This is an optimization exercise on Yosys and OpenROAD, whose aim is small area, not a production implementation. Function was checked by simulation only, so behaviour that the tests miss may differ from the original. Some runs may be left out. An edit can pass the tests and still lose a function that they never use. No activity file was given, so power comes from the tool's default toggle rates.

Fig. 1: run 1, cell outlines without signal wires
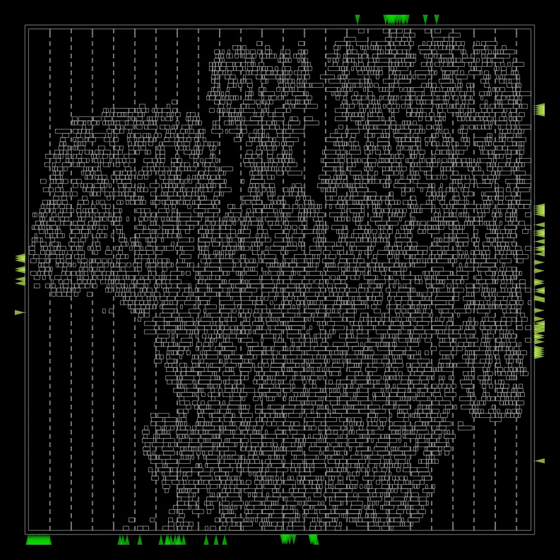
Fig. 2: run 1, cell area per tile
33 x 33 tiles, from dark blue (low) to red (high), 0 to 100% covered.
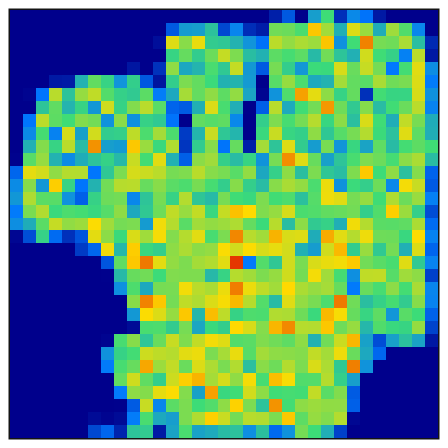
Fig. 3: run 1, routed metal, one colour a layer
Two of the layers only.
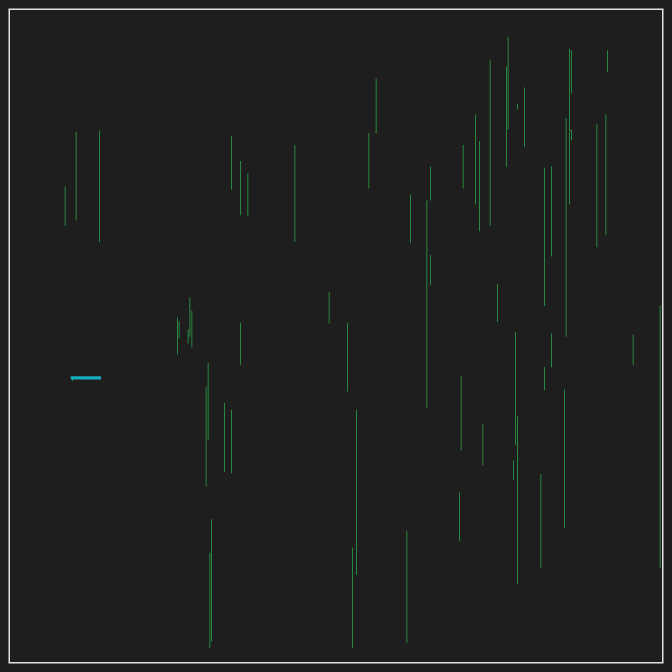
==> flow/design.v <==
module qpsk_mem(
	input wire clk,
	input wire rst,
	input wire [15:0] rd_addr,
	output reg [7:0] i,
	output reg [7:0] q
);
	localparam NUM_SYMBOLS = 144;
	reg [7:0] mem_i [0:NUM_SYMBOLS-1];
	reg [7:0] mem_q [0:NUM_SYMBOLS-1];
	wire [15:0] rd_addr_mod = (rd_addr % NUM_SYMBOLS);
	always @ (posedge clk) begin
		if (rst) begin
			i <= 0;
			q <= 0;
		end else begin
			i <= mem_i[rd_addr_mod];
			q <= mem_q[rd_addr_mod];
		end
	end
	initial begin
		mem_i[0] = $signed(1); mem_q[0] = $signed(1);
		mem_i[1] = $signed(1); mem_q[1] = $signed(1);
		mem_i[2] = $signed(-1); mem_q[2] = $signed(-1);
		mem_i[3] = $signed(1); mem_q[3] = $signed(-1);
		mem_i[4] = $signed(1); mem_q[4] = $signed(-1);
		mem_i[5] = $signed(1); mem_q[5] = $signed(-1);
		mem_i[6] = $signed(-1); mem_q[6] = $signed(1);
		mem_i[7] = $signed(1); mem_q[7] = $signed(-1);
		mem_i[8] = $signed(-1); mem_q[8] = $signed(-1);
		mem_i[9] = $signed(1); mem_q[9] = $signed(-1);
		mem_i[10] = $signed(-1); mem_q[10] = $signed(-1);
		mem_i[11] = $signed(-1); mem_q[11] = $signed(1);
		mem_i[12] = $signed(-1); mem_q[12] = $signed(-1);
		mem_i[13] = $signed(1); mem_q[13] = $signed(1);
		mem_i[14] = $signed(-1); mem_q[14] = $signed(1);
		mem_i[15] = $signed(1); mem_q[15] = $signed(1);
		mem_i[16] = $signed(1); mem_q[16] = $signed(-1);
		mem_i[17] = $signed(-1); mem_q[17] = $signed(-1);
		mem_i[18] = $signed(1); mem_q[18] = $signed(-1);
		mem_i[19] = $signed(-1); mem_q[19] = $signed(1);
		mem_i[20] = $signed(1); mem_q[20] = $signed(-1);
		mem_i[21] = $signed(-1); mem_q[21] = $signed(1);
		mem_i[22] = $signed(-1); mem_q[22] = $signed(1);
		mem_i[23] = $signed(-1); mem_q[23] = $signed(-1);
		mem_i[24] = $signed(-1); mem_q[24] = $signed(1);
		mem_i[25] = $signed(1); mem_q[25] = $signed(-1);
		mem_i[26] = $signed(1); mem_q[26] = $signed(-1);
		mem_i[27] = $signed(1); mem_q[27] = $signed(-1);
		mem_i[28] = $signed(-1); mem_q[28] = $signed(-1);
		mem_i[29] = $signed(1); mem_q[29] = $signed(1);
		mem_i[30] = $signed(-1); mem_q[30] = $signed(-1);
		mem_i[31] = $signed(1); mem_q[31] = $signed(-1);
		mem_i[32] = $signed(-1); mem_q[32] = $signed(1);
		mem_i[33] = $signed(1); mem_q[33] = $signed(1);
		mem_i[34] = $signed(-1); mem_q[34] = $signed(1);
		mem_i[35] = $signed(1); mem_q[35] = $signed(1);
		mem_i[36] = $signed(1); mem_q[36] = $signed(-1);
		mem_i[37] = $signed(-1); mem_q[37] = $signed(-1);
		mem_i[38] = $signed(1); mem_q[38] = $signed(1);
		mem_i[39] = $signed(1); mem_q[39] = $signed(-1);
		mem_i[40] = $signed(1); mem_q[40] = $signed(1);
		mem_i[41] = $signed(-1); mem_q[41] = $signed(1);
		mem_i[42] = $signed(-1); mem_q[42] = $signed(1);
		mem_i[43] = $signed(1); mem_q[43] = $signed(1);
		mem_i[44] = $signed(1); mem_q[44] = $signed(-1);
		mem_i[45] = $signed(-1); mem_q[45] = $signed(1);
		mem_i[46] = $signed(-1); mem_q[46] = $signed(-1);
		mem_i[47] = $signed(-1); mem_q[47] = $signed(-1);
		mem_i[48] = $signed(1); mem_q[48] = $signed(-1);
		mem_i[49] = $signed(-1); mem_q[49] = $signed(1);
		mem_i[50] = $signed(1); mem_q[50] = $signed(-1);
		mem_i[51] = $signed(-1); mem_q[51] = $signed(-1);
		mem_i[52] = $signed(-1); mem_q[52] = $signed(1);
		mem_i[53] = $signed(-1); mem_q[53] = $signed(1);
		mem_i[54] = $signed(-1); mem_q[54] = $signed(-1);
		mem_i[55] = $signed(-1); mem_q[55] = $signed(-1);
		mem_i[56] = $signed(-1); mem_q[56] = $signed(1);
		mem_i[57] = $signed(-1); mem_q[57] = $signed(1);
		mem_i[58] = $signed(-1); mem_q[58] = $signed(-1);
		mem_i[59] = $signed(1); mem_q[59] = $signed(1);
		mem_i[60] = $signed(1); mem_q[60] = $signed(1);
		mem_i[61] = $signed(1); mem_q[61] = $signed(1);
		mem_i[62] = $signed(1); mem_q[62] = $signed(1);
		mem_i[63] = $signed(-1); mem_q[63] = $signed(-1);
		mem_i[64] = $signed(-1); mem_q[64] = $signed(1);
		mem_i[65] = $signed(-1); mem_q[65] = $signed(-1);
		mem_i[66] = $signed(-1); mem_q[66] = $signed(1);
		mem_i[67] = $signed(1); mem_q[67] = $signed(1);
		mem_i[68] = $signed(1); mem_q[68] = $signed(1);
		mem_i[69] = $signed(-1); mem_q[69] = $signed(-1);
		mem_i[70] = $signed(1); mem_q[70] = $signed(-1);
		mem_i[71] = $signed(1); mem_q[71] = $signed(1);
		mem_i[72] = $signed(-1); mem_q[72] = $signed(1);
		mem_i[73] = $signed(1); mem_q[73] = $signed(1);
		mem_i[74] = $signed(1); mem_q[74] = $signed(-1);
		mem_i[75] = $signed(1); mem_q[75] = $signed(-1);
		mem_i[76] = $signed(1); mem_q[76] = $signed(-1);
		mem_i[77] = $signed(1); mem_q[77] = $signed(-1);
		mem_i[78] = $signed(1); mem_q[78] = $signed(-1);
		mem_i[79] = $signed(1); mem_q[79] = $signed(-1);
		mem_i[80] = $signed(-1); mem_q[80] = $signed(-1);
		mem_i[81] = $signed(1); mem_q[81] = $signed(1);
		mem_i[82] = $signed(-1); mem_q[82] = $signed(1);
		mem_i[83] = $signed(-1); mem_q[83] = $signed(-1);
		mem_i[84] = $signed(-1); mem_q[84] = $signed(1);
		mem_i[85] = $signed(1); mem_q[85] = $signed(-1);
		mem_i[86] = $signed(1); mem_q[86] = $signed(1);
		mem_i[87] = $signed(-1); mem_q[87] = $signed(1);
		mem_i[88] = $signed(-1); mem_q[88] = $signed(1);
		mem_i[89] = $signed(-1); mem_q[89] = $signed(-1);
		mem_i[90] = $signed(1); mem_q[90] = $signed(1);
		mem_i[91] = $signed(1); mem_q[91] = $signed(-1);
		mem_i[92] = $signed(-1); mem_q[92] = $signed(-1);
		mem_i[93] = $signed(1); mem_q[93] = $signed(1);
		mem_i[94] = $signed(1); mem_q[94] = $signed(-1);
		mem_i[95] = $signed(-1); mem_q[95] = $signed(-1);
		mem_i[96] = $signed(-1); mem_q[96] = $signed(1);
		mem_i[97] = $signed(1); mem_q[97] = $signed(-1);
		mem_i[98] = $signed(1); mem_q[98] = $signed(-1);
		mem_i[99] = $signed(1); mem_q[99] = $signed(-1);
		mem_i[100] = $signed(1); mem_q[100] = $signed(-1);
		mem_i[101] = $signed(1); mem_q[101] = $signed(1);
		mem_i[102] = $signed(1); mem_q[102] = $signed(-1);
		mem_i[103] = $signed(1); mem_q[103] = $signed(1);
		mem_i[104] = $signed(1); mem_q[104] = $signed(1);
		mem_i[105] = $signed(-1); mem_q[105] = $signed(-1);
		mem_i[106] = $signed(1); mem_q[106] = $signed(1);
		mem_i[107] = $signed(-1); mem_q[107] = $signed(1);
		mem_i[108] = $signed(-1); mem_q[108] = $signed(1);
		mem_i[109] = $signed(1); mem_q[109] = $signed(-1);
		mem_i[110] = $signed(-1); mem_q[110] = $signed(1);
		mem_i[111] = $signed(1); mem_q[111] = $signed(-1);
		mem_i[112] = $signed(-1); mem_q[112] = $signed(1);
		mem_i[113] = $signed(-1); mem_q[113] = $signed(-1);
		mem_i[114] = $signed(-1); mem_q[114] = $signed(1);
		mem_i[115] = $signed(1); mem_q[115] = $signed(1);
		mem_i[116] = $signed(-1); mem_q[116] = $signed(1);
		mem_i[117] = $signed(1); mem_q[117] = $signed(-1);
		mem_i[118] = $signed(-1); mem_q[118] = $signed(1);
		mem_i[119] = $signed(-1); mem_q[119] = $signed(1);
		mem_i[120] = $signed(1); mem_q[120] = $signed(1);
		mem_i[121] = $signed(-1); mem_q[121] = $signed(-1);
		mem_i[122] = $signed(-1); mem_q[122] = $signed(1);
		mem_i[123] = $signed(1); mem_q[123] = $signed(-1);
		mem_i[124] = $signed(1); mem_q[124] = $signed(1);
		mem_i[125] = $signed(-1); mem_q[125] = $signed(-1);
		mem_i[126] = $signed(1); mem_q[126] = $signed(-1);
		mem_i[127] = $signed(-1); mem_q[127] = $signed(1);
		mem_i[128] = $signed(1); mem_q[128] = $signed(-1);
		mem_i[129] = $signed(1); mem_q[129] = $signed(1);
		mem_i[130] = $signed(-1); mem_q[130] = $signed(1);
		mem_i[131] = $signed(1); mem_q[131] = $signed(1);
		mem_i[132] = $signed(1); mem_q[132] = $signed(1);
		mem_i[133] = $signed(-1); mem_q[133] = $signed(-1);
		mem_i[134] = $signed(-1); mem_q[134] = $signed(1);
		mem_i[135] = $signed(-1); mem_q[135] = $signed(-1);
		mem_i[136] = $signed(-1); mem_q[136] = $signed(-1);
		mem_i[137] = $signed(1); mem_q[137] = $signed(1);
		mem_i[138] = $signed(-1); mem_q[138] = $signed(1);
		mem_i[139] = $signed(-1); mem_q[139] = $signed(1);
		mem_i[140] = $signed(-1); mem_q[140] = $signed(-1);
		mem_i[141] = $signed(1); mem_q[141] = $signed(1);
		mem_i[142] = $signed(-1); mem_q[142] = $signed(1);
		mem_i[143] = $signed(1); mem_q[143] = $signed(-1);
	end
endmodule
module bpsk_mem(
	input wire clk,
	input wire rst,
	input wire [15:0] rd_addr,
	output reg [7:0] i,
	output reg [7:0] q
);
	localparam NUM_SYMBOLS = 288;
	reg [7:0] mem_i [0:NUM_SYMBOLS-1];
	reg [7:0] mem_q [0:NUM_SYMBOLS-1];
	wire [15:0] rd_addr_mod = (rd_addr % NUM_SYMBOLS);
	always @ (posedge clk) begin
		if (rst) begin
			i <= 0;
			q <= 0;
		end else begin
			i <= mem_i[rd_addr_mod];
			q <= mem_q[rd_addr_mod];
		end
	end
	initial begin
		mem_i[0] = $signed(-1); mem_q[0] = $signed(0);
		mem_i[1] = $signed(-1); mem_q[1] = $signed(0);
		mem_i[2] = $signed(-1); mem_q[2] = $signed(0);
		mem_i[3] = $signed(-1); mem_q[3] = $signed(0);
		mem_i[4] = $signed(1); mem_q[4] = $signed(0);
		mem_i[5] = $signed(1); mem_q[5] = $signed(0);
		mem_i[6] = $signed(1); mem_q[6] = $signed(0);
		mem_i[7] = $signed(-1); mem_q[7] = $signed(0);
		mem_i[8] = $signed(1); mem_q[8] = $signed(0);
		mem_i[9] = $signed(-1); mem_q[9] = $signed(0);
		mem_i[10] = $signed(1); mem_q[10] = $signed(0);
		mem_i[11] = $signed(-1); mem_q[11] = $signed(0);
		mem_i[12] = $signed(-1); mem_q[12] = $signed(0);
		mem_i[13] = $signed(1); mem_q[13] = $signed(0);
		mem_i[14] = $signed(1); mem_q[14] = $signed(0);
		mem_i[15] = $signed(-1); mem_q[15] = $signed(0);
		mem_i[16] = $signed(1); mem_q[16] = $signed(0);
		mem_i[17] = $signed(1); mem_q[17] = $signed(0);
		mem_i[18] = $signed(1); mem_q[18] = $signed(0);
		mem_i[19] = $signed(-1); mem_q[19] = $signed(0);
		mem_i[20] = $signed(1); mem_q[20] = $signed(0);
		mem_i[21] = $signed(1); mem_q[21] = $signed(0);
		mem_i[22] = $signed(-1); mem_q[22] = $signed(0);
		mem_i[23] = $signed(1); mem_q[23] = $signed(0);
		mem_i[24] = $signed(1); mem_q[24] = $signed(0);
		mem_i[25] = $signed(1); mem_q[25] = $signed(0);
		mem_i[26] = $signed(-1); mem_q[26] = $signed(0);
		mem_i[27] = $signed(-1); mem_q[27] = $signed(0);
		mem_i[28] = $signed(-1); mem_q[28] = $signed(0);
		mem_i[29] = $signed(1); mem_q[29] = $signed(0);
		mem_i[30] = $signed(-1); mem_q[30] = $signed(0);
		mem_i[31] = $signed(-1); mem_q[31] = $signed(0);
		mem_i[32] = $signed(1); mem_q[32] = $signed(0);
		mem_i[33] = $signed(-1); mem_q[33] = $signed(0);
		mem_i[34] = $signed(1); mem_q[34] = $signed(0);
		mem_i[35] = $signed(1); mem_q[35] = $signed(0);
		mem_i[36] = $signed(1); mem_q[36] = $signed(0);
		mem_i[37] = $signed(-1); mem_q[37] = $signed(0);
		mem_i[38] = $signed(-1); mem_q[38] = $signed(0);
		mem_i[39] = $signed(1); mem_q[39] = $signed(0);
		mem_i[40] = $signed(1); mem_q[40] = $signed(0);
		mem_i[41] = $signed(-1); mem_q[41] = $signed(0);
		mem_i[42] = $signed(-1); mem_q[42] = $signed(0);
		mem_i[43] = $signed(1); mem_q[43] = $signed(0);
		mem_i[44] = $signed(-1); mem_q[44] = $signed(0);
		mem_i[45] = $signed(1); mem_q[45] = $signed(0);
		mem_i[46] = $signed(1); mem_q[46] = $signed(0);
		mem_i[47] = $signed(1); mem_q[47] = $signed(0);
		mem_i[48] = $signed(-1); mem_q[48] = $signed(0);
		mem_i[49] = $signed(1); mem_q[49] = $signed(0);
		mem_i[50] = $signed(1); mem_q[50] = $signed(0);
		mem_i[51] = $signed(-1); mem_q[51] = $signed(0);
		mem_i[52] = $signed(1); mem_q[52] = $signed(0);
		mem_i[53] = $signed(-1); mem_q[53] = $signed(0);
		mem_i[54] = $signed(1); mem_q[54] = $signed(0);
		mem_i[55] = $signed(-1); mem_q[55] = $signed(0);
		mem_i[56] = $signed(1); mem_q[56] = $signed(0);
		mem_i[57] = $signed(1); mem_q[57] = $signed(0);
		mem_i[58] = $signed(-1); mem_q[58] = $signed(0);
		mem_i[59] = $signed(-1); mem_q[59] = $signed(0);
		mem_i[60] = $signed(1); mem_q[60] = $signed(0);
		mem_i[61] = $signed(1); mem_q[61] = $signed(0);
		mem_i[62] = $signed(1); mem_q[62] = $signed(0);
		mem_i[63] = $signed(-1); mem_q[63] = $signed(0);
		mem_i[64] = $signed(-1); mem_q[64] = $signed(0);
		mem_i[65] = $signed(1); mem_q[65] = $signed(0);
		mem_i[66] = $signed(-1); mem_q[66] = $signed(0);
		mem_i[67] = $signed(-1); mem_q[67] = $signed(0);
		mem_i[68] = $signed(-1); mem_q[68] = $signed(0);
		mem_i[69] = $signed(1); mem_q[69] = $signed(0);
		mem_i[70] = $signed(-1); mem_q[70] = $signed(0);
		mem_i[71] = $signed(-1); mem_q[71] = $signed(0);
		mem_i[72] = $signed(1); mem_q[72] = $signed(0);
		mem_i[73] = $signed(-1); mem_q[73] = $signed(0);
		mem_i[74] = $signed(1); mem_q[74] = $signed(0);
		mem_i[75] = $signed(1); mem_q[75] = $signed(0);
		mem_i[76] = $signed(-1); mem_q[76] = $signed(0);
		mem_i[77] = $signed(-1); mem_q[77] = $signed(0);
		mem_i[78] = $signed(1); mem_q[78] = $signed(0);
		mem_i[79] = $signed(-1); mem_q[79] = $signed(0);
		mem_i[80] = $signed(-1); mem_q[80] = $signed(0);
		mem_i[81] = $signed(-1); mem_q[81] = $signed(0);
		mem_i[82] = $signed(-1); mem_q[82] = $signed(0);
		mem_i[83] = $signed(1); mem_q[83] = $signed(0);
		mem_i[84] = $signed(-1); mem_q[84] = $signed(0);
		mem_i[85] = $signed(1); mem_q[85] = $signed(0);
		mem_i[86] = $signed(-1); mem_q[86] = $signed(0);
		mem_i[87] = $signed(-1); mem_q[87] = $signed(0);
		mem_i[88] = $signed(1); mem_q[88] = $signed(0);
		mem_i[89] = $signed(-1); mem_q[89] = $signed(0);
		mem_i[90] = $signed(-1); mem_q[90] = $signed(0);
		mem_i[91] = $signed(1); mem_q[91] = $signed(0);
		mem_i[92] = $signed(1); mem_q[92] = $signed(0);
		mem_i[93] = $signed(1); mem_q[93] = $signed(0);
		mem_i[94] = $signed(1); mem_q[94] = $signed(0);
		mem_i[95] = $signed(1); mem_q[95] = $signed(0);
		mem_i[96] = $signed(1); mem_q[96] = $signed(0);
		mem_i[97] = $signed(-1); mem_q[97] = $signed(0);
		mem_i[98] = $signed(-1); mem_q[98] = $signed(0);
		mem_i[99] = $signed(1); mem_q[99] = $signed(0);
		mem_i[100] = $signed(1); mem_q[100] = $signed(0);
		mem_i[101] = $signed(-1); mem_q[101] = $signed(0);
		mem_i[102] = $signed(1); mem_q[102] = $signed(0);
		mem_i[103] = $signed(1); mem_q[103] = $signed(0);
		mem_i[104] = $signed(-1); mem_q[104] = $signed(0);
		mem_i[105] = $signed(1); mem_q[105] = $signed(0);
		mem_i[106] = $signed(-1); mem_q[106] = $signed(0);
		mem_i[107] = $signed(1); mem_q[107] = $signed(0);
		mem_i[108] = $signed(1); mem_q[108] = $signed(0);
		mem_i[109] = $signed(1); mem_q[109] = $signed(0);
		mem_i[110] = $signed(1); mem_q[110] = $signed(0);
		mem_i[111] = $signed(1); mem_q[111] = $signed(0);
		mem_i[112] = $signed(-1); mem_q[112] = $signed(0);
		mem_i[113] = $signed(1); mem_q[113] = $signed(0);
		mem_i[114] = $signed(-1); mem_q[114] = $signed(0);
		mem_i[115] = $signed(1); mem_q[115] = $signed(0);
		mem_i[116] = $signed(1); mem_q[116] = $signed(0);
		mem_i[117] = $signed(1); mem_q[117] = $signed(0);
		mem_i[118] = $signed(-1); mem_q[118] = $signed(0);
		mem_i[119] = $signed(-1); mem_q[119] = $signed(0);
		mem_i[120] = $signed(-1); mem_q[120] = $signed(0);
		mem_i[121] = $signed(-1); mem_q[121] = $signed(0);
		mem_i[122] = $signed(-1); mem_q[122] = $signed(0);
		mem_i[123] = $signed(-1); mem_q[123] = $signed(0);
		mem_i[124] = $signed(-1); mem_q[124] = $signed(0);
		mem_i[125] = $signed(-1); mem_q[125] = $signed(0);
		mem_i[126] = $signed(1); mem_q[126] = $signed(0);
		mem_i[127] = $signed(1); mem_q[127] = $signed(0);
		mem_i[128] = $signed(-1); mem_q[128] = $signed(0);
		mem_i[129] = $signed(1); mem_q[129] = $signed(0);
		mem_i[130] = $signed(1); mem_q[130] = $signed(0);
		mem_i[131] = $signed(1); mem_q[131] = $signed(0);
		mem_i[132] = $signed(-1); mem_q[132] = $signed(0);
		mem_i[133] = $signed(1); mem_q[133] = $signed(0);
		mem_i[134] = $signed(-1); mem_q[134] = $signed(0);
		mem_i[135] = $signed(-1); mem_q[135] = $signed(0);
		mem_i[136] = $signed(-1); mem_q[136] = $signed(0);
		mem_i[137] = $signed(-1); mem_q[137] = $signed(0);
		mem_i[138] = $signed(1); mem_q[138] = $signed(0);
		mem_i[139] = $signed(1); mem_q[139] = $signed(0);
		mem_i[140] = $signed(1); mem_q[140] = $signed(0);
		mem_i[141] = $signed(-1); mem_q[141] = $signed(0);
		mem_i[142] = $signed(-1); mem_q[142] = $signed(0);
		mem_i[143] = $signed(-1); mem_q[143] = $signed(0);
		mem_i[144] = $signed(-1); mem_q[144] = $signed(0);
		mem_i[145] = $signed(1); mem_q[145] = $signed(0);
		mem_i[146] = $signed(-1); mem_q[146] = $signed(0);
		mem_i[147] = $signed(-1); mem_q[147] = $signed(0);
		mem_i[148] = $signed(1); mem_q[148] = $signed(0);
		mem_i[149] = $signed(-1); mem_q[149] = $signed(0);
		mem_i[150] = $signed(1); mem_q[150] = $signed(0);
		mem_i[151] = $signed(-1); mem_q[151] = $signed(0);
		mem_i[152] = $signed(1); mem_q[152] = $signed(0);
		mem_i[153] = $signed(-1); mem_q[153] = $signed(0);
		mem_i[154] = $signed(1); mem_q[154] = $signed(0);
		mem_i[155] = $signed(-1); mem_q[155] = $signed(0);
		mem_i[156] = $signed(1); mem_q[156] = $signed(0);
		mem_i[157] = $signed(-1); mem_q[157] = $signed(0);
		mem_i[158] = $signed(1); mem_q[158] = $signed(0);
		mem_i[159] = $signed(-1); mem_q[159] = $signed(0);
		mem_i[160] = $signed(1); mem_q[160] = $signed(0);
		mem_i[161] = $signed(1); mem_q[161] = $signed(0);
		mem_i[162] = $signed(-1); mem_q[162] = $signed(0);
		mem_i[163] = $signed(-1); mem_q[163] = $signed(0);
		mem_i[164] = $signed(-1); mem_q[164] = $signed(0);
		mem_i[165] = $signed(1); mem_q[165] = $signed(0);
		mem_i[166] = $signed(1); mem_q[166] = $signed(0);
		mem_i[167] = $signed(1); mem_q[167] = $signed(0);
		mem_i[168] = $signed(-1); mem_q[168] = $signed(0);
		mem_i[169] = $signed(1); mem_q[169] = $signed(0);
		mem_i[170] = $signed(1); mem_q[170] = $signed(0);
		mem_i[171] = $signed(-1); mem_q[171] = $signed(0);
		mem_i[172] = $signed(-1); mem_q[172] = $signed(0);
		mem_i[173] = $signed(-1); mem_q[173] = $signed(0);
		mem_i[174] = $signed(-1); mem_q[174] = $signed(0);
		mem_i[175] = $signed(1); mem_q[175] = $signed(0);
		mem_i[176] = $signed(-1); mem_q[176] = $signed(0);
		mem_i[177] = $signed(1); mem_q[177] = $signed(0);
		mem_i[178] = $signed(1); mem_q[178] = $signed(0);
		mem_i[179] = $signed(1); mem_q[179] = $signed(0);
		mem_i[180] = $signed(-1); mem_q[180] = $signed(0);
		mem_i[181] = $signed(-1); mem_q[181] = $signed(0);
		mem_i[182] = $signed(1); mem_q[182] = $signed(0);
		mem_i[183] = $signed(-1); mem_q[183] = $signed(0);
		mem_i[184] = $signed(1); mem_q[184] = $signed(0);
		mem_i[185] = $signed(1); mem_q[185] = $signed(0);
		mem_i[186] = $signed(-1); mem_q[186] = $signed(0);
		mem_i[187] = $signed(-1); mem_q[187] = $signed(0);
		mem_i[188] = $signed(1); mem_q[188] = $signed(0);
		mem_i[189] = $signed(-1); mem_q[189] = $signed(0);
		mem_i[190] = $signed(1); mem_q[190] = $signed(0);
		mem_i[191] = $signed(1); mem_q[191] = $signed(0);
		mem_i[192] = $signed(-1); mem_q[192] = $signed(0);
		mem_i[193] = $signed(1); mem_q[193] = $signed(0);
		mem_i[194] = $signed(1); mem_q[194] = $signed(0);
		mem_i[195] = $signed(-1); mem_q[195] = $signed(0);
		mem_i[196] = $signed(1); mem_q[196] = $signed(0);
		mem_i[197] = $signed(-1); mem_q[197] = $signed(0);
		mem_i[198] = $signed(1); mem_q[198] = $signed(0);
		mem_i[199] = $signed(-1); mem_q[199] = $signed(0);
		mem_i[200] = $signed(1); mem_q[200] = $signed(0);
		mem_i[201] = $signed(-1); mem_q[201] = $signed(0);
		mem_i[202] = $signed(-1); mem_q[202] = $signed(0);
		mem_i[203] = $signed(-1); mem_q[203] = $signed(0);
		mem_i[204] = $signed(1); mem_q[204] = $signed(0);
		mem_i[205] = $signed(-1); mem_q[205] = $signed(0);
		mem_i[206] = $signed(-1); mem_q[206] = $signed(0);
		mem_i[207] = $signed(-1); mem_q[207] = $signed(0);
		mem_i[208] = $signed(-1); mem_q[208] = $signed(0);
		mem_i[209] = $signed(-1); mem_q[209] = $signed(0);
		mem_i[210] = $signed(1); mem_q[210] = $signed(0);
		mem_i[211] = $signed(1); mem_q[211] = $signed(0);
		mem_i[212] = $signed(-1); mem_q[212] = $signed(0);
		mem_i[213] = $signed(-1); mem_q[213] = $signed(0);
		mem_i[214] = $signed(-1); mem_q[214] = $signed(0);
		mem_i[215] = $signed(1); mem_q[215] = $signed(0);
		mem_i[216] = $signed(-1); mem_q[216] = $signed(0);
		mem_i[217] = $signed(1); mem_q[217] = $signed(0);
		mem_i[218] = $signed(1); mem_q[218] = $signed(0);
		mem_i[219] = $signed(-1); mem_q[219] = $signed(0);
		mem_i[220] = $signed(-1); mem_q[220] = $signed(0);
		mem_i[221] = $signed(1); mem_q[221] = $signed(0);
		mem_i[222] = $signed(1); mem_q[222] = $signed(0);
		mem_i[223] = $signed(-1); mem_q[223] = $signed(0);
		mem_i[224] = $signed(-1); mem_q[224] = $signed(0);
		mem_i[225] = $signed(1); mem_q[225] = $signed(0);
		mem_i[226] = $signed(1); mem_q[226] = $signed(0);
		mem_i[227] = $signed(1); mem_q[227] = $signed(0);
		mem_i[228] = $signed(-1); mem_q[228] = $signed(0);
		mem_i[229] = $signed(1); mem_q[229] = $signed(0);
		mem_i[230] = $signed(-1); mem_q[230] = $signed(0);
		mem_i[231] = $signed(-1); mem_q[231] = $signed(0);
		mem_i[232] = $signed(-1); mem_q[232] = $signed(0);
		mem_i[233] = $signed(1); mem_q[233] = $signed(0);
		mem_i[234] = $signed(1); mem_q[234] = $signed(0);
		mem_i[235] = $signed(-1); mem_q[235] = $signed(0);
		mem_i[236] = $signed(-1); mem_q[236] = $signed(0);
		mem_i[237] = $signed(1); mem_q[237] = $signed(0);
		mem_i[238] = $signed(-1); mem_q[238] = $signed(0);
		mem_i[239] = $signed(1); mem_q[239] = $signed(0);
		mem_i[240] = $signed(-1); mem_q[240] = $signed(0);
		mem_i[241] = $signed(-1); mem_q[241] = $signed(0);
		mem_i[242] = $signed(1); mem_q[242] = $signed(0);
		mem_i[243] = $signed(1); mem_q[243] = $signed(0);
		mem_i[244] = $signed(-1); mem_q[244] = $signed(0);
		mem_i[245] = $signed(1); mem_q[245] = $signed(0);
		mem_i[246] = $signed(1); mem_q[246] = $signed(0);
		mem_i[247] = $signed(-1); mem_q[247] = $signed(0);
		mem_i[248] = $signed(-1); mem_q[248] = $signed(0);
		mem_i[249] = $signed(-1); mem_q[249] = $signed(0);
		mem_i[250] = $signed(1); mem_q[250] = $signed(0);
		mem_i[251] = $signed(1); mem_q[251] = $signed(0);
		mem_i[252] = $signed(1); mem_q[252] = $signed(0);
		mem_i[253] = $signed(-1); mem_q[253] = $signed(0);
		mem_i[254] = $signed(-1); mem_q[254] = $signed(0);
		mem_i[255] = $signed(1); mem_q[255] = $signed(0);
		mem_i[256] = $signed(1); mem_q[256] = $signed(0);
		mem_i[257] = $signed(-1); mem_q[257] = $signed(0);
		mem_i[258] = $signed(-1); mem_q[258] = $signed(0);
		mem_i[259] = $signed(-1); mem_q[259] = $signed(0);
		mem_i[260] = $signed(-1); mem_q[260] = $signed(0);
		mem_i[261] = $signed(1); mem_q[261] = $signed(0);
		mem_i[262] = $signed(-1); mem_q[262] = $signed(0);
		mem_i[263] = $signed(-1); mem_q[263] = $signed(0);
		mem_i[264] = $signed(-1); mem_q[264] = $signed(0);
		mem_i[265] = $signed(-1); mem_q[265] = $signed(0);
		mem_i[266] = $signed(1); mem_q[266] = $signed(0);
		mem_i[267] = $signed(1); mem_q[267] = $signed(0);
		mem_i[268] = $signed(-1); mem_q[268] = $signed(0);
		mem_i[269] = $signed(1); mem_q[269] = $signed(0);
		mem_i[270] = $signed(1); mem_q[270] = $signed(0);
		mem_i[271] = $signed(1); mem_q[271] = $signed(0);
		mem_i[272] = $signed(1); mem_q[272] = $signed(0);
		mem_i[273] = $signed(1); mem_q[273] = $signed(0);
		mem_i[274] = $signed(-1); mem_q[274] = $signed(0);
		mem_i[275] = $signed(-1); mem_q[275] = $signed(0);
		mem_i[276] = $signed(-1); mem_q[276] = $signed(0);
		mem_i[277] = $signed(1); mem_q[277] = $signed(0);
		mem_i[278] = $signed(-1); mem_q[278] = $signed(0);
		mem_i[279] = $signed(1); mem_q[279] = $signed(0);
		mem_i[280] = $signed(1); mem_q[280] = $signed(0);
		mem_i[281] = $signed(1); mem_q[281] = $signed(0);
		mem_i[282] = $signed(-1); mem_q[282] = $signed(0);
		mem_i[283] = $signed(-1); mem_q[283] = $signed(0);
		mem_i[284] = $signed(-1); mem_q[284] = $signed(0);
		mem_i[285] = $signed(1); mem_q[285] = $signed(0);
		mem_i[286] = $signed(1); mem_q[286] = $signed(0);
		mem_i[287] = $signed(-1); mem_q[287] = $signed(0);
	end
endmodule
module M8psk_mem(
	input wire clk,
	input wire rst,
	input wire [15:0] rd_addr,
	output reg [7:0] i,
	output reg [7:0] q
);
	localparam NUM_SYMBOLS = 96;
	reg [7:0] mem_i [0:NUM_SYMBOLS-1];
	reg [7:0] mem_q [0:NUM_SYMBOLS-1];
	wire [15:0] rd_addr_mod = (rd_addr % NUM_SYMBOLS);
	always @ (posedge clk) begin
		if (rst) begin
			i <= 0;
			q <= 0;
		end else begin
			i <= mem_i[rd_addr_mod];
			q <= mem_q[rd_addr_mod];
		end
	end
	initial begin
		mem_i[0] = $signed(1); mem_q[0] = $signed(0);
		mem_i[1] = $signed(0); mem_q[1] = $signed(1);
		mem_i[2] = $signed(-1); mem_q[2] = $signed(0);
		mem_i[3] = $signed(1); mem_q[3] = $signed(-1);
		mem_i[4] = $signed(0); mem_q[4] = $signed(1);
		mem_i[5] = $signed(0); mem_q[5] = $signed(1);
		mem_i[6] = $signed(-1); mem_q[6] = $signed(0);
		mem_i[7] = $signed(-1); mem_q[7] = $signed(0);
		mem_i[8] = $signed(0); mem_q[8] = $signed(-1);
		mem_i[9] = $signed(1); mem_q[9] = $signed(1);
		mem_i[10] = $signed(1); mem_q[10] = $signed(1);
		mem_i[11] = $signed(0); mem_q[11] = $signed(1);
		mem_i[12] = $signed(-1); mem_q[12] = $signed(-1);
		mem_i[13] = $signed(0); mem_q[13] = $signed(-1);
		mem_i[14] = $signed(1); mem_q[14] = $signed(-1);
		mem_i[15] = $signed(-1); mem_q[15] = $signed(1);
		mem_i[16] = $signed(0); mem_q[16] = $signed(1);
		mem_i[17] = $signed(1); mem_q[17] = $signed(-1);
		mem_i[18] = $signed(-1); mem_q[18] = $signed(0);
		mem_i[19] = $signed(-1); mem_q[19] = $signed(-1);
		mem_i[20] = $signed(-1); mem_q[20] = $signed(1);
		mem_i[21] = $signed(1); mem_q[21] = $signed(1);
		mem_i[22] = $signed(1); mem_q[22] = $signed(0);
		mem_i[23] = $signed(-1); mem_q[23] = $signed(-1);
		mem_i[24] = $signed(-1); mem_q[24] = $signed(0);
		mem_i[25] = $signed(-1); mem_q[25] = $signed(-1);
		mem_i[26] = $signed(-1); mem_q[26] = $signed(-1);
		mem_i[27] = $signed(1); mem_q[27] = $signed(1);
		mem_i[28] = $signed(1); mem_q[28] = $signed(-1);
		mem_i[29] = $signed(1); mem_q[29] = $signed(-1);
		mem_i[30] = $signed(0); mem_q[30] = $signed(1);
		mem_i[31] = $signed(-1); mem_q[31] = $signed(1);
		mem_i[32] = $signed(-1); mem_q[32] = $signed(-1);
		mem_i[33] = $signed(0); mem_q[33] = $signed(-1);
		mem_i[34] = $signed(0); mem_q[34] = $signed(-1);
		mem_i[35] = $signed(-1); mem_q[35] = $signed(0);
		mem_i[36] = $signed(-1); mem_q[36] = $signed(1);
		mem_i[37] = $signed(-1); mem_q[37] = $signed(0);
		mem_i[38] = $signed(0); mem_q[38] = $signed(1);
		mem_i[39] = $signed(-1); mem_q[39] = $signed(-1);
		mem_i[40] = $signed(1); mem_q[40] = $signed(0);
		mem_i[41] = $signed(1); mem_q[41] = $signed(0);
		mem_i[42] = $signed(0); mem_q[42] = $signed(-1);
		mem_i[43] = $signed(-1); mem_q[43] = $signed(1);
		mem_i[44] = $signed(1); mem_q[44] = $signed(-1);
		mem_i[45] = $signed(1); mem_q[45] = $signed(0);
		mem_i[46] = $signed(-1); mem_q[46] = $signed(1);
		mem_i[47] = $signed(1); mem_q[47] = $signed(0);
		mem_i[48] = $signed(1); mem_q[48] = $signed(-1);
		mem_i[49] = $signed(1); mem_q[49] = $signed(-1);
		mem_i[50] = $signed(-1); mem_q[50] = $signed(0);
		mem_i[51] = $signed(1); mem_q[51] = $signed(-1);
		mem_i[52] = $signed(-1); mem_q[52] = $signed(0);
		mem_i[53] = $signed(0); mem_q[53] = $signed(1);
		mem_i[54] = $signed(1); mem_q[54] = $signed(0);
		mem_i[55] = $signed(-1); mem_q[55] = $signed(1);
		mem_i[56] = $signed(0); mem_q[56] = $signed(1);
		mem_i[57] = $signed(1); mem_q[57] = $signed(0);
		mem_i[58] = $signed(1); mem_q[58] = $signed(-1);
		mem_i[59] = $signed(-1); mem_q[59] = $signed(1);
		mem_i[60] = $signed(1); mem_q[60] = $signed(1);
		mem_i[61] = $signed(0); mem_q[61] = $signed(1);
		mem_i[62] = $signed(1); mem_q[62] = $signed(1);
		mem_i[63] = $signed(0); mem_q[63] = $signed(1);
		mem_i[64] = $signed(0); mem_q[64] = $signed(1);
		mem_i[65] = $signed(1); mem_q[65] = $signed(-1);
		mem_i[66] = $signed(-1); mem_q[66] = $signed(0);
		mem_i[67] = $signed(1); mem_q[67] = $signed(0);
		mem_i[68] = $signed(-1); mem_q[68] = $signed(-1);
		mem_i[69] = $signed(1); mem_q[69] = $signed(0);
		mem_i[70] = $signed(0); mem_q[70] = $signed(-1);
		mem_i[71] = $signed(1); mem_q[71] = $signed(1);
		mem_i[72] = $signed(0); mem_q[72] = $signed(1);
		mem_i[73] = $signed(1); mem_q[73] = $signed(1);
		mem_i[74] = $signed(-1); mem_q[74] = $signed(-1);
		mem_i[75] = $signed(-1); mem_q[75] = $signed(1);
		mem_i[76] = $signed(1); mem_q[76] = $signed(-1);
		mem_i[77] = $signed(1); mem_q[77] = $signed(1);
		mem_i[78] = $signed(-1); mem_q[78] = $signed(-1);
		mem_i[79] = $signed(-1); mem_q[79] = $signed(0);
		mem_i[80] = $signed(1); mem_q[80] = $signed(1);
		mem_i[81] = $signed(-1); mem_q[81] = $signed(0);
		mem_i[82] = $signed(-1); mem_q[82] = $signed(-1);
		mem_i[83] = $signed(0); mem_q[83] = $signed(1);
		mem_i[84] = $signed(-1); mem_q[84] = $signed(-1);
		mem_i[85] = $signed(0); mem_q[85] = $signed(-1);
		mem_i[86] = $signed(1); mem_q[86] = $signed(0);
		mem_i[87] = $signed(-1); mem_q[87] = $signed(-1);
		mem_i[88] = $signed(1); mem_q[88] = $signed(1);
		mem_i[89] = $signed(-1); mem_q[89] = $signed(0);
		mem_i[90] = $signed(-1); mem_q[90] = $signed(1);
		mem_i[91] = $signed(-1); mem_q[91] = $signed(-1);
		mem_i[92] = $signed(1); mem_q[92] = $signed(-1);
		mem_i[93] = $signed(-1); mem_q[93] = $signed(1);
		mem_i[94] = $signed(1); mem_q[94] = $signed(0);
		mem_i[95] = $signed(0); mem_q[95] = $signed(-1);
	end
endmodule
module qam16_mem(
	input wire clk,
	input wire rst,
	input wire [15:0] rd_addr,
	output reg [7:0] i,
	output reg [7:0] q
);
	localparam NUM_SYMBOLS = 72;
	reg [7:0] mem_i [0:NUM_SYMBOLS-1];
	reg [7:0] mem_q [0:NUM_SYMBOLS-1];
	wire [15:0] rd_addr_mod = (rd_addr % NUM_SYMBOLS);
	always @ (posedge clk) begin
		if (rst) begin
			i <= 0;
			q <= 0;
		end else begin
			i <= mem_i[rd_addr_mod];
			q <= mem_q[rd_addr_mod];
		end
	end
	initial begin
		mem_i[0] = $signed(-2); mem_q[0] = $signed(-2);
		mem_i[1] = $signed(2); mem_q[1] = $signed(1);
		mem_i[2] = $signed(2); mem_q[2] = $signed(2);
		mem_i[3] = $signed(2); mem_q[3] = $signed(-1);
		mem_i[4] = $signed(2); mem_q[4] = $signed(1);
		mem_i[5] = $signed(-1); mem_q[5] = $signed(1);
		mem_i[6] = $signed(-2); mem_q[6] = $signed(1);
		mem_i[7] = $signed(-2); mem_q[7] = $signed(-1);
		mem_i[8] = $signed(1); mem_q[8] = $signed(2);
		mem_i[9] = $signed(-1); mem_q[9] = $signed(2);
		mem_i[10] = $signed(-1); mem_q[10] = $signed(2);
		mem_i[11] = $signed(1); mem_q[11] = $signed(-1);
		mem_i[12] = $signed(2); mem_q[12] = $signed(-1);
		mem_i[13] = $signed(2); mem_q[13] = $signed(2);
		mem_i[14] = $signed(-2); mem_q[14] = $signed(1);
		mem_i[15] = $signed(2); mem_q[15] = $signed(1);
		mem_i[16] = $signed(-2); mem_q[16] = $signed(-1);
		mem_i[17] = $signed(-2); mem_q[17] = $signed(-1);
		mem_i[18] = $signed(1); mem_q[18] = $signed(2);
		mem_i[19] = $signed(2); mem_q[19] = $signed(-2);
		mem_i[20] = $signed(-1); mem_q[20] = $signed(-2);
		mem_i[21] = $signed(-2); mem_q[21] = $signed(-1);
		mem_i[22] = $signed(-1); mem_q[22] = $signed(2);
		mem_i[23] = $signed(1); mem_q[23] = $signed(1);
		mem_i[24] = $signed(-1); mem_q[24] = $signed(2);
		mem_i[25] = $signed(1); mem_q[25] = $signed(2);
		mem_i[26] = $signed(-1); mem_q[26] = $signed(-1);
		mem_i[27] = $signed(1); mem_q[27] = $signed(1);
		mem_i[28] = $signed(-1); mem_q[28] = $signed(-1);
		mem_i[29] = $signed(-2); mem_q[29] = $signed(1);
		mem_i[30] = $signed(-2); mem_q[30] = $signed(-2);
		mem_i[31] = $signed(1); mem_q[31] = $signed(-2);
		mem_i[32] = $signed(1); mem_q[32] = $signed(-1);
		mem_i[33] = $signed(-2); mem_q[33] = $signed(-1);
		mem_i[34] = $signed(1); mem_q[34] = $signed(-2);
		mem_i[35] = $signed(-2); mem_q[35] = $signed(2);
		mem_i[36] = $signed(-2); mem_q[36] = $signed(-1);
		mem_i[37] = $signed(2); mem_q[37] = $signed(2);
		mem_i[38] = $signed(2); mem_q[38] = $signed(2);
		mem_i[39] = $signed(2); mem_q[39] = $signed(2);
		mem_i[40] = $signed(-2); mem_q[40] = $signed(1);
		mem_i[41] = $signed(1); mem_q[41] = $signed(-1);
		mem_i[42] = $signed(2); mem_q[42] = $signed(-1);
		mem_i[43] = $signed(-1); mem_q[43] = $signed(-2);
		mem_i[44] = $signed(1); mem_q[44] = $signed(-1);
		mem_i[45] = $signed(2); mem_q[45] = $signed(-2);
		mem_i[46] = $signed(-2); mem_q[46] = $signed(1);
		mem_i[47] = $signed(1); mem_q[47] = $signed(2);
		mem_i[48] = $signed(2); mem_q[48] = $signed(-1);
		mem_i[49] = $signed(2); mem_q[49] = $signed(2);
		mem_i[50] = $signed(-2); mem_q[50] = $signed(2);
		mem_i[51] = $signed(-2); mem_q[51] = $signed(2);
		mem_i[52] = $signed(1); mem_q[52] = $signed(-2);
		mem_i[53] = $signed(-1); mem_q[53] = $signed(-2);
		mem_i[54] = $signed(2); mem_q[54] = $signed(-1);
		mem_i[55] = $signed(2); mem_q[55] = $signed(-1);
		mem_i[56] = $signed(1); mem_q[56] = $signed(-1);
		mem_i[57] = $signed(-2); mem_q[57] = $signed(-1);
		mem_i[58] = $signed(2); mem_q[58] = $signed(-1);
		mem_i[59] = $signed(-1); mem_q[59] = $signed(-1);
		mem_i[60] = $signed(1); mem_q[60] = $signed(-2);
		mem_i[61] = $signed(2); mem_q[61] = $signed(-1);
		mem_i[62] = $signed(1); mem_q[62] = $signed(-2);
		mem_i[63] = $signed(-1); mem_q[63] = $signed(2);
		mem_i[64] = $signed(-2); mem_q[64] = $signed(2);
		mem_i[65] = $signed(-2); mem_q[65] = $signed(-1);
		mem_i[66] = $signed(1); mem_q[66] = $signed(-2);
		mem_i[67] = $signed(1); mem_q[67] = $signed(-1);
		mem_i[68] = $signed(-2); mem_q[68] = $signed(1);
		mem_i[69] = $signed(-1); mem_q[69] = $signed(-1);
		mem_i[70] = $signed(-2); mem_q[70] = $signed(1);
		mem_i[71] = $signed(2); mem_q[71] = $signed(-1);
	end
endmodule
module Modulators #(
    parameter IQ_BW = 16
) (
    ap_clk,
    ap_rst,
    amplitude,
    samples_per_symbol,
    mod_type,
    start,
    i_out_TVALID,
    i_out_TREADY,
    i_out_TDATA,
    q_out_TVALID,
    q_out_TREADY,
    q_out_TDATA
);
    input ap_clk;
    input ap_rst;
    input [31:0] amplitude;
    input [31:0] samples_per_symbol;
    input start;
    input [2:0] mod_type;
    output reg i_out_TVALID;
    input i_out_TREADY;
    output reg [IQ_BW-1:0] i_out_TDATA;
    output reg q_out_TVALID;
    input q_out_TREADY;
    output reg [IQ_BW-1:0] q_out_TDATA;
    reg [15:0] qpsk_rd_addr;
    wire [7:0] qpsk_symbol_i, qpsk_symbol_q;
    qpsk_mem qpsk_mem_inst (
        .clk(ap_clk),
        .rst(ap_rst),
        .rd_addr(qpsk_rd_addr),
        .i(qpsk_symbol_i),
        .q(qpsk_symbol_q)
    );
    reg [15:0] bpsk_rd_addr;
    wire [7:0] bpsk_symbol_i, bpsk_symbol_q;
    bpsk_mem bpsk_mem_inst (
        .clk(ap_clk),
        .rst(ap_rst),
        .rd_addr(bpsk_rd_addr),
        .i(bpsk_symbol_i),
        .q(bpsk_symbol_q)
    );
    reg [15:0] M8psk_rd_addr;
    wire [7:0] M8psk_symbol_i, M8psk_symbol_q;
    M8psk_mem M8psk_mem_inst (
        .clk(ap_clk),
        .rst(ap_rst),
        .rd_addr(M8psk_rd_addr),
        .i(M8psk_symbol_i),
        .q(M8psk_symbol_q)
    );
    reg [15:0] qam16_rd_addr;
    wire [7:0] qam16_symbol_i, qam16_symbol_q;
    qam16_mem qam16_mem_inst (
        .clk(ap_clk),
        .rst(ap_rst),
        .rd_addr(qam16_rd_addr),
        .i(qam16_symbol_i),
        .q(qam16_symbol_q)
    );
    wire force_start = 1'b0;
    wire use_mod_type_hook = 1'b0;
    wire [2:0] mod_type_hook = 3'b000;
    wire [2:0] mod_type_v = use_mod_type_hook ? mod_type_hook : mod_type;
    reg [2:0] mod_type_last;
    wire reset_sps = (mod_type_last != mod_type_v);
    wire [31:0] qpsk_nps = reset_sps ? 0 : (qpsk_sps+1);
    wire [31:0] bpsk_nps = reset_sps ? 0 : (bpsk_sps+1);
    wire [31:0] M8psk_nps = reset_sps ? 0 : (M8psk_sps+1);
    wire [31:0] qam16_nps = reset_sps ? 0 : (qam16_sps+1);
    reg [31:0] qpsk_sps, bpsk_sps, M8psk_sps, qam16_sps;
    always @ (posedge ap_clk) begin
        if (ap_rst) begin
            i_out_TDATA <= 0; i_out_TVALID <= 0;
            q_out_TDATA <= 0; q_out_TVALID <= 0;
            qpsk_rd_addr <= 0;
            bpsk_rd_addr <= 0;
            M8psk_rd_addr <= 0;
            qam16_rd_addr <= 0;
            qpsk_sps <= 0; bpsk_sps <= 0; M8psk_sps <= 0; qam16_sps <= 0;
            mod_type_last <= mod_type_v;
        end else begin
            if (start | force_start) begin
                mod_type_last <= mod_type_v;
                if (mod_type_last != mod_type_v) begin  
                    qpsk_sps <= 0; bpsk_sps <= 0; M8psk_sps <= 0; qam16_sps <= 0;
                end
                i_out_TVALID <= 1; q_out_TVALID <= 1;
                if (mod_type_v == 3'b000) begin  
                    i_out_TDATA <= $signed( $signed(qpsk_symbol_i) * $signed(amplitude) );
                    q_out_TDATA <= $signed( $signed(qpsk_symbol_q) * $signed(amplitude) );
                    if (i_out_TREADY && q_out_TREADY) begin
                        if (qpsk_nps == samples_per_symbol) begin
                            qpsk_rd_addr <= qpsk_rd_addr + 1;
                            qpsk_sps <= 0;
                        end else begin
                            qpsk_sps <= qpsk_sps + 1;
                        end
                    end
                end else if (mod_type_v == 3'b001) begin  
                    i_out_TDATA <= $signed( $signed(bpsk_symbol_i) * $signed(amplitude) );
                    q_out_TDATA <= $signed( $signed(bpsk_symbol_q) * $signed(amplitude) );
                    if (i_out_TREADY && q_out_TREADY) begin
                        if (bpsk_nps == samples_per_symbol) begin
                            bpsk_rd_addr <= bpsk_rd_addr + 1;
                            bpsk_sps <= 0;
                        end else begin
                            bpsk_sps <= bpsk_sps + 1;
                        end
                    end
                end else if (mod_type_v == 3'b010) begin  
                    i_out_TDATA <= $signed( $signed(qam16_symbol_i) * $signed(amplitude) );
                    q_out_TDATA <= $signed( $signed(qam16_symbol_q) * $signed(amplitude) );
                    if (i_out_TREADY && q_out_TREADY) begin
                        if (qam16_nps == samples_per_symbol) begin
                            qam16_rd_addr <= qam16_rd_addr + 1;
                            qam16_sps <= 0;
                        end else begin
                            qam16_sps <= qam16_sps + 1;
                        end
                    end
                end else begin  
                    i_out_TDATA <= $signed( $signed(M8psk_symbol_i) * $signed(amplitude) );
                    q_out_TDATA <= $signed( $signed(M8psk_symbol_q) * $signed(amplitude) );
                    if (i_out_TREADY && q_out_TREADY) begin
                        if (M8psk_nps == samples_per_symbol) begin
                            M8psk_rd_addr <= M8psk_rd_addr + 1;
                            M8psk_sps <= 0;
                        end else begin
                            M8psk_sps <= M8psk_sps + 1;
                        end
                    end
                end
            end else begin  
                qpsk_rd_addr <= 0; bpsk_rd_addr <= 0; M8psk_rd_addr <= 0; qam16_rd_addr <= 0;
                qpsk_sps <= 0; bpsk_sps <= 0; M8psk_sps <= 0; qam16_sps <= 0;
            end
        end
    end
endmodule
==> flow/run.sh <==
#!/bin/bash
# synth_recipe.tcl (not shown) runs the flow's synth.tcl, then flattens the netlist and writes it again
# the make line also repeats each setting of config.mk as NAME=value (left out here)
make -C /OpenROAD-flow-scripts/flow DESIGN_CONFIG=/design/flow/config.mk WORK_HOME=/design/flow/orfs CLKGATE_MAP_FILE= SYNTH_SCRIPT=/design/flow/synth_recipe.tcl finish
==> flow/config.mk <==
export PLATFORM = sky130hd
export DESIGN_NAME = Modulators
export DESIGN_NICKNAME = Modulators
export VERILOG_FILES = /design/flow/design.v
export SDC_FILE = /design/flow/constraint.sdc
export NUM_CORES = 4
export LEC_CHECK = 0
export CAP_MARGIN = 20
export CORE_MARGIN = 2
export CORE_UTILIZATION = 40
export SLEW_MARGIN = 20
==> flow/constraint.sdc <==
create_clock -name core_clock -period 14.0 [get_ports {ap_clk}]
set_input_delay 2.8000 -clock core_clock [delete_from_list [all_inputs] [get_ports {ap_clk}]]
set_output_delay 2.8000 -clock core_clock [all_outputs]
set_load 0.01 [all_outputs]
==> reports/metrics.cfg, run 1 <==
[detailed_routing]
ant_nets=0
vias_per_cell=5.53
post_drt_wl_per_cell_um=17.4
drtPass1Iterations=6

[power]
leakagePower_nw=20.0
ir_drop_mv=0.0778

[global_routing]
grt_pass1_vias=36248
grt-busiest-layer=met2
met3_usage_pct=2.55

[flow_run]
max_cap_violations=0

[timing]
setup_viol=0
max-slew-margin-rel_pct=26.4
max_freq_ghz=0.0758
tns_ps=0

[setup_path]
end_kind=flip-flop
startpoint=qam16_rd_addr[2]

[placed_design]
detailedPlace.worstSlack_ps=583
place_area_sq_um=45000
dp_hpwl_um=90600

[synth]
synth_top_area_share_pct=19.9

[final_layout]
diodes=0

[clock_network]
clock_sinks=242
htreeDepth=2

[worst_hold_path]
hold_class=reg -> reg

[status]
status=complete, no violations

Notes on Fig. 1 above:
Util after Layout: 43.4%
row cnt: 120
sequential fraction of total cell area: 10.5%

Notes on Fig. 2 above:
The fullest tile reaches 94%. The mean over all tiles is 41%. The emptiest ninth of the die: south-west.

Notes on Fig. 3 above:
M4: drawn in green, wire length 2,410 um. M5: drawn in cyan, wire length 13.8 um.

## run 1: timing repair
item	4_1_cts	5_1_grt
setup endpoints to repair	0	6
hold buffers	0	0
gates resized for setup	0	15
## run 1: final cells by class
class	instances	area (sq um)
multi-input combinational	4294	34400
inverter	713	2680
sequential	242	4870
timing repair buffer	163	1430
tap	1403	1760
clock inverter	15	230
clock buffer	45	972
fill	10725	60500
## run 1: worst max-delay path, delay by kind of cell, from the launching register on
family,cells,cell delay (ps)
AND/OR/NAND/NOR,12,3840
XOR/XNOR,2,830
buffers and inverters,3,740
multiplexers,5,1570
adder cells (fa/ha/maj),2,670
AO/OA/AOI/OAI,18,5100
flip-flops,1,370
## run 1: power breakdown
group	total (W)	switching [W]	internal, W
Combinational	0.00116	0.000672	0.000486
Clock	0.000942	0.000374	0.000568
Sequential	0.000714	0.0000129	0.000701
## run 1: cell families (layout without fill, tap and decap cells)
logic type      after synthesis  after routing  share of synthesized area (%)
buf+inv                    1008            936                           8.92
mux                          94             94                           2.52
fa+ha+maj                   708            708                           28.0
compound gates             1241           1241                           19.1
xor+xnor                    448            448                           9.15
simple gates               1803           1803                           20.9
flops                       242            242                           11.4
Fig. 4: run 1, routing congestion
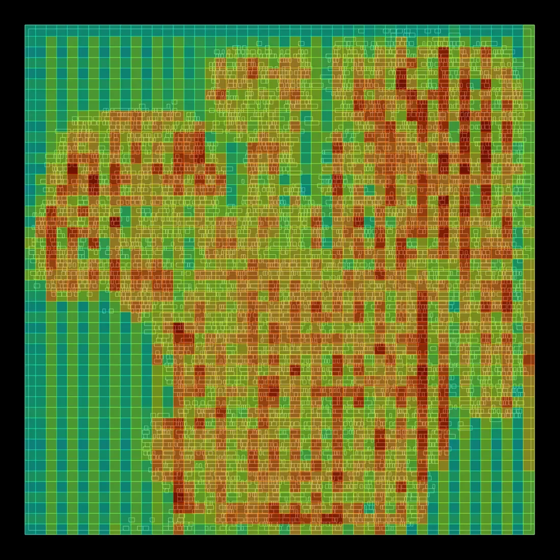

==> run 2: a larger rewrite; changed files in full <==
==> flow/design.v <==
module qpsk_rom (
	input wire [7:0] r,
	output reg [1:0] c
);
	always @(*) begin
		case (r)
			8'd0: c = 2'b00;
			8'd1: c = 2'b00;
			8'd2: c = 2'b11;
			8'd3: c = 2'b01;
			8'd4: c = 2'b01;
			8'd5: c = 2'b01;
			8'd6: c = 2'b10;
			8'd7: c = 2'b01;
			8'd8: c = 2'b11;
			8'd9: c = 2'b01;
			8'd10: c = 2'b11;
			8'd11: c = 2'b10;
			8'd12: c = 2'b11;
			8'd13: c = 2'b00;
			8'd14: c = 2'b10;
			8'd15: c = 2'b00;
			8'd16: c = 2'b01;
			8'd17: c = 2'b11;
			8'd18: c = 2'b01;
			8'd19: c = 2'b10;
			8'd20: c = 2'b01;
			8'd21: c = 2'b10;
			8'd22: c = 2'b10;
			8'd23: c = 2'b11;
			8'd24: c = 2'b10;
			8'd25: c = 2'b01;
			8'd26: c = 2'b01;
			8'd27: c = 2'b01;
			8'd28: c = 2'b11;
			8'd29: c = 2'b00;
			8'd30: c = 2'b11;
			8'd31: c = 2'b01;
			8'd32: c = 2'b10;
			8'd33: c = 2'b00;
			8'd34: c = 2'b10;
			8'd35: c = 2'b00;
			8'd36: c = 2'b01;
			8'd37: c = 2'b11;
			8'd38: c = 2'b00;
			8'd39: c = 2'b01;
			8'd40: c = 2'b00;
			8'd41: c = 2'b10;
			8'd42: c = 2'b10;
			8'd43: c = 2'b00;
			8'd44: c = 2'b01;
			8'd45: c = 2'b10;
			8'd46: c = 2'b11;
			8'd47: c = 2'b11;
			8'd48: c = 2'b01;
			8'd49: c = 2'b10;
			8'd50: c = 2'b01;
			8'd51: c = 2'b11;
			8'd52: c = 2'b10;
			8'd53: c = 2'b10;
			8'd54: c = 2'b11;
			8'd55: c = 2'b11;
			8'd56: c = 2'b10;
			8'd57: c = 2'b10;
			8'd58: c = 2'b11;
			8'd59: c = 2'b00;
			8'd60: c = 2'b00;
			8'd61: c = 2'b00;
			8'd62: c = 2'b00;
			8'd63: c = 2'b11;
			8'd64: c = 2'b10;
			8'd65: c = 2'b11;
			8'd66: c = 2'b10;
			8'd67: c = 2'b00;
			8'd68: c = 2'b00;
			8'd69: c = 2'b11;
			8'd70: c = 2'b01;
			8'd71: c = 2'b00;
			8'd72: c = 2'b10;
			8'd73: c = 2'b00;
			8'd74: c = 2'b01;
			8'd75: c = 2'b01;
			8'd76: c = 2'b01;
			8'd77: c = 2'b01;
			8'd78: c = 2'b01;
			8'd79: c = 2'b01;
			8'd80: c = 2'b11;
			8'd81: c = 2'b00;
			8'd82: c = 2'b10;
			8'd83: c = 2'b11;
			8'd84: c = 2'b10;
			8'd85: c = 2'b01;
			8'd86: c = 2'b00;
			8'd87: c = 2'b10;
			8'd88: c = 2'b10;
			8'd89: c = 2'b11;
			8'd90: c = 2'b00;
			8'd91: c = 2'b01;
			8'd92: c = 2'b11;
			8'd93: c = 2'b00;
			8'd94: c = 2'b01;
			8'd95: c = 2'b11;
			8'd96: c = 2'b10;
			8'd97: c = 2'b01;
			8'd98: c = 2'b01;
			8'd99: c = 2'b01;
			8'd100: c = 2'b01;
			8'd101: c = 2'b00;
			8'd102: c = 2'b01;
			8'd103: c = 2'b00;
			8'd104: c = 2'b00;
			8'd105: c = 2'b11;
			8'd106: c = 2'b00;
			8'd107: c = 2'b10;
			8'd108: c = 2'b10;
			8'd109: c = 2'b01;
			8'd110: c = 2'b10;
			8'd111: c = 2'b01;
			8'd112: c = 2'b10;
			8'd113: c = 2'b11;
			8'd114: c = 2'b10;
			8'd115: c = 2'b00;
			8'd116: c = 2'b10;
			8'd117: c = 2'b01;
			8'd118: c = 2'b10;
			8'd119: c = 2'b10;
			8'd120: c = 2'b00;
			8'd121: c = 2'b11;
			8'd122: c = 2'b10;
			8'd123: c = 2'b01;
			8'd124: c = 2'b00;
			8'd125: c = 2'b11;
			8'd126: c = 2'b01;
			8'd127: c = 2'b10;
			8'd128: c = 2'b01;
			8'd129: c = 2'b00;
			8'd130: c = 2'b10;
			8'd131: c = 2'b00;
			8'd132: c = 2'b00;
			8'd133: c = 2'b11;
			8'd134: c = 2'b10;
			8'd135: c = 2'b11;
			8'd136: c = 2'b11;
			8'd137: c = 2'b00;
			8'd138: c = 2'b10;
			8'd139: c = 2'b10;
			8'd140: c = 2'b11;
			8'd141: c = 2'b00;
			8'd142: c = 2'b10;
			8'd143: c = 2'b01;
			default: c = 2'b00;
		endcase
	end
endmodule
module bpsk_rom (
	input wire [8:0] r,
	output reg [0:0] c
);
	always @(*) begin
		case (r)
			9'd0: c = 1'b1;
			9'd1: c = 1'b1;
			9'd2: c = 1'b1;
			9'd3: c = 1'b1;
			9'd4: c = 1'b0;
			9'd5: c = 1'b0;
			9'd6: c = 1'b0;
			9'd7: c = 1'b1;
			9'd8: c = 1'b0;
			9'd9: c = 1'b1;
			9'd10: c = 1'b0;
			9'd11: c = 1'b1;
			9'd12: c = 1'b1;
			9'd13: c = 1'b0;
			9'd14: c = 1'b0;
			9'd15: c = 1'b1;
			9'd16: c = 1'b0;
			9'd17: c = 1'b0;
			9'd18: c = 1'b0;
			9'd19: c = 1'b1;
			9'd20: c = 1'b0;
			9'd21: c = 1'b0;
			9'd22: c = 1'b1;
			9'd23: c = 1'b0;
			9'd24: c = 1'b0;
			9'd25: c = 1'b0;
			9'd26: c = 1'b1;
			9'd27: c = 1'b1;
			9'd28: c = 1'b1;
			9'd29: c = 1'b0;
			9'd30: c = 1'b1;
			9'd31: c = 1'b1;
			9'd32: c = 1'b0;
			9'd33: c = 1'b1;
			9'd34: c = 1'b0;
			9'd35: c = 1'b0;
			9'd36: c = 1'b0;
			9'd37: c = 1'b1;
			9'd38: c = 1'b1;
			9'd39: c = 1'b0;
			9'd40: c = 1'b0;
			9'd41: c = 1'b1;
			9'd42: c = 1'b1;
			9'd43: c = 1'b0;
			9'd44: c = 1'b1;
			9'd45: c = 1'b0;
			9'd46: c = 1'b0;
			9'd47: c = 1'b0;
			9'd48: c = 1'b1;
			9'd49: c = 1'b0;
			9'd50: c = 1'b0;
			9'd51: c = 1'b1;
			9'd52: c = 1'b0;
			9'd53: c = 1'b1;
			9'd54: c = 1'b0;
			9'd55: c = 1'b1;
			9'd56: c = 1'b0;
			9'd57: c = 1'b0;
			9'd58: c = 1'b1;
			9'd59: c = 1'b1;
			9'd60: c = 1'b0;
			9'd61: c = 1'b0;
			9'd62: c = 1'b0;
			9'd63: c = 1'b1;
			9'd64: c = 1'b1;
			9'd65: c = 1'b0;
			9'd66: c = 1'b1;
			9'd67: c = 1'b1;
			9'd68: c = 1'b1;
			9'd69: c = 1'b0;
			9'd70: c = 1'b1;
			9'd71: c = 1'b1;
			9'd72: c = 1'b0;
			9'd73: c = 1'b1;
			9'd74: c = 1'b0;
			9'd75: c = 1'b0;
			9'd76: c = 1'b1;
			9'd77: c = 1'b1;
			9'd78: c = 1'b0;
			9'd79: c = 1'b1;
			9'd80: c = 1'b1;
			9'd81: c = 1'b1;
			9'd82: c = 1'b1;
			9'd83: c = 1'b0;
			9'd84: c = 1'b1;
			9'd85: c = 1'b0;
			9'd86: c = 1'b1;
			9'd87: c = 1'b1;
			9'd88: c = 1'b0;
			9'd89: c = 1'b1;
			9'd90: c = 1'b1;
			9'd91: c = 1'b0;
			9'd92: c = 1'b0;
			9'd93: c = 1'b0;
			9'd94: c = 1'b0;
			9'd95: c = 1'b0;
			9'd96: c = 1'b0;
			9'd97: c = 1'b1;
			9'd98: c = 1'b1;
			9'd99: c = 1'b0;
			9'd100: c = 1'b0;
			9'd101: c = 1'b1;
			9'd102: c = 1'b0;
			9'd103: c = 1'b0;
			9'd104: c = 1'b1;
			9'd105: c = 1'b0;
			9'd106: c = 1'b1;
			9'd107: c = 1'b0;
			9'd108: c = 1'b0;
			9'd109: c = 1'b0;
			9'd110: c = 1'b0;
			9'd111: c = 1'b0;
			9'd112: c = 1'b1;
			9'd113: c = 1'b0;
			9'd114: c = 1'b1;
			9'd115: c = 1'b0;
			9'd116: c = 1'b0;
			9'd117: c = 1'b0;
			9'd118: c = 1'b1;
			9'd119: c = 1'b1;
			9'd120: c = 1'b1;
			9'd121: c = 1'b1;
			9'd122: c = 1'b1;
			9'd123: c = 1'b1;
			9'd124: c = 1'b1;
			9'd125: c = 1'b1;
			9'd126: c = 1'b0;
			9'd127: c = 1'b0;
			9'd128: c = 1'b1;
			9'd129: c = 1'b0;
			9'd130: c = 1'b0;
			9'd131: c = 1'b0;
			9'd132: c = 1'b1;
			9'd133: c = 1'b0;
			9'd134: c = 1'b1;
			9'd135: c = 1'b1;
			9'd136: c = 1'b1;
			9'd137: c = 1'b1;
			9'd138: c = 1'b0;
			9'd139: c = 1'b0;
			9'd140: c = 1'b0;
			9'd141: c = 1'b1;
			9'd142: c = 1'b1;
			9'd143: c = 1'b1;
			9'd144: c = 1'b1;
			9'd145: c = 1'b0;
			9'd146: c = 1'b1;
			9'd147: c = 1'b1;
			9'd148: c = 1'b0;
			9'd149: c = 1'b1;
			9'd150: c = 1'b0;
			9'd151: c = 1'b1;
			9'd152: c = 1'b0;
			9'd153: c = 1'b1;
			9'd154: c = 1'b0;
			9'd155: c = 1'b1;
			9'd156: c = 1'b0;
			9'd157: c = 1'b1;
			9'd158: c = 1'b0;
			9'd159: c = 1'b1;
			9'd160: c = 1'b0;
			9'd161: c = 1'b0;
			9'd162: c = 1'b1;
			9'd163: c = 1'b1;
			9'd164: c = 1'b1;
			9'd165: c = 1'b0;
			9'd166: c = 1'b0;
			9'd167: c = 1'b0;
			9'd168: c = 1'b1;
			9'd169: c = 1'b0;
			9'd170: c = 1'b0;
			9'd171: c = 1'b1;
			9'd172: c = 1'b1;
			9'd173: c = 1'b1;
			9'd174: c = 1'b1;
			9'd175: c = 1'b0;
			9'd176: c = 1'b1;
			9'd177: c = 1'b0;
			9'd178: c = 1'b0;
			9'd179: c = 1'b0;
			9'd180: c = 1'b1;
			9'd181: c = 1'b1;
			9'd182: c = 1'b0;
			9'd183: c = 1'b1;
			9'd184: c = 1'b0;
			9'd185: c = 1'b0;
			9'd186: c = 1'b1;
			9'd187: c = 1'b1;
			9'd188: c = 1'b0;
			9'd189: c = 1'b1;
			9'd190: c = 1'b0;
			9'd191: c = 1'b0;
			9'd192: c = 1'b1;
			9'd193: c = 1'b0;
			9'd194: c = 1'b0;
			9'd195: c = 1'b1;
			9'd196: c = 1'b0;
			9'd197: c = 1'b1;
			9'd198: c = 1'b0;
			9'd199: c = 1'b1;
			9'd200: c = 1'b0;
			9'd201: c = 1'b1;
			9'd202: c = 1'b1;
			9'd203: c = 1'b1;
			9'd204: c = 1'b0;
			9'd205: c = 1'b1;
			9'd206: c = 1'b1;
			9'd207: c = 1'b1;
			9'd208: c = 1'b1;
			9'd209: c = 1'b1;
			9'd210: c = 1'b0;
			9'd211: c = 1'b0;
			9'd212: c = 1'b1;
			9'd213: c = 1'b1;
			9'd214: c = 1'b1;
			9'd215: c = 1'b0;
			9'd216: c = 1'b1;
			9'd217: c = 1'b0;
			9'd218: c = 1'b0;
			9'd219: c = 1'b1;
			9'd220: c = 1'b1;
			9'd221: c = 1'b0;
			9'd222: c = 1'b0;
			9'd223: c = 1'b1;
			9'd224: c = 1'b1;
			9'd225: c = 1'b0;
			9'd226: c = 1'b0;
			9'd227: c = 1'b0;
			9'd228: c = 1'b1;
			9'd229: c = 1'b0;
			9'd230: c = 1'b1;
			9'd231: c = 1'b1;
			9'd232: c = 1'b1;
			9'd233: c = 1'b0;
			9'd234: c = 1'b0;
			9'd235: c = 1'b1;
			9'd236: c = 1'b1;
			9'd237: c = 1'b0;
			9'd238: c = 1'b1;
			9'd239: c = 1'b0;
			9'd240: c = 1'b1;
			9'd241: c = 1'b1;
			9'd242: c = 1'b0;
			9'd243: c = 1'b0;
			9'd244: c = 1'b1;
			9'd245: c = 1'b0;
			9'd246: c = 1'b0;
			9'd247: c = 1'b1;
			9'd248: c = 1'b1;
			9'd249: c = 1'b1;
			9'd250: c = 1'b0;
			9'd251: c = 1'b0;
			9'd252: c = 1'b0;
			9'd253: c = 1'b1;
			9'd254: c = 1'b1;
			9'd255: c = 1'b0;
			9'd256: c = 1'b0;
			9'd257: c = 1'b1;
			9'd258: c = 1'b1;
			9'd259: c = 1'b1;
			9'd260: c = 1'b1;
			9'd261: c = 1'b0;
			9'd262: c = 1'b1;
			9'd263: c = 1'b1;
			9'd264: c = 1'b1;
			9'd265: c = 1'b1;
			9'd266: c = 1'b0;
			9'd267: c = 1'b0;
			9'd268: c = 1'b1;
			9'd269: c = 1'b0;
			9'd270: c = 1'b0;
			9'd271: c = 1'b0;
			9'd272: c = 1'b0;
			9'd273: c = 1'b0;
			9'd274: c = 1'b1;
			9'd275: c = 1'b1;
			9'd276: c = 1'b1;
			9'd277: c = 1'b0;
			9'd278: c = 1'b1;
			9'd279: c = 1'b0;
			9'd280: c = 1'b0;
			9'd281: c = 1'b0;
			9'd282: c = 1'b1;
			9'd283: c = 1'b1;
			9'd284: c = 1'b1;
			9'd285: c = 1'b0;
			9'd286: c = 1'b0;
			9'd287: c = 1'b1;
			default: c = 1'b0;
		endcase
	end
endmodule
module m8psk_rom (
	input wire [6:0] r,
	output reg [3:0] c
);
	always @(*) begin
		case (r)
			7'd0: c = 4'b0010;
			7'd1: c = 4'b1000;
			7'd2: c = 4'b0110;
			7'd3: c = 4'b0001;
			7'd4: c = 4'b1000;
			7'd5: c = 4'b1000;
			7'd6: c = 4'b0110;
			7'd7: c = 4'b0110;
			7'd8: c = 4'b1001;
			7'd9: c = 4'b0000;
			7'd10: c = 4'b0000;
			7'd11: c = 4'b1000;
			7'd12: c = 4'b0101;
			7'd13: c = 4'b1001;
			7'd14: c = 4'b0001;
			7'd15: c = 4'b0100;
			7'd16: c = 4'b1000;
			7'd17: c = 4'b0001;
			7'd18: c = 4'b0110;
			7'd19: c = 4'b0101;
			7'd20: c = 4'b0100;
			7'd21: c = 4'b0000;
			7'd22: c = 4'b0010;
			7'd23: c = 4'b0101;
			7'd24: c = 4'b0110;
			7'd25: c = 4'b0101;
			7'd26: c = 4'b0101;
			7'd27: c = 4'b0000;
			7'd28: c = 4'b0001;
			7'd29: c = 4'b0001;
			7'd30: c = 4'b1000;
			7'd31: c = 4'b0100;
			7'd32: c = 4'b0101;
			7'd33: c = 4'b1001;
			7'd34: c = 4'b1001;
			7'd35: c = 4'b0110;
			7'd36: c = 4'b0100;
			7'd37: c = 4'b0110;
			7'd38: c = 4'b1000;
			7'd39: c = 4'b0101;
			7'd40: c = 4'b0010;
			7'd41: c = 4'b0010;
			7'd42: c = 4'b1001;
			7'd43: c = 4'b0100;
			7'd44: c = 4'b0001;
			7'd45: c = 4'b0010;
			7'd46: c = 4'b0100;
			7'd47: c = 4'b0010;
			7'd48: c = 4'b0001;
			7'd49: c = 4'b0001;
			7'd50: c = 4'b0110;
			7'd51: c = 4'b0001;
			7'd52: c = 4'b0110;
			7'd53: c = 4'b1000;
			7'd54: c = 4'b0010;
			7'd55: c = 4'b0100;
			7'd56: c = 4'b1000;
			7'd57: c = 4'b0010;
			7'd58: c = 4'b0001;
			7'd59: c = 4'b0100;
			7'd60: c = 4'b0000;
			7'd61: c = 4'b1000;
			7'd62: c = 4'b0000;
			7'd63: c = 4'b1000;
			7'd64: c = 4'b1000;
			7'd65: c = 4'b0001;
			7'd66: c = 4'b0110;
			7'd67: c = 4'b0010;
			7'd68: c = 4'b0101;
			7'd69: c = 4'b0010;
			7'd70: c = 4'b1001;
			7'd71: c = 4'b0000;
			7'd72: c = 4'b1000;
			7'd73: c = 4'b0000;
			7'd74: c = 4'b0101;
			7'd75: c = 4'b0100;
			7'd76: c = 4'b0001;
			7'd77: c = 4'b0000;
			7'd78: c = 4'b0101;
			7'd79: c = 4'b0110;
			7'd80: c = 4'b0000;
			7'd81: c = 4'b0110;
			7'd82: c = 4'b0101;
			7'd83: c = 4'b1000;
			7'd84: c = 4'b0101;
			7'd85: c = 4'b1001;
			7'd86: c = 4'b0010;
			7'd87: c = 4'b0101;
			7'd88: c = 4'b0000;
			7'd89: c = 4'b0110;
			7'd90: c = 4'b0100;
			7'd91: c = 4'b0101;
			7'd92: c = 4'b0001;
			7'd93: c = 4'b0100;
			7'd94: c = 4'b0010;
			7'd95: c = 4'b1001;
			default: c = 4'b0000;
		endcase
	end
endmodule
module qam16_rom (
	input wire [6:0] r,
	output reg [3:0] c
);
	always @(*) begin
		case (r)
			7'd0: c = 4'b1111;
			7'd1: c = 4'b0100;
			7'd2: c = 4'b0101;
			7'd3: c = 4'b0110;
			7'd4: c = 4'b0100;
			7'd5: c = 4'b1000;
			7'd6: c = 4'b1100;
			7'd7: c = 4'b1110;
			7'd8: c = 4'b0001;
			7'd9: c = 4'b1001;
			7'd10: c = 4'b1001;
			7'd11: c = 4'b0010;
			7'd12: c = 4'b0110;
			7'd13: c = 4'b0101;
			7'd14: c = 4'b1100;
			7'd15: c = 4'b0100;
			7'd16: c = 4'b1110;
			7'd17: c = 4'b1110;
			7'd18: c = 4'b0001;
			7'd19: c = 4'b0111;
			7'd20: c = 4'b1011;
			7'd21: c = 4'b1110;
			7'd22: c = 4'b1001;
			7'd23: c = 4'b0000;
			7'd24: c = 4'b1001;
			7'd25: c = 4'b0001;
			7'd26: c = 4'b1010;
			7'd27: c = 4'b0000;
			7'd28: c = 4'b1010;
			7'd29: c = 4'b1100;
			7'd30: c = 4'b1111;
			7'd31: c = 4'b0011;
			7'd32: c = 4'b0010;
			7'd33: c = 4'b1110;
			7'd34: c = 4'b0011;
			7'd35: c = 4'b1101;
			7'd36: c = 4'b1110;
			7'd37: c = 4'b0101;
			7'd38: c = 4'b0101;
			7'd39: c = 4'b0101;
			7'd40: c = 4'b1100;
			7'd41: c = 4'b0010;
			7'd42: c = 4'b0110;
			7'd43: c = 4'b1011;
			7'd44: c = 4'b0010;
			7'd45: c = 4'b0111;
			7'd46: c = 4'b1100;
			7'd47: c = 4'b0001;
			7'd48: c = 4'b0110;
			7'd49: c = 4'b0101;
			7'd50: c = 4'b1101;
			7'd51: c = 4'b1101;
			7'd52: c = 4'b0011;
			7'd53: c = 4'b1011;
			7'd54: c = 4'b0110;
			7'd55: c = 4'b0110;
			7'd56: c = 4'b0010;
			7'd57: c = 4'b1110;
			7'd58: c = 4'b0110;
			7'd59: c = 4'b1010;
			7'd60: c = 4'b0011;
			7'd61: c = 4'b0110;
			7'd62: c = 4'b0011;
			7'd63: c = 4'b1001;
			7'd64: c = 4'b1101;
			7'd65: c = 4'b1110;
			7'd66: c = 4'b0011;
			7'd67: c = 4'b0010;
			7'd68: c = 4'b1100;
			7'd69: c = 4'b1010;
			7'd70: c = 4'b1100;
			7'd71: c = 4'b0110;
			default: c = 4'b0000;
		endcase
	end
endmodule
module pos_cnt #(
    parameter N = 144,
    parameter RW = 8,
    parameter QW = 9
) (
    input wire clk,
    input wire clr,
    input wire adv,
    output reg [RW-1:0] r
);
    localparam QMAX = 65535 / N;
    localparam RLAST = 65535 % N;
    reg [QW-1:0] q;
    wire r_end = (r == N - 1);
    wire wrap = (q == QMAX) && (r == RLAST);
    always @(posedge clk) begin
        if (clr) begin
            r <= 0; q <= 0;
        end else if (adv) begin
            if (wrap) begin
                r <= 0; q <= 0;
            end else if (r_end) begin
                r <= 0; q <= q + 1;
            end else begin
                r <= r + 1;
            end
        end
    end
endmodule
module Modulators #(
    parameter IQ_BW = 16
) (
    ap_clk,
    ap_rst,
    amplitude,
    samples_per_symbol,
    mod_type,
    start,
    i_out_TVALID,
    i_out_TREADY,
    i_out_TDATA,
    q_out_TVALID,
    q_out_TREADY,
    q_out_TDATA
);
    input ap_clk;
    input ap_rst;
    input [31:0] amplitude;
    input [31:0] samples_per_symbol;
    input start;
    input [2:0] mod_type;
    output i_out_TVALID;
    input i_out_TREADY;
    output [IQ_BW-1:0] i_out_TDATA;
    output q_out_TVALID;
    input q_out_TREADY;
    output [IQ_BW-1:0] q_out_TDATA;
    function [1:0] cls;
        input [2:0] m;
        cls = (m[2] | (m[1] & m[0])) ? 2'd3 : m[1:0];
    endfunction
    reg vld;
    reg [2:0] mod_type_last;
    reg zf, rf, incf;
    reg [31:0] nps;
    wire acc = i_out_TREADY & q_out_TREADY;
    wire reset_sps = (mod_type_last != mod_type);
    wire same_cls = (cls(mod_type_last) == cls(mod_type));
    wire match = !reset_sps && (nps[31:11] == 0) && (nps[10:0] == samples_per_symbol[10:0]);
    always @(posedge ap_clk) begin
        zf <= ap_rst;
        rf <= ap_rst | ~start;
        incf <= ~ap_rst & start & acc & match;
        if (ap_rst) begin
            vld <= 1'b0;
            mod_type_last <= mod_type;
        end else if (start) begin
            vld <= 1'b1;
            mod_type_last <= mod_type;
        end
        if (ap_rst | ~start)
            nps <= 32'd1;
        else if (acc) begin
            if (match) nps <= 32'd1;
            else if (reset_sps & ~same_cls) nps <= 32'd2;
            else nps <= nps + 32'd1;
        end else if (reset_sps)
            nps <= 32'd1;
    end
    wire [1:0] cl = cls(mod_type_last);
    wire [7:0] r_qpsk;
    wire [8:0] r_bpsk;
    wire [6:0] r_qam16, r_m8psk;
    pos_cnt #(.N(144), .RW(8), .QW(9))  p_qpsk  (.clk(ap_clk), .clr(rf), .adv(incf & (cl == 2'd0)), .r(r_qpsk));
    pos_cnt #(.N(288), .RW(9), .QW(8))  p_bpsk  (.clk(ap_clk), .clr(rf), .adv(incf & (cl == 2'd1)), .r(r_bpsk));
    pos_cnt #(.N(72),  .RW(7), .QW(10)) p_qam16 (.clk(ap_clk), .clr(rf), .adv(incf & (cl == 2'd2)), .r(r_qam16));
    pos_cnt #(.N(96),  .RW(7), .QW(10)) p_m8psk (.clk(ap_clk), .clr(rf), .adv(incf & (cl == 2'd3)), .r(r_m8psk));
    wire [1:0] c_qpsk;
    wire [0:0] c_bpsk;
    wire [3:0] c_qam16, c_m8psk;
    qpsk_rom  t_qpsk  (.r(r_qpsk),  .c(c_qpsk));
    bpsk_rom  t_bpsk  (.r(r_bpsk),  .c(c_bpsk));
    qam16_rom t_qam16 (.r(r_qam16), .c(c_qam16));
    m8psk_rom t_m8psk (.r(r_m8psk), .c(c_m8psk));
    reg [2:0] ni, nq;
    always @(*) begin
        if (zf) begin
            ni = 3'b100; nq = 3'b100;
        end else case (cls(mod_type))
            2'd0: begin ni = {1'b0, c_qpsk[1], 1'b0}; nq = {1'b0, c_qpsk[0], 1'b0}; end
            2'd1: begin ni = {1'b0, c_bpsk[0], 1'b0}; nq = 3'b100; end
            2'd2: begin ni = {1'b0, c_qam16[3:2]}; nq = {1'b0, c_qam16[1:0]}; end
            default: begin ni = {c_m8psk[3:2], 1'b0}; nq = {c_m8psk[1:0], 1'b0}; end
        endcase
    end
    reg [2:0] ci, cq;
    reg [15:0] amp;
    always @(posedge ap_clk) begin
        if (ap_rst) begin
            ci <= 3'b100; cq <= 3'b100;
        end else if (start) begin
            ci <= ni; cq <= nq;
        end
        if (start) amp <= amplitude[15:0];
    end
    wire [15:0] nz;    
    assign nz[0] = 1'b0;
    genvar k;
    generate
        for (k = 1; k < 16; k = k + 1) begin : g_nz
            assign nz[k] = nz[k-1] | amp[k-1];
        end
    endgenerate
    wire [15:0] mi = amp ^ ({16{ci[1]}} & nz);
    wire [15:0] mq = amp ^ ({16{cq[1]}} & nz);
    assign i_out_TDATA = ci[2] ? 16'd0 : ci[0] ? {mi[14:0], 1'b0} : mi;
    assign q_out_TDATA = cq[2] ? 16'd0 : cq[0] ? {mq[14:0], 1'b0} : mq;
    assign i_out_TVALID = vld;
    assign q_out_TVALID = vld;
endmodule
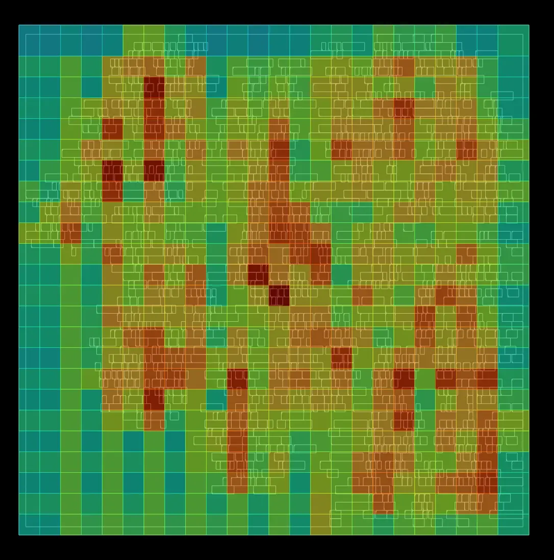
Fig. 5. Routing congestion (run 2).
grt met1 use: 27.2%
global routing usage on met3: 3.46%
wire per inst: 15.5 um
GRT Util Overall: 19.7%

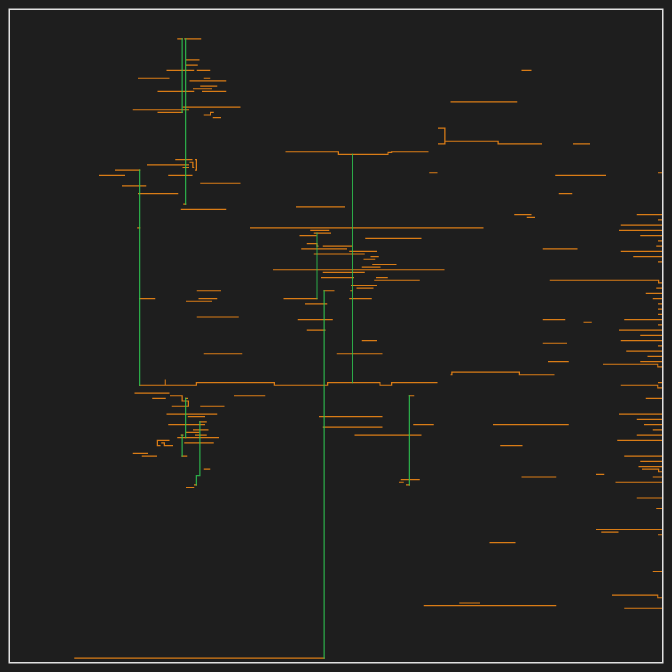
Fig. 6. Routed metal, one colour a layer (run 2).
Two of the layers only.
vias: 10.6k
final WL: 28,200 um

==> reports/metrics.cfg, run 2 <==
[status]
status=complete, no violations

[final_layout]
multi_input_area_sq_um=7280  ; -79%
regArea_sq_um=2990  ; -39%
diodes=0  ; unchanged
seq_cells=140  ; -42%
inv_count=47  ; -93%
multi_input_area_share_pct=59.7  ; -15 points
signal_buffers=77  ; -53%
multi_input_comb_cells=1185  ; -72%
sh_seq_area_pct=24.5  ; +14 points
fin_util_pct=45.4  ; +2.0 points
nClkBuffers=20  ; -56%

[power]
p_comb_w=0.0000777  ; -93%
p_seq_share_pct=45.2  ; +20 points
leakagePower_nw=4.31  ; -78%
switching_power_w=0.000254  ; -76%
internal_power_w=0.000696  ; -60%
pg_clk_w=0.000442  ; -53%
swShare_pct=26.7  ; -11 points
p_comb_share_pct=8.2  ; -33 points
clockPowerShare_pct=46.6  ; +13 points
power_leader=the clock network
power_sequential_w=0.000430  ; -40%

[setup_path]
path_depth=8  ; -81%
end_kind=output port
crit_family=simple AND/OR/NAND/NOR gates
startpoint=amp[1]
crit_buf_inv=1  ; -2

[placed_design]
detailedPlace.worstSlack_ps=7350  ; +6770 ps
place_area_sq_um=11600  ; -74%

[clock_network]
postCtsHoldBufs=0  ; unchanged
cts.repair.resized=0  ; unchanged
htreeDepth=4  ; +2
clock_sinks=140  ; -42%

[timing]
max-slew-margin-rel_pct=27.1  ; +0.73 points
tns_ps=0  ; unchanged

[global_routing]
grt_pass1_vias=9728  ; -73%
grt-busiest-layer=met2

[floorplanning]
placementRows=60  ; -50%
taps=341  ; -76%

[flow_run]
max_cap_violations=0  ; unchanged

[synth]
synth_top_area_share_pct=22.2  ; +2.3 points

[detailed_routing]
vias_per_cell=5.84  ; +5.5%

run 2: changes by cell type after synthesis, sizes merged, moves of 61 or more:
| cell | before | now |
|---|---|---|
| nand2 | 370 | 141 |
| nand2b | 88 | 27 |
| a21oi | 332 | 120 |
| clkbuf | 249 | 71 |
| inv | 707 | 47 |
| dfxtp | 239 | 121 |
| and2 | 152 | 13 |
| xor2 | 125 | 42 |
| xnor2 | 323 | 31 |
| fa | 427 | 0 |
| nor2 | 560 | 207 |
| o21ai | 293 | 84 |
| ha | 272 | 40 |
| nand3 | 141 | 36 |
run 2: worst register-to-register path: stages (launching register included):
cell and delay (ps):
edfxtp_1 550, or4b_1 860, or3_1 450, o21ai_1 520, nor2_1 220, inv_1 240
ha_1 280, inv_1 100, mux2i_1 130, nor2_1 60, o21ai_1 130, o21ai_1 90
a2111oi_0 480, a211o_1 220
run 2: logic make-up after synthesis:
logic type                 share of synthesized area (%)
xor gates and xnor gates                            5.87
muxes                                               2.21
adders and majority gates                           4.60
DFF                                                 27.5
AOI/OAI and AO/OA                                   24.2
buffers and inverters                               5.68
and+or+nand+nor                                     29.9
Fig. 7: run 2, clock wires, drivers and flops
Scale bar: 50 um.
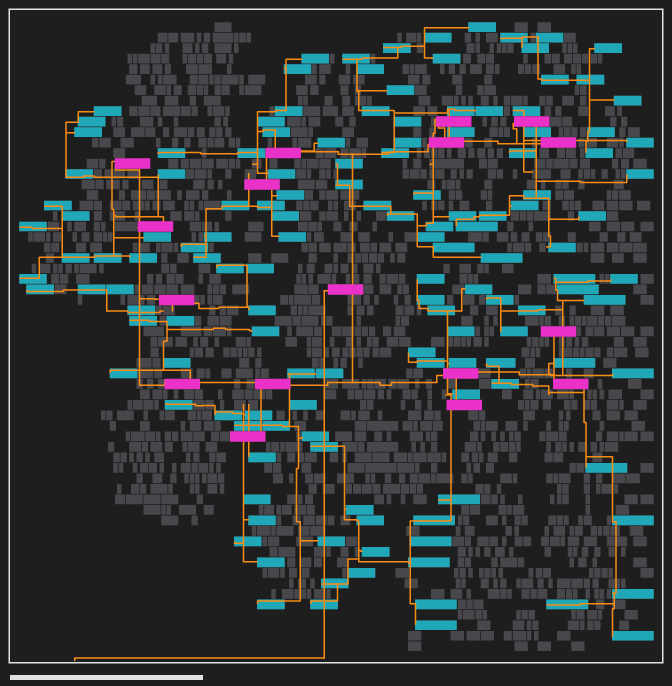

==> run 3, diff against run 2 <==
--- a/flow/config.mk
+++ b/flow/config.mk
@@ -5,7 +5,8 @@
 export SDC_FILE = /design/flow/constraint.sdc
 export NUM_CORES = 4
 export LEC_CHECK = 0
+export ABC_AREA = 1
 export CAP_MARGIN = 20
 export CORE_MARGIN = 2
-export CORE_UTILIZATION = 40
+export CORE_UTILIZATION = 60
 export SLEW_MARGIN = 20
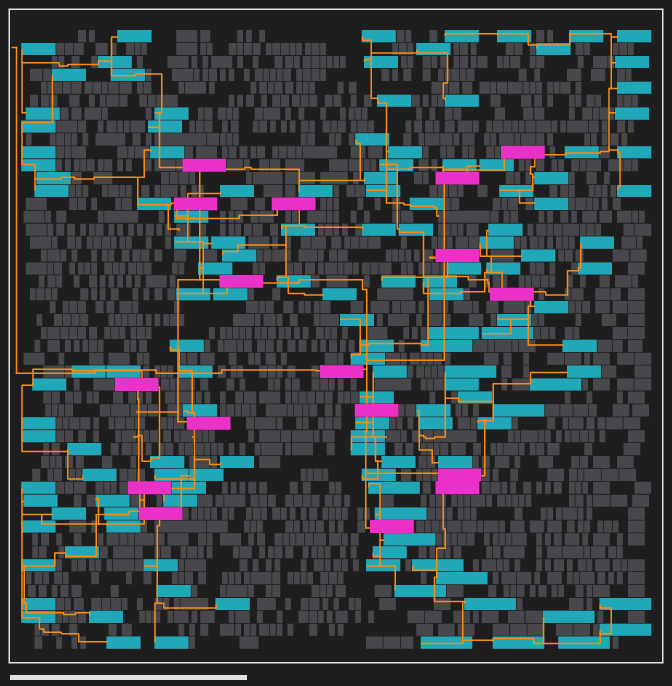
Fig. 8. Clock wires, drivers and flops (run 3).
Scale bar: 50 um.
flip-flops: drawn in cyan, count 140. clock-net drivers: drawn in magenta, count 17. clock wires: drawn in orange, length 1,960 um.
Position of the flops: all over the die.

==> reports/metrics.cfg, run 3 <==
[final_layout]
regArea_sq_um=2990  ; about the same
multi_input_area_sq_um=6600  ; -9.4%

[power]
switching_power_w=0.000237  ; -6.4%
leakagePower_nw=5.08  ; +18%
clockPowerShare_pct=50.0  ; +3.4 points
power_sequential_w=0.000420  ; -2%
swShare_pct=24.2  ; -2.5 points
power_leader=the clock network
p_comb_w=0.0000704  ; -9.4%
internal_power_w=0.000742  ; +6.6%

[flow_run]
max_cap_violations=0  ; unchanged

[clock_network]
postCtsHoldBufs=0  ; unchanged
clock_sinks=140  ; unchanged
cts.repair.resized=0  ; unchanged

[detailed_routing]
vias_per_cell=5.53  ; -5.2%
vias=10676  ; +0.33%
post_drt_wl_per_cell_um=13.4  ; -14%
wl_um=25800  ; -8.5%

[global_routing]
grt_pass1_vias=9481  ; -2.5%

[placed_design]
detailedPlace.worstSlack_ps=8420  ; +1080 ps

[floorplanning]
placementRows=48  ; -20%

[setup_path]
end_kind=output port

[synth]
synth_top_family_by_area=simple AND/OR/NAND/NOR gates
synth_compound_area_share_pct=11.4  ; -13 points

[status]
status=complete, no violations

[timing]
tns_ps=0  ; unchanged

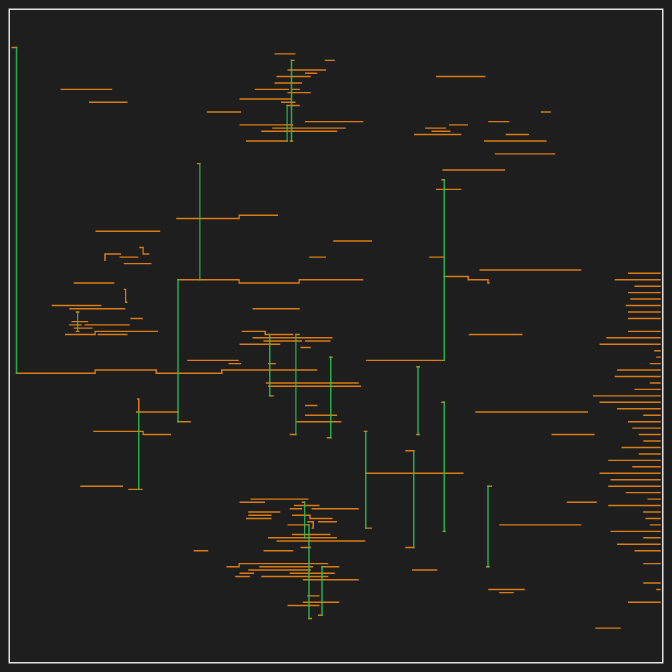
Fig. 9. Routed metal, one colour a layer (run 3).
Two of the layers only.
M4: drawn in green, wire length 394 um. M3: drawn in orange, wire length 1,360 um.

run 3: cell types whose count changed in the layout (fill, tap and decap cells not counted), moves of 19 or more:
| cell | delta |
|---|---|
| and3_1 | -24 |
| xnor2_1 | -26 |
| nor2_1 | -43 |
| a21oi_1 | -30 |
| a2111oi_0 | -31 |
| nand2b_1 | -27 |
| nand3_1 | +132 |
| nor2b_1 | -20 |
| a31oi_1 | -19 |
| inv_1 | +156 |
| nand2_1 | +273 |
| o21ai_0 | +21 |
run 3: worst paths after layout:
check	from	end	slack (ps)	cells past startpoint
worst min register to register	c_qam16[0]	cq[0]	450	2
worst min-delay path	c_qam16[0]	cq[0]	450	2
worst max-delay path	amp[0]	q_out_TDATA[15]	7960	14
worst max register to register	rf	c_qpsk[1]	10790	15
run 3: layer usage:
layer  vias up  GRT usage, %
li1       5491             -
met4         0          8.76
met5         -             0
met1      4836          37.7
met3        43          3.61
met2       306          45.2
run 3: final cells by class:
| type | count | share of cell area, % |
|---|---|---|
| tap | 225 | 2.34 |
| inverter | 214 | 6.74 |
| multi-input combinational | 1246 | 54.8 |
| timing repair buffer | 72 | 5.91 |
| clock buffer | 19 | 3.86 |
| clock inverter | 13 | 1.46 |
| sequential | 140 | 24.9 |
Fig. 10: run 3, routing congestion
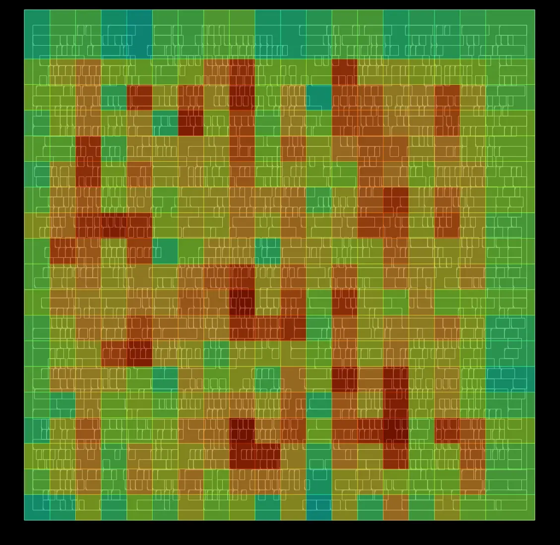

==> run 4, diff against run 3 <==
==> flow/flow/run.sh (new file) <==
#!/bin/bash
# Own layout flow: the standard synthesis, then the combinational logic between the
# standard synthesis's registers re-mapped for area (registers, their names and cells kept),
# then the standard ORFS layout steps with smaller port buffers and no CTS dummy loads.
set -euo pipefail
W=$PWD
F=$W/flow
R=$W/orfs/results/$FLOW_PLATFORM/Modulators/base
LIB=$FLOW_HOME/platforms/$FLOW_PLATFORM/lib/sky130_fd_sc_hd__tt_025C_1v80.lib

bash standard.sh synth > $W/log_1_standard_synth.log 2>&1
cp $R/1_2_yosys.v $W/std_1_2_yosys.v

sed -e "s#@LIB@#$LIB#g" -e "s#@IN@#$W/std_1_2_yosys.v#" -e "s#@OUT@#$W/remapped.v#" \
    -e "s#@TOP@#$FLOW_TOP#g" -e "s#@SCRIPT@#$F/remap.abc#" $F/remap.ys.in > $W/remap.ys
yosys -q $W/remap.ys > $W/log_2_remap.log 2>&1

cp $W/remapped.v $R/1_2_yosys.v
rm -f $R/1_synth.odb $R/1_synth.sdc
touch $R/1_2_yosys.v
bash standard.sh "BUFFER_PORTS_ARGS=-buffer_cell sky130_fd_sc_hd__buf_1" \
    "CTS_ARGS=-sink_clustering_enable -repair_clock_nets -dont_use_dummy_load" \
    finish > $W/log_3_layout.log 2>&1
==> flow/flow/remap.abc (new file) <==
strash
&get -n
&deepsyn -T 60
&put
dch
map -a
topo
==> flow/flow/remap.ys.in (new file) <==
read_liberty -ignore_miss_func @LIB@
read_verilog @IN@
hierarchy -top @TOP@
setattr -mod -set keep_hierarchy 1 *__df* *__edf* *__sdf* *__sedf* *__dl*
flatten
opt_clean -purge
abc -liberty @LIB@ -dont_use *probe* -dont_use *lpflow* -script @SCRIPT@
opt_clean -purge
hilomap -singleton -hicell sky130_fd_sc_hd__conb_1 HI -locell sky130_fd_sc_hd__conb_1 LO
insbuf -buf sky130_fd_sc_hd__buf_1 A X
opt_clean -purge
select @TOP@
write_verilog -noattr -selected @OUT@
==> flow/standard.sh (new file) <==
#!/bin/bash
# synth_recipe.tcl (not shown) runs the flow's synth.tcl, then flattens the netlist and writes it again
# the make line also repeats each setting of config.mk as NAME=value (left out here)
make -C /OpenROAD-flow-scripts/flow DESIGN_CONFIG=/design/flow/config.mk WORK_HOME=/design/flow/orfs CLKGATE_MAP_FILE= SYNTH_SCRIPT=/design/flow/synth_recipe.tcl "${@:-finish}"
removed: flow/run.sh
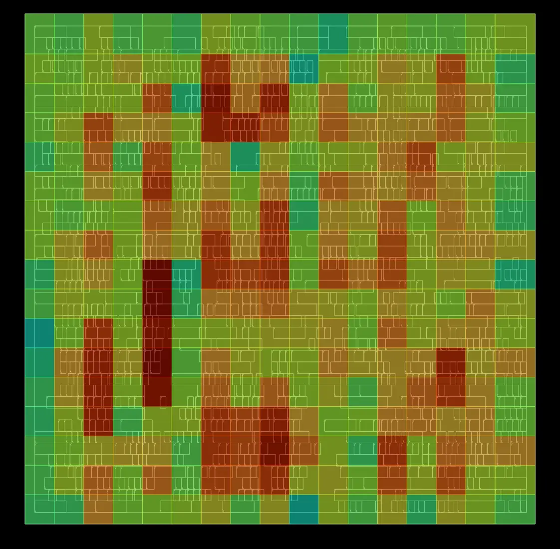
Fig. 11. Routing congestion (run 4).
wire per inst: 13.2 um
grt met1 use: 36.6%
GRT busiest layer: met2
Util after Layout: 68.1%
GRT met2 Usage: 45.1%

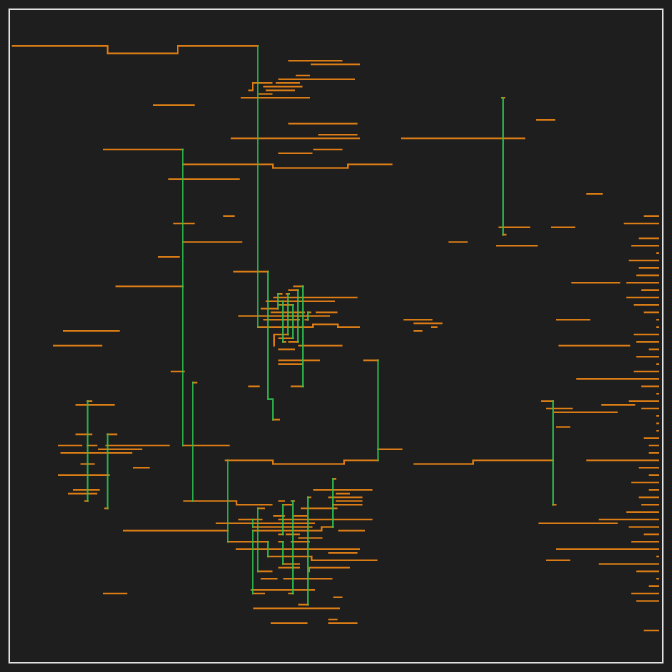
Fig. 12. Routed metal, one colour a layer (run 4).
Two of the layers only.
GRT Util Overall: 27.6%
final WL: 19,400 um
vias: 8,328

==> reports/metrics.cfg, run 4 <==
[power]
leakagePower_nw=2.96  ; -42%
power_sequential_w=0.000419  ; about the same
internal_power_w=0.000639  ; -14%
power_leader=registers
switching_power_w=0.000178  ; -25%
p_seq_share_pct=51.4
swShare_pct=21.8  ; -2.4 points
clockPowerShare_pct=43.3  ; -6.7 points
p_comb_w=0.0000435  ; -38%
power_density_nw_per_um2=90.9

[clock_network]
clock_sinks=140  ; unchanged
cts.repair.resized=0  ; unchanged
postCtsHoldBufs=0  ; unchanged

[timing]
setup_viol=0
tns_ps=0  ; unchanged

[flow_run]
max_cap_violations=0  ; unchanged

[final_layout]
final_cell_mix=290 x nor2_1, 213 x clkinv_1, 137 x nand2_1

[global_routing]
grt_overflow_total=0
grt_pass1_vias=7517  ; -21%

[setup_path]
end_kind=output port
slowest_stage=edfxtp_1

[synth]
yosys_warnings=9
syn_nets=1279
avgSynthCellArea_sq_um=6.67

[floorplanning]
placementRows=42  ; -13%

[detailed_routing]
vias_per_cell=5.66  ; +2.2%

[status]
status=complete, no violations

## run 4: final timing paths
check	to	start	slack (ps)	cells after the start
worst max-delay path	q_out_TDATA[15]	amp[1]	7250	20
worst min-delay path	p_qpsk.q[2]	p_qpsk.q[2]	440	2
worst max register to register	nps[26]	nps[0]	8750	29
worst min register to register	p_qpsk.q[2]	p_qpsk.q[2]	440	2
## run 4: metrics by stage
step	setup slack (ps)	cells	instance area (sq um)	hold WS (ps)	util, %
floorplan	8090	1207	8050	416	-
global placement	7710	1455	8560	430	64.9
detailed placement	7680	1455	8560	429	64.9
CTS	7230	1472	8980	436	68.1
global route	6670	1472	8980	444	68.1
finish	7250	1472	8980	436	68.1
## run 4: cell type report
type	count	area [sq um]	area share (%)
Clock buffer	17	425	4.74
Inverter	213	800	8.90
Multi-Input combinational cell	853	4250	47.3
Sequential cell	140	2990	33.3
Tap cell	176	220	2.45
Timing Repair Buffer	73	293	3.26
## run 4: routing by layer
layer	up-vias	part of all wire (%)	GRT usage, %
met5	-	0	0
met4	0	2.1	8.01
met3	60	6.3	6.61
met2	314	44	45.1
met1	3645	47	36.6
li1	4309	-	-
Fig. 13: run 4, clock wires, drivers and flops
Scale bar: 20 um.
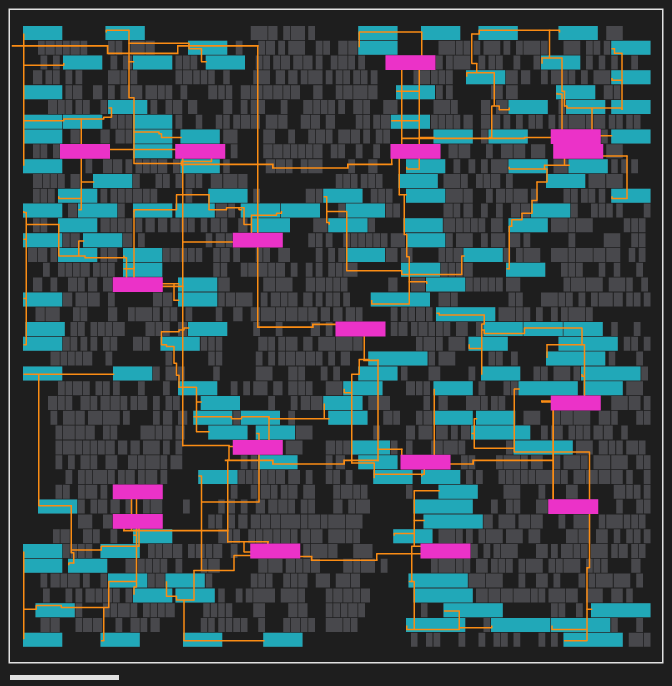

## Run 5: files that changed since run 4, shown whole
==> flow/design.v <==
module qpsk_sym (
    input wire clk,
    input wire clr,
    input wire adv,
    output wire [1:0] c
);
    reg [7:0] r;
    reg [8:0] q;
    wire [7:0] r_nx = r + 1'b1;
    wire [8:0] q_nx = {q[7:0], ~(^{q[8], q[6]})};
    wire r_end = (r == 8'd143);
    wire wrap = (q == 9'd153) && (r == 8'd15);
    always @(posedge clk) begin
        if (clr | (adv & wrap)) begin
            r <= 0; q <= 0;
        end else if (adv) begin
            if (r_end) begin
                r <= 0; q <= q_nx;
            end else begin
                r <= r_nx;
            end
        end
    end
    localparam [511:0] TAB = 512'b00000000000000000000000000000000000000000000000000000000000000000000000000000000000000000000000000000000000000000000000000000000000000000000000000000000000000000000000000000000000000000000000000000000000000000000000000000000011000111010001111101100001000011001110001101100101001100010111001100110100011000001000101010110110100110100111010000110111000110101010101010010000111000010111011000000001110101111101011011001111110010010100001001101001000100111001101010110111010011001110100100011101101110110010101110000;
    assign c = TAB[r * 2 +: 2];
endmodule
module bpsk_sym (
    input wire clk,
    input wire clr,
    input wire adv,
    output wire [0:0] c
);
    reg [8:0] r;
    reg [7:0] q;
    wire [8:0] r_nx = r + 1'b1;
    wire [7:0] q_nx = {q[6:0], ~(^{q[7], q[6], q[5]})};
    wire r_end = (r == 9'd287);
    wire wrap = (q == 8'd71) && (r == 9'd159);
    always @(posedge clk) begin
        if (clr | (adv & wrap)) begin
            r <= 0; q <= 0;
        end else if (adv) begin
            if (r_end) begin
                r <= 0; q <= q_nx;
            end else begin
                r <= r_nx;
            end
        end
    end
    localparam [511:0] TAB = 512'b00000000000000000000000000000000000000000000000000000000000000000000000000000000000000000000000000000000000000000000000000000000000000000000000000000000000000000000000000000000000000000000000000000000000000000000000000000000100111000101110000010011110111100110001110010011010110011101000110011001011100111110111010101001001011001011000101111001000111001010101010101101111000111101000100111111110001010000010100100110000001101101011110110010110111011000110010101001000101100110001011011100010010001001101010001111;
    assign c = TAB[r * 1 +: 1];
endmodule
module qam16_sym (
    input wire clk,
    input wire clr,
    input wire adv,
    output wire [3:0] c
);
    reg [6:0] r;
    reg [9:0] q;
    wire [6:0] r_nx = r + 1'b1;
    wire [9:0] q_nx = {q[8:0], ~(^{q[9], q[6]})};
    wire r_end = (r == 7'd71);
    wire wrap = (q == 10'd404) && (r == 7'd15);
    always @(posedge clk) begin
        if (clr | (adv & wrap)) begin
            r <= 0; q <= 0;
        end else if (adv) begin
            if (r_end) begin
                r <= 0; q <= q_nx;
            end else begin
                r <= r_nx;
            end
        end
    end
    localparam [511:0] TAB = 512'b00000000000000000000000000000000000000000000000000000000000000000000000000000000000000000000000000000000000000000000000000000000000000000000000000000000000000000000000000000000000000000000000000000000000000000000000000000000011011001010110000100011111011011001001101100011101001101110001001100110101100111101110101010110000111000111001010110110001011000101010101011110110100111110001000111111110010100000101000011001000010011110101101110001111011100100110001010110001010011001000111101100100001000110010101001111;
    assign c = TAB[r * 4 +: 4];
endmodule
module m8psk_sym (
    input wire clk,
    input wire clr,
    input wire adv,
    output wire [2:0] c
);
    reg [6:0] r;
    reg [9:0] q;
    wire [6:0] r_nx = r + 1'b1;
    wire [9:0] q_nx = {q[8:0], ~(^{q[9], q[8]})};
    wire r_end = (r == 7'd95);
    wire wrap = (q == 10'd851) && (r == 7'd63);
    always @(posedge clk) begin
        if (clr | (adv & wrap)) begin
            r <= 0; q <= 0;
        end else if (adv) begin
            if (r_end) begin
                r <= 0; q <= q_nx;
            end else begin
                r <= r_nx;
            end
        end
    end
    localparam [383:0] TAB = 384'b000000000000000000000000000000000000000000000000000000000000000000000000000000000000000000000000111100010001011010101000011100111011110011101000101011000001010011000110000111100011100101001110110000110000010001100110010100110101001101001001100010100001010111100100011110101010101111111011010110001001000011011101011100000010011101001110010001111011110000000111101101110110001101110100;
    assign c = TAB[r * 3 +: 3];
endmodule
module Modulators #(
    parameter IQ_BW = 16
) (
    ap_clk,
    ap_rst,
    amplitude,
    samples_per_symbol,
    mod_type,
    start,
    i_out_TVALID,
    i_out_TREADY,
    i_out_TDATA,
    q_out_TVALID,
    q_out_TREADY,
    q_out_TDATA
);
    input ap_clk;
    input ap_rst;
    input [31:0] amplitude;
    input [31:0] samples_per_symbol;
    input start;
    input [2:0] mod_type;
    output i_out_TVALID;
    input i_out_TREADY;
    output [IQ_BW-1:0] i_out_TDATA;
    output q_out_TVALID;
    input q_out_TREADY;
    output [IQ_BW-1:0] q_out_TDATA;
    function [1:0] cls;
        input [2:0] m;
        cls = (m[2] | (m[1] & m[0])) ? 2'd3 : m[1:0];
    endfunction
    reg vld;
    reg [2:0] mod_type_last;
    reg zf, rf, incf;
    reg [10:0] nps_lo;
    reg [20:0] nps_hi;
    wire hi_low0 = (nps_hi[19:0] == 0);
    wire hi_zero = hi_low0 & ~nps_hi[20];
    wire [20:0] hi_nx = {nps_hi[19:0], nps_hi[20] ^ nps_hi[18] ^ hi_low0};
    wire acc = i_out_TREADY & q_out_TREADY;
    wire reset_sps = (mod_type_last != mod_type);
    wire same_cls = (cls(mod_type_last) == cls(mod_type));
    wire match = !reset_sps && hi_zero && (nps_lo == samples_per_symbol[10:0]);
    always @(posedge ap_clk) begin
        zf <= ap_rst;
        rf <= ap_rst | ~start;
        incf <= ~ap_rst & start & acc & match;
        if (ap_rst) begin
            vld <= 1'b0;
            mod_type_last <= mod_type;
        end else if (start) begin
            vld <= 1'b1;
            mod_type_last <= mod_type;
        end
        if (ap_rst | ~start | (acc & match) | (~acc & reset_sps)) begin
            nps_lo <= 11'd1; nps_hi <= 21'd0;
        end else if (acc) begin
            if (reset_sps & ~same_cls) begin
                nps_lo <= 11'd2; nps_hi <= 21'd0;
            end else begin
                nps_lo <= nps_lo + 11'd1;
                if (&nps_lo) nps_hi <= hi_nx;
            end
        end
    end
    wire [1:0] cl = cls(mod_type_last);
    wire [1:0] c_qpsk;
    wire [0:0] c_bpsk;
    wire [3:0] c_qam16;
    wire [2:0] c_m8psk;
    qpsk_sym  t_qpsk  (.clk(ap_clk), .clr(rf), .adv(incf & (cl == 2'd0)), .c(c_qpsk));
    bpsk_sym  t_bpsk  (.clk(ap_clk), .clr(rf), .adv(incf & (cl == 2'd1)), .c(c_bpsk));
    qam16_sym t_qam16 (.clk(ap_clk), .clr(rf), .adv(incf & (cl == 2'd2)), .c(c_qam16));
    m8psk_sym t_m8psk (.clk(ap_clk), .clr(rf), .adv(incf & (cl == 2'd3)), .c(c_m8psk));
    reg [2:0] ni, nq;
    always @(*) begin
        if (zf) begin
            ni = 3'b100; nq = 3'b100;
        end else case (cls(mod_type))
            2'd0: begin ni = {1'b0, c_qpsk[1], 1'b0}; nq = {1'b0, c_qpsk[0], 1'b0}; end
            2'd1: begin ni = {1'b0, c_bpsk[0], 1'b0}; nq = 3'b100; end
            2'd2: begin ni = {1'b0, c_qam16[3:2]}; nq = {1'b0, c_qam16[1:0]}; end
            default: begin
                ni = {c_m8psk[2] & c_m8psk[1], c_m8psk[2] ? c_m8psk[0] : c_m8psk[1], 1'b0};
                nq = {c_m8psk[2] & ~c_m8psk[1], c_m8psk[0], 1'b0};
            end
        endcase
    end
    reg [2:0] ci, cq;
    reg [15:0] amp;
    always @(posedge ap_clk) begin
        if (ap_rst) begin
            ci <= 3'b100; cq <= 3'b100;
        end else if (start) begin
            ci <= ni; cq <= nq;
        end
        if (start) amp <= amplitude[15:0];
    end
    wire [15:0] nz;    
    assign nz[0] = 1'b0;
    genvar k;
    generate
        for (k = 1; k < 16; k = k + 1) begin : g_nz
            assign nz[k] = nz[k-1] | amp[k-1];
        end
    endgenerate
    wire [15:0] mi = amp ^ ({16{ci[1]}} & nz);
    wire [15:0] mq = amp ^ ({16{cq[1]}} & nz);
    assign i_out_TDATA = ci[2] ? 16'd0 : ci[0] ? {mi[14:0], 1'b0} : mi;
    assign q_out_TDATA = cq[2] ? 16'd0 : cq[0] ? {mq[14:0], 1'b0} : mq;
    assign i_out_TVALID = vld;
    assign q_out_TVALID = vld;
endmodule
==> flow/flow/run.sh <==
#!/bin/bash
# Own layout flow: the standard synthesis, then the combinational logic between the
# standard synthesis's registers re-mapped for area (registers, their names and cells kept),
# then the standard ORFS layout steps with smaller port buffers and no CTS dummy loads.
set -euo pipefail
W=$PWD
F=$W/flow
R=$W/orfs/results/$FLOW_PLATFORM/Modulators/base
LIB=$FLOW_HOME/platforms/$FLOW_PLATFORM/lib/sky130_fd_sc_hd__tt_025C_1v80.lib

bash standard.sh synth > $W/log_1_standard_synth.log 2>&1
cp $R/1_2_yosys.v $W/std_1_2_yosys.v

sed -e "s#@LIB@#$LIB#g" -e "s#@IN@#$W/std_1_2_yosys.v#" -e "s#@OUT@#$W/remapped.v#" \
    -e "s#@TOP@#$FLOW_TOP#g" -e "s#@SCRIPT@#$F/remap.abc#" $F/remap.ys.in > $W/remap.ys
yosys -q $W/remap.ys > $W/log_2_remap.log 2>&1

cp $W/remapped.v $R/1_2_yosys.v
rm -f $R/1_synth.odb $R/1_synth.sdc
touch $R/1_2_yosys.v
bash standard.sh "BUFFER_PORTS_ARGS=-buffer_cell sky130_fd_sc_hd__buf_1" \
    "CTS_ARGS=-sink_clustering_enable -repair_clock_nets -dont_use_dummy_load -buf_list sky130_fd_sc_hd__clkbuf_8" \
    finish > $W/log_3_layout.log 2>&1
==> flow/flow/remap.abc <==
strash
&get -n
&deepsyn -T 60
&put
dch
map -a
strash
dch
map -a
strash
dch
map -a
topo
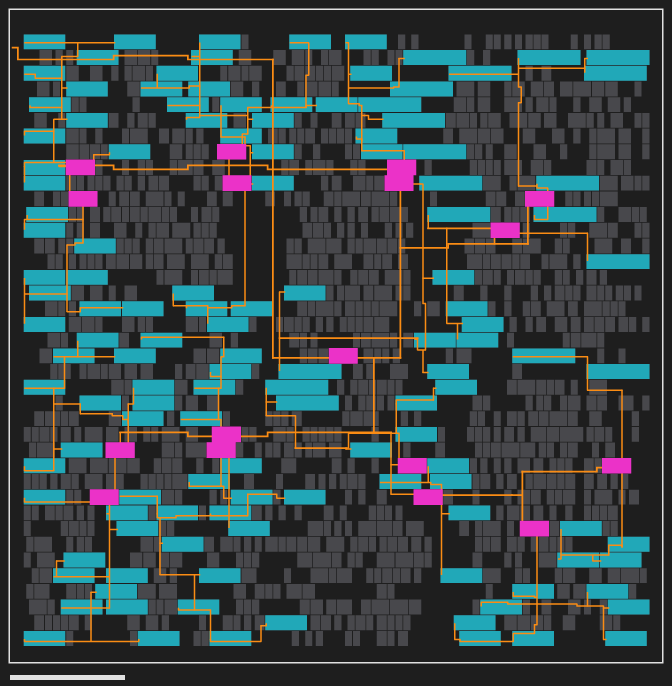
Fig. 14. Clock wires, drivers and flops (run 5).
Scale bar: 20 um.
clock wires: drawn in orange, length 1,530 um. flip-flops: drawn in cyan, count 129. clock-net drivers: drawn in magenta, count 17.
There are 18 routed clock nets.

==> reports/metrics.cfg, run 5 <==
[status]
status=complete, no violations

[setup_path]
critPathKind=reg -> out
slowest_stage=edfxtp_1
end_kind=output port
path_depth=19  ; -5.0%
startpoint_type=flip-flop
r2r_slack_ps=10950  ; +2200 ps
rr_worst_depth=11  ; -62%

[timing]
tns_ps=0  ; unchanged
setup_viol=0  ; unchanged
finClkSkew_ps=29.5
max_freq_ghz=0.141

[power]
internal_power_w=0.000504  ; -21%
clockPowerShare_pct=34.4  ; -8.9 points
switching_power_w=0.000155  ; -13%
p_seq_share_pct=59.0  ; +7.6 points
power_density_nw_per_um2=84.5  ; -7.1%
leakagePower_nw=2.49  ; -16%

[clock_network]
postCtsHoldBufs=0  ; unchanged
cts.repair.resized=0  ; unchanged
clock_sinks=129  ; -7.9%

[final_layout]
final_common_cell=nor2_1
final_area_sq_um=7800  ; -13%
final_cell_mix=199 x nor2_1, 189 x clkinv_1, 110 x dfxtp_1
fin_cells=1246  ; -15%

[detailed_routing]
vias_per_cell=5.91  ; +4.5%
met2WireLength_um=7700  ; -10%
highest_layer=met4
vias=7365  ; -12%
met1_length_um=7870  ; -15%
route.met3.wl_um=1400  ; +15%

[global_routing]
grt_pass1_vias=6485  ; -14%
grt_overflow_total=0  ; unchanged
grt-busiest-layer=met2

[flow_run]
max_cap_violations=0  ; unchanged

[synth]
syn_nets=1089  ; -15%
avgSynthCellArea_sq_um=7.00  ; +5.0%

[placed_design]
dp_cells=1229  ; -16%

[floorplanning]
placementRows=39  ; -7.1%

[worst_hold_path]
holdPathStages=2  ; unchanged

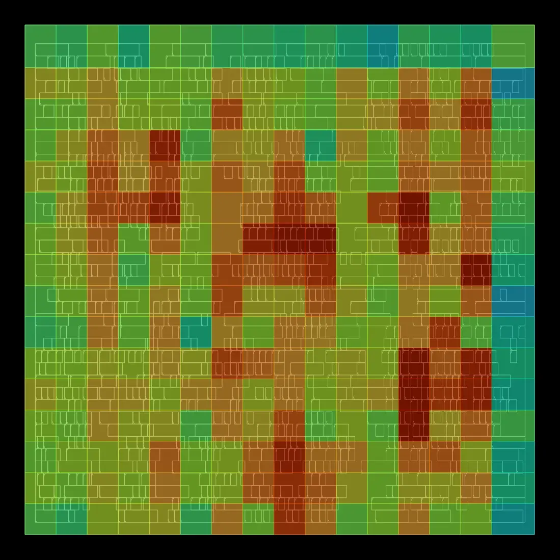
Fig. 15. Routing congestion (run 5).
global routing usage on met3: 5.84%
Util after Layout: 67.8%
GRT met2 Usage: 44.1%
wire per inst: 13.9 um
GRT Util Overall: 27.7%

-- run 5: power by group through the flow --
stage          Combinational [W]  Clock, W  Sequential [W]
3_5_place_dp           0.0000429         0        0.000397
6_report               0.0000432  0.000227        0.000389
5_1_grt                0.0000489  0.000247        0.000389
2_1_floorplan          0.0000284         0        0.000395
3_3_place_gp           0.0000425         0        0.000397
4_1_cts                0.0000431  0.000232        0.000389
-- run 5: path summary, 6_finish.rpt --
| path | startpoint | end |
|---|---|---|
| setup / recovery | amp[0] | i_out_TDATA[15] |
| hold / removal | nps_hi[14] | nps_hi[15] |
| setup reg to reg | t_m8psk.r[1] | t_m8psk.q[5] |
| hold reg to reg | nps_hi[14] | nps_hi[15] |
-- run 5: metrics by stage --
stage               setup WS [ps]  hold slack [ps]  total power, W
global route                 6390              489        0.000686
global placement             7510              462        0.000439
floorplan                    8080              447        0.000424
detailed placement           7460              468        0.000440
finish                       6890              469        0.000659
CTS                          6960              472        0.000664
-- run 5: final cells by class --
cell class                 count  area, sq um  area share [%]
multi-input combinational    698         3640            46.6
sequential                   129         2770            35.5
inverter                     189          709            9.09
timing repair buffer          70          270            3.46
clock buffer                  17          234            3.00
tap                          143          179            2.29
Fig. 16: run 5, cell outlines without signal wires
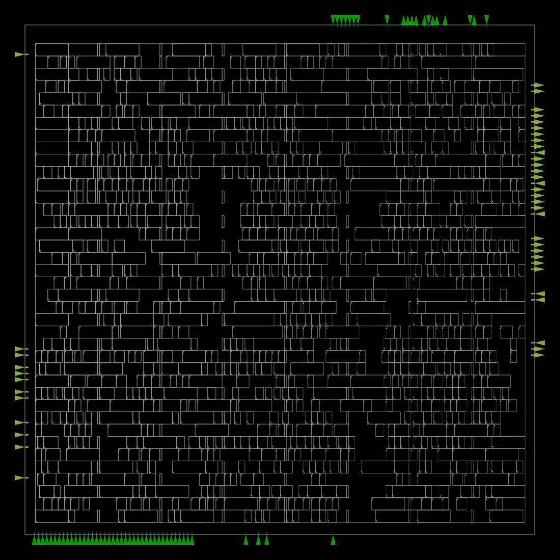

## Run 6: large edit since run 5, in outline
flow/design.v: 218 -> 227 lines; modules unchanged: 0
  qpsk_pos: new, 21 lines
  bpsk_pos: new, 21 lines
  qam16_pos: new, 21 lines
  m8psk_pos: new, 24 lines
  sym_rom: new, 7 lines
  Modulators: edited, 114 -> 133 lines
  removed: qpsk_sym, bpsk_sym, qam16_sym, m8psk_sym
==> module qpsk_pos as of run 6 <==
module qpsk_pos (
    input wire clk,
    input wire clr,
    input wire adv,
    output reg [7:0] r
);
    reg [8:0] q;
    wire r_end = (r == 8'd143);
    wire wrap = (q == 9'd153) && (r == 8'd15);
    always @(posedge clk) begin
        if (clr | (adv & wrap)) begin
            r <= 0; q <= 0;
        end else if (adv) begin
            if (r_end) begin
                r <= 0; q <= {q[7:0], ~(^{q[8], q[6]})};
            end else begin
                r <= r + 1'b1;
            end
        end
    end
endmodule
==> module m8psk_pos as of run 6 <==
module m8psk_pos (
    input wire clk,
    input wire clr,
    input wire adv,
    output reg [6:0] u,
    output reg [1:0] o
);
    reg [9:0] q;
    wire r_end = (u == 7'd71) && (o == 2'd1);
    wire wrap = (q == 10'd851) && (u == 7'd47) && (o == 2'd1);
    always @(posedge clk) begin
        if (clr | (adv & wrap)) begin
            u <= 0; o <= 0; q <= 0;
        end else if (adv) begin
            if (r_end) begin
                u <= 0; o <= 0; q <= {q[8:0], ~(^{q[9], q[8]})};
            end else if (o == 2'd0) begin
                o <= 2'd3;
            end else begin
                u <= u + 1'b1; o <= o - 1'b1;
            end
        end
    end
endmodule
==> module sym_rom as of run 6 <==
module sym_rom (
    input wire [6:0] u,
    output wire [5:0] w
);
    localparam [767:0] TAB = 768'b000000000000000000000000000000000000000000000000000000000000000000000000000000000000000000000000000000000000000000000000000000000000000000000000000000000000000000000000000000000000000000000000000000000000000000000000000000000000000000000000000000000000000000000000000000000000000000000000000000000000000000000000000000000000000000000000001001011100000101011100000001010011111101011110100110100011111001010011110101011001011101010001011001011001010111110011111110101110101010101001010010101100001011110001010111111001010001011100001010101010101010101101011110100011111101010001010011111111111100000101010000000101010010100110100000000110101101010111111011110010101101011101011000001100001010101001010001010110100110100010101101011100000100001000001001011010101000001111;
    assign w = TAB[u * 6 +: 6];
endmodule
==> module qam16_pos as of run 6 <==
module qam16_pos (
    input wire clk,
    input wire clr,
    input wire adv,
    output reg [6:0] r
);
    reg [9:0] q;
    wire r_end = (r == 7'd71);
    wire wrap = (q == 10'd404) && (r == 7'd15);
    always @(posedge clk) begin
        if (clr | (adv & wrap)) begin
            r <= 0; q <= 0;
        end else if (adv) begin
            if (r_end) begin
                r <= 0; q <= {q[8:0], ~(^{q[9], q[6]})};
            end else begin
                r <= r + 1'b1;
            end
        end
    end
endmodule
==> module bpsk_pos as of run 6 <==
module bpsk_pos (
    input wire clk,
    input wire clr,
    input wire adv,
    output reg [8:0] r
);
    reg [7:0] q;
    wire r_end = (r == 9'd287);
    wire wrap = (q == 8'd71) && (r == 9'd159);
    always @(posedge clk) begin
        if (clr | (adv & wrap)) begin
            r <= 0; q <= 0;
        end else if (adv) begin
            if (r_end) begin
                r <= 0; q <= {q[6:0], ~(^{q[7], q[6], q[5]})};
            end else begin
                r <= r + 1'b1;
            end
        end
    end
endmodule
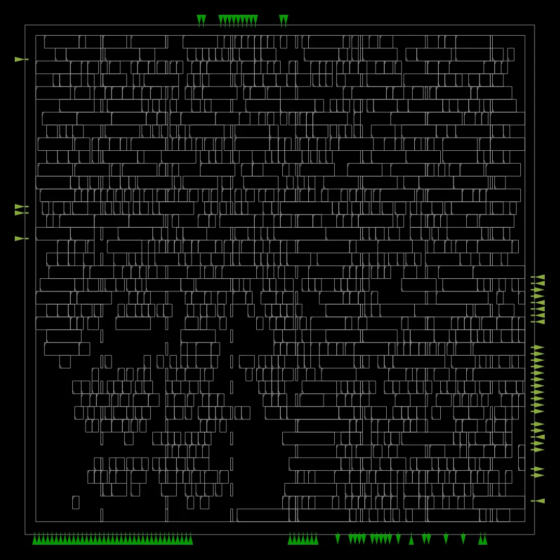
Fig. 17. Cell outlines without signal wires (run 6).
sequential fraction of total cell area: 39.0%
final std cells w/o fill: 1,125
Util after Layout: 67.1%

==> reports/metrics.cfg, run 6 <==
[global_routing]
grt_pass1_vias=5996  ; -7.5%
grt_util_met2_pct=45.7  ; +1.6 points
grt-busiest-layer=met2
met3_usage_pct=6.93  ; +1.1 points

[final_layout]
buf_share_pct=3.85  ; +0.39 points
multi_input_comb_cells=583  ; -16%
largest_cell_class=multi-input combinational cells
regArea_sq_um=2810  ; +1.4%
clock_area_share_pct=3.25  ; +0.25 points
final_common_cell=clkinv_1

[setup_path]
rr_worst_depth=20  ; +9
r2r_slack_ps=9790  ; -1160 ps
end_kind=output port
crit-reg2reg-launch=p_qam16.r[1]

[detailed_routing]
met2WireLength_um=7500  ; -2.7%
met1_length_um=7360  ; -6.5%
highest_layer=met4
route.met3.wl_um=1090  ; -22%

[status]
status=complete, no violations

[synth]
syn_nets=970  ; -11%

[power]
power_density_nw_per_um2=96.4  ; +14%
power.total_w=0.000695  ; +5.5%

[placed_design]
detailedPlace.worstSlack_ps=6450  ; -1010 ps

[timing]
max_freq_ghz=0.131  ; -6.8%
tns_ps=0  ; unchanged

[clock_network]
postCtsHoldBufs=0  ; unchanged

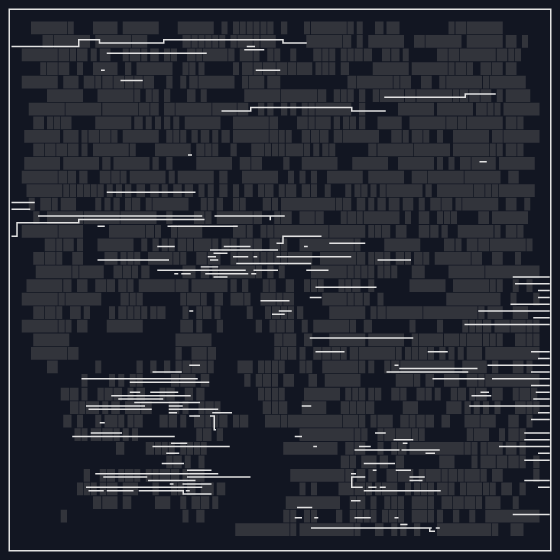
Fig. 18. Met3 routing (run 6).
Cells faint in the background.
108 nets have wire on it. The layer carries 1,090 um of wire. The longest straight run is 32.7 um. The layer holds 6.7% of the routed length. The wires run mostly horizontal.

[run 6: worst max-delay path by stage]
stage / startpoint / endpoint / slack [ps] / cells past startpoint
final: amp[1] / i_out_TDATA[15] / 6370 / 24
after global routing: amp[1] / i_out_TDATA[15] / 5740 / 24
after CTS: amp[1] / i_out_TDATA[15] / 6390 / 24
after floorplan: mod_type[0] / cq[1] / 7410 / 25
after detailed placement: mod_type[2] / cq[1] / 6450 / 27
after global placement: mod_type[2] / cq[1] / 6450 / 27
[run 6: worst register-to-register path: stages, from the launching register on]
cell and delay, ps:
dfxtp_1 340, a22oi_1 230, clkinv_1 90, nor2_1 490, clkinv_1 470, nor2_1 340, a22oi_1 150, nand3_1 130
clkinv_1 80, a311oi_1 220, nor3_1 90, o221ai_1 290, nand2_1 80, o21ai_0 110, nor2_1 100, nor2_1 230
xnor2_1 130, nor2_1 170, o22ai_1 110, o211ai_1 120, o21ai_0 110
[run 6: where the power goes]
group / internal (W) / leakage (nW) / switching, W / total (W)
clock: 0.000106 / 0.122 / 0.000119 / 0.000226
sequential: 0.000388 / 1.09 / 0.00000672 / 0.000395
combinational: 0.0000242 / 1.12 / 0.0000501 / 0.0000743
Fig. 19: run 6, routed metal, one colour a layer
Two of the layers only.
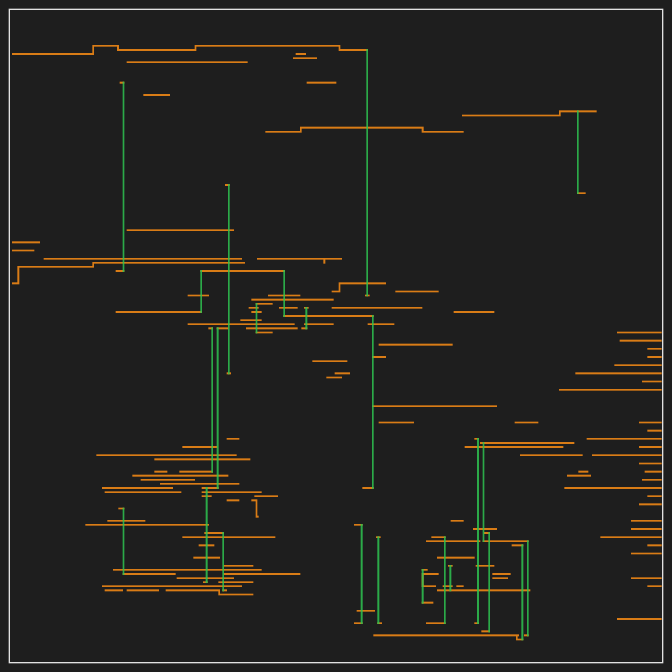

==> run 7, diff against run 6 <==
--- a/flow/design.v
+++ b/flow/design.v
@@ -89,7 +89,7 @@
     input wire [6:0] u,
     output wire [5:0] w
 );
-    localparam [767:0] TAB = 768'b000000000000000000000000000000000000000000000000000000000000000000000000000000000000000000000000000000000000000000000000000000000000000000000000000000000000000000000000000000000000000000000000000000000000000000000000000000000000000000000000000000000000000000000000000000000000000000000000000000000000000000000000000000000000000000000000001001011100000101011100000001010011111101011110100110100011111001010011110101011001011101010001011001011001010111110011111110101110101010101001010010101100001011110001010111111001010001011100001010101010101010101101011110100011111101010001010011111111111100000101010000000101010010100110100000000110101101010111111011110010101101011101011000001100001010101001010001010110100110100010101101011100000100001000001001011010101000001111;
+    localparam [767:0] TAB = 768'b100110100011111001010011110101011001011101010001011001011001010111110011111110101110101010101001010010101100001011110001010111111001010001011100001010101010101010101101011110100011111101010001010011111111111100000101010000000101010010100110100000000110101101010111111011110010101101011101011000001100001010101001010001010110100110100010001001011100000101011100000001010011111101011110100110100011111001010011110101011001011101010001011001011001010111110011111110101110101010101001010010101100001011110001010111111001010001011100001010101010101010101101011110100011111101010001010011111111111100000101010000000101010010100110100000000110101101010111111011110010101101011101011000001100001010101001010001010110100110100010101101011100000100001000001001011010101000001111;
     assign w = TAB[u * 6 +: 6];
 endmodule
 module Modulators #(
==> flow/flow/run.sh (replaced) <==
#!/bin/bash
# Own layout flow: the standard synthesis, then the combinational logic between the
# standard synthesis's registers re-mapped for area (registers, their names and cells
# kept; three ABC runs with different seeds, the smallest kept), then the standard ORFS
# layout steps with smaller port buffers and clock buffers and no CTS dummy loads.
set -euo pipefail
W=$PWD
F=$W/flow
R=$W/orfs/results/$FLOW_PLATFORM/Modulators/base
LIB=$FLOW_HOME/platforms/$FLOW_PLATFORM/lib/sky130_fd_sc_hd__tt_025C_1v80.lib

bash standard.sh synth > $W/log_1_standard_synth.log 2>&1
cp $R/1_2_yosys.v $W/std_1_2_yosys.v

for s in 1 2 3; do
    sed -e "s#@SEED@#$s#" $F/remap.abc.in > $W/remap_$s.abc
    sed -e "s#@LIB@#$LIB#g" -e "s#@IN@#$W/std_1_2_yosys.v#" -e "s#@OUT@#$W/remapped_$s.v#" \
        -e "s#@TOP@#$FLOW_TOP#g" -e "s#@SCRIPT@#$W/remap_$s.abc#" $F/remap.ys.in > $W/remap_$s.ys
    yosys -q $W/remap_$s.ys > $W/log_2_remap_$s.log 2>&1 &
done
wait
best=""
for s in 1 2 3; do
    a=$(python3 $F/area.py $LIB $W/remapped_$s.v)
    echo "remap seed $s: area $a" >> $W/log_2_remap_pick.log
    if [[ -z "$best" ]] || python3 -c "import sys; sys.exit(0 if $a < $besta else 1)"; then best=$s; besta=$a; fi
done
echo "picked seed $best" >> $W/log_2_remap_pick.log
cp $W/remapped_$best.v $W/remapped.v

cp $W/remapped.v $R/1_2_yosys.v
rm -f $R/1_synth.odb $R/1_synth.sdc
touch $R/1_2_yosys.v
bash standard.sh "BUFFER_PORTS_ARGS=-buffer_cell sky130_fd_sc_hd__buf_1" \
    "CTS_ARGS=-sink_clustering_enable -repair_clock_nets -dont_use_dummy_load -buf_list sky130_fd_sc_hd__clkbuf_4" \
    finish > $W/log_3_layout.log 2>&1
==> flow/flow/area.py (new file) <==
# area.py LIB netlist.v: total cell area of a mapped netlist
import re, sys
lib = open(sys.argv[1]).read()
A = {}
for c in re.split(r'\n\s*cell\s*\(', lib)[1:]:
    n = re.match(r'\s*"?(\w+)"?', c).group(1)
    A[n] = float(re.search(r'area\s*:\s*([\d.]+)', c).group(1))
print(sum(A[m] for m in re.findall(r'^\s*(sky130_fd_sc_hd__\w+)\s', open(sys.argv[2]).read(), re.M)))
==> flow/flow/remap.abc.in (new file) <==
strash
&get -n
&deepsyn -T 150 -S @SEED@
&put
dch
map -a
strash
dch
map -a
strash
dch
map -a
topo
removed: flow/flow/remap.abc
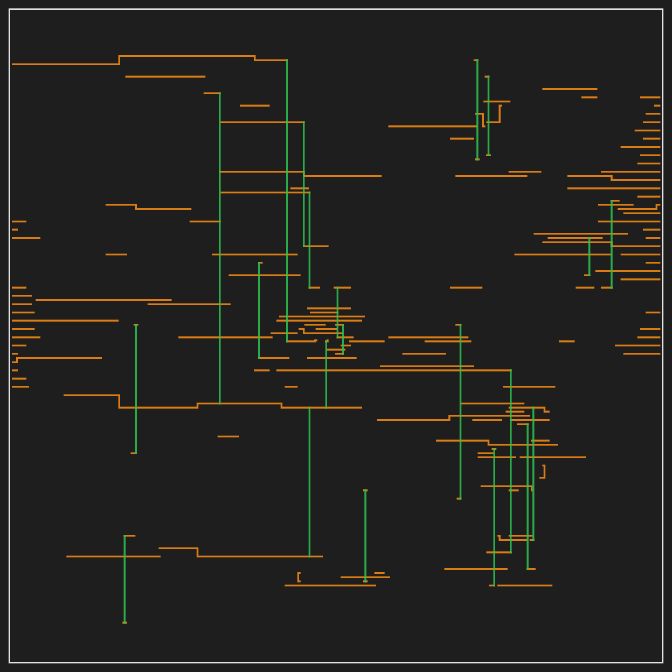
Fig. 20. Routed metal, one colour a layer (run 7).
Two of the layers only.
M3: drawn in orange, wire length 1,040 um. M4: drawn in green, wire length 424 um.

==> reports/metrics.cfg, run 7 <==
[status]
status=complete, no violations

[setup_path]
endpoint=cq[1]
crit-reg2reg-launch=p_qpsk.r[3]
startpoint=mod_type[0]
rr_endpoint=cq[1]
end_kind=flip-flop
r2r_slack_ps=10100  ; +310 ps

[final_layout]
final_common_cell=clkinv_1
fillerInstances=903
regArea_sq_um=2810  ; unchanged
clock_area_share_pct=1.84  ; -1.4 points
sh_seq_area_pct=40.5  ; +1.4 points
fin_util_pct=67.3  ; +0.24 points
multi_input_comb_cells=560  ; -3.9%
buf_share_pct=3.89  ; +0.035 points

[clock_network]
postCtsHoldBufs=0  ; unchanged

[detailed_routing]
met1_length_um=6470  ; -12%
route.met3.wl_um=1040  ; -4.5%
highest_layer=met4
met2WireLength_um=7400  ; -1.2%

[global_routing]
met3_usage_pct=7.60  ; +0.67 points
grt-busiest-layer=met2
grt_util_met2_pct=47.8  ; +2.1 points
grt_pass1_vias=5927  ; -1.2%

[power]
power_density_nw_per_um2=91.4  ; -5.2%

[timing]
tns_ps=0  ; unchanged
max_freq_ghz=0.141  ; +7.6%

[synth]
syn_nets=930  ; -4.1%
synth_cells=858

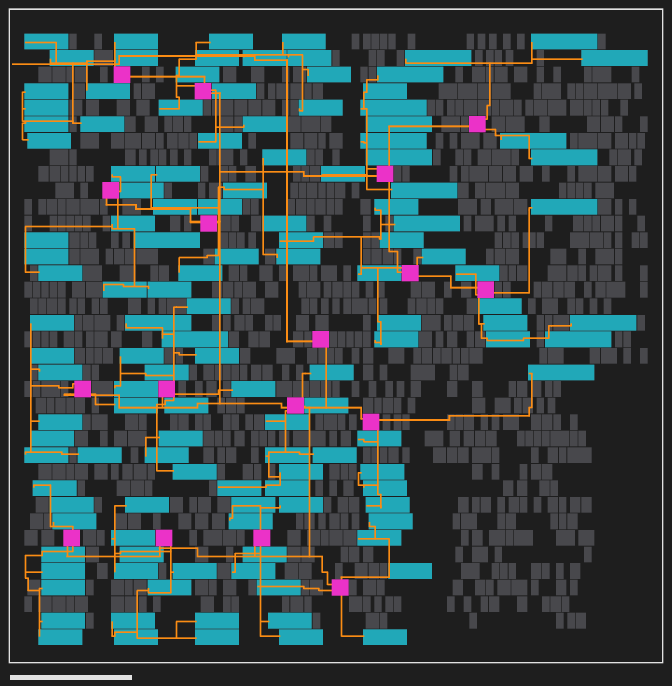
Fig. 21. Clock wires, drivers and flops (run 7).
Scale bar: 20 um.
clock-net drivers: drawn in magenta, count 17. flip-flops: drawn in cyan, count 131. clock wires: drawn in orange, length 1,350 um.
There are 18 routed clock nets.

run 7: cell types whose count changed in the layout (fill, tap and decap cells not counted), moves of 6 or more:
cell / previous run / this run
nor3_1: 59 / 40
nand3_1: 25 / 19
clkbuf_8: 17 / 0
clkinv_1: 183 / 166
o22ai_1: 89 / 98
o21ai_0: 38 / 51
nor2_1: 150 / 122
clkbuf_4: 0 / 17
nor4_1: 7 / 13
run 7: report_power, final:
part / switching [W] / internal, W / leakage [nW]
registers: 0.00000670 / 0.000388 / 1.09
clock network: 0.000109 / 0.0000553 / 0.0782
logic: 0.0000514 / 0.0000258 / 1.11
total: 0.000167 / 0.000469 / 2.28
run 7: per-stage QoR:
step | area (sq um) | setup WS [ps] | cells | power [W]
5_1_grt | 6950 | 6480 | 1080 | 0.000664
4_1_cts | 6950 | 7150 | 1080 | 0.000638
2_1_floorplan | 6390 | 7730 | 858 | 0.000454
3_3_place_gp | 6820 | 6670 | 1063 | 0.000476
6_report | 6950 | 6910 | 1080 | 0.000636
3_5_place_dp | 6820 | 6590 | 1063 | 0.000478

==> what the ideal ports hide <==
Ports are ideal in the flow. The routed layouts listed here were re-timed in OpenROAD. Step 1 sets driving cells, clkbuf_16 on the clock port and buf_2 on the other inputs (assumed; they add their load-dependent delay and slew). Step 2 adds t to the input delays and takes it off the output delays; t is the mean of the earliest and latest rising clock arrival at the registers after step 1. Input paths then give back, and output paths get back, about the clock's delay inside the block. Three values: no drivers, after step 1, after step 2; two values: the first two.
run	t, ns	slack for setup (ns)	slew at the worst register clock pin (ns)
run 1	0.625	0.811 / 0.811 / 0.811	0.07 / 0.07
run 2	0.475	6.794 / 6.748 / 7.223	0.07 / 0.07
run 3	0.464	7.958 / 7.915 / 8.379	0.07 / 0.07
run 4	0.468	7.248 / 7.201 / 7.669	0.06 / 0.06
run 5	0.461	6.891 / 6.855 / 7.315	0.07 / 0.07
run 6	0.469	6.370 / 6.332 / 6.252	0.08 / 0.08
run 7	0.560	6.910 / 6.914 / 6.354	0.11 / 0.11
After both steps setup and hold are still met in every run listed. For run 7, which loses most, drivers alone change the setup slack by +0.004 ns; drivers and shift together by -0.556 ns.
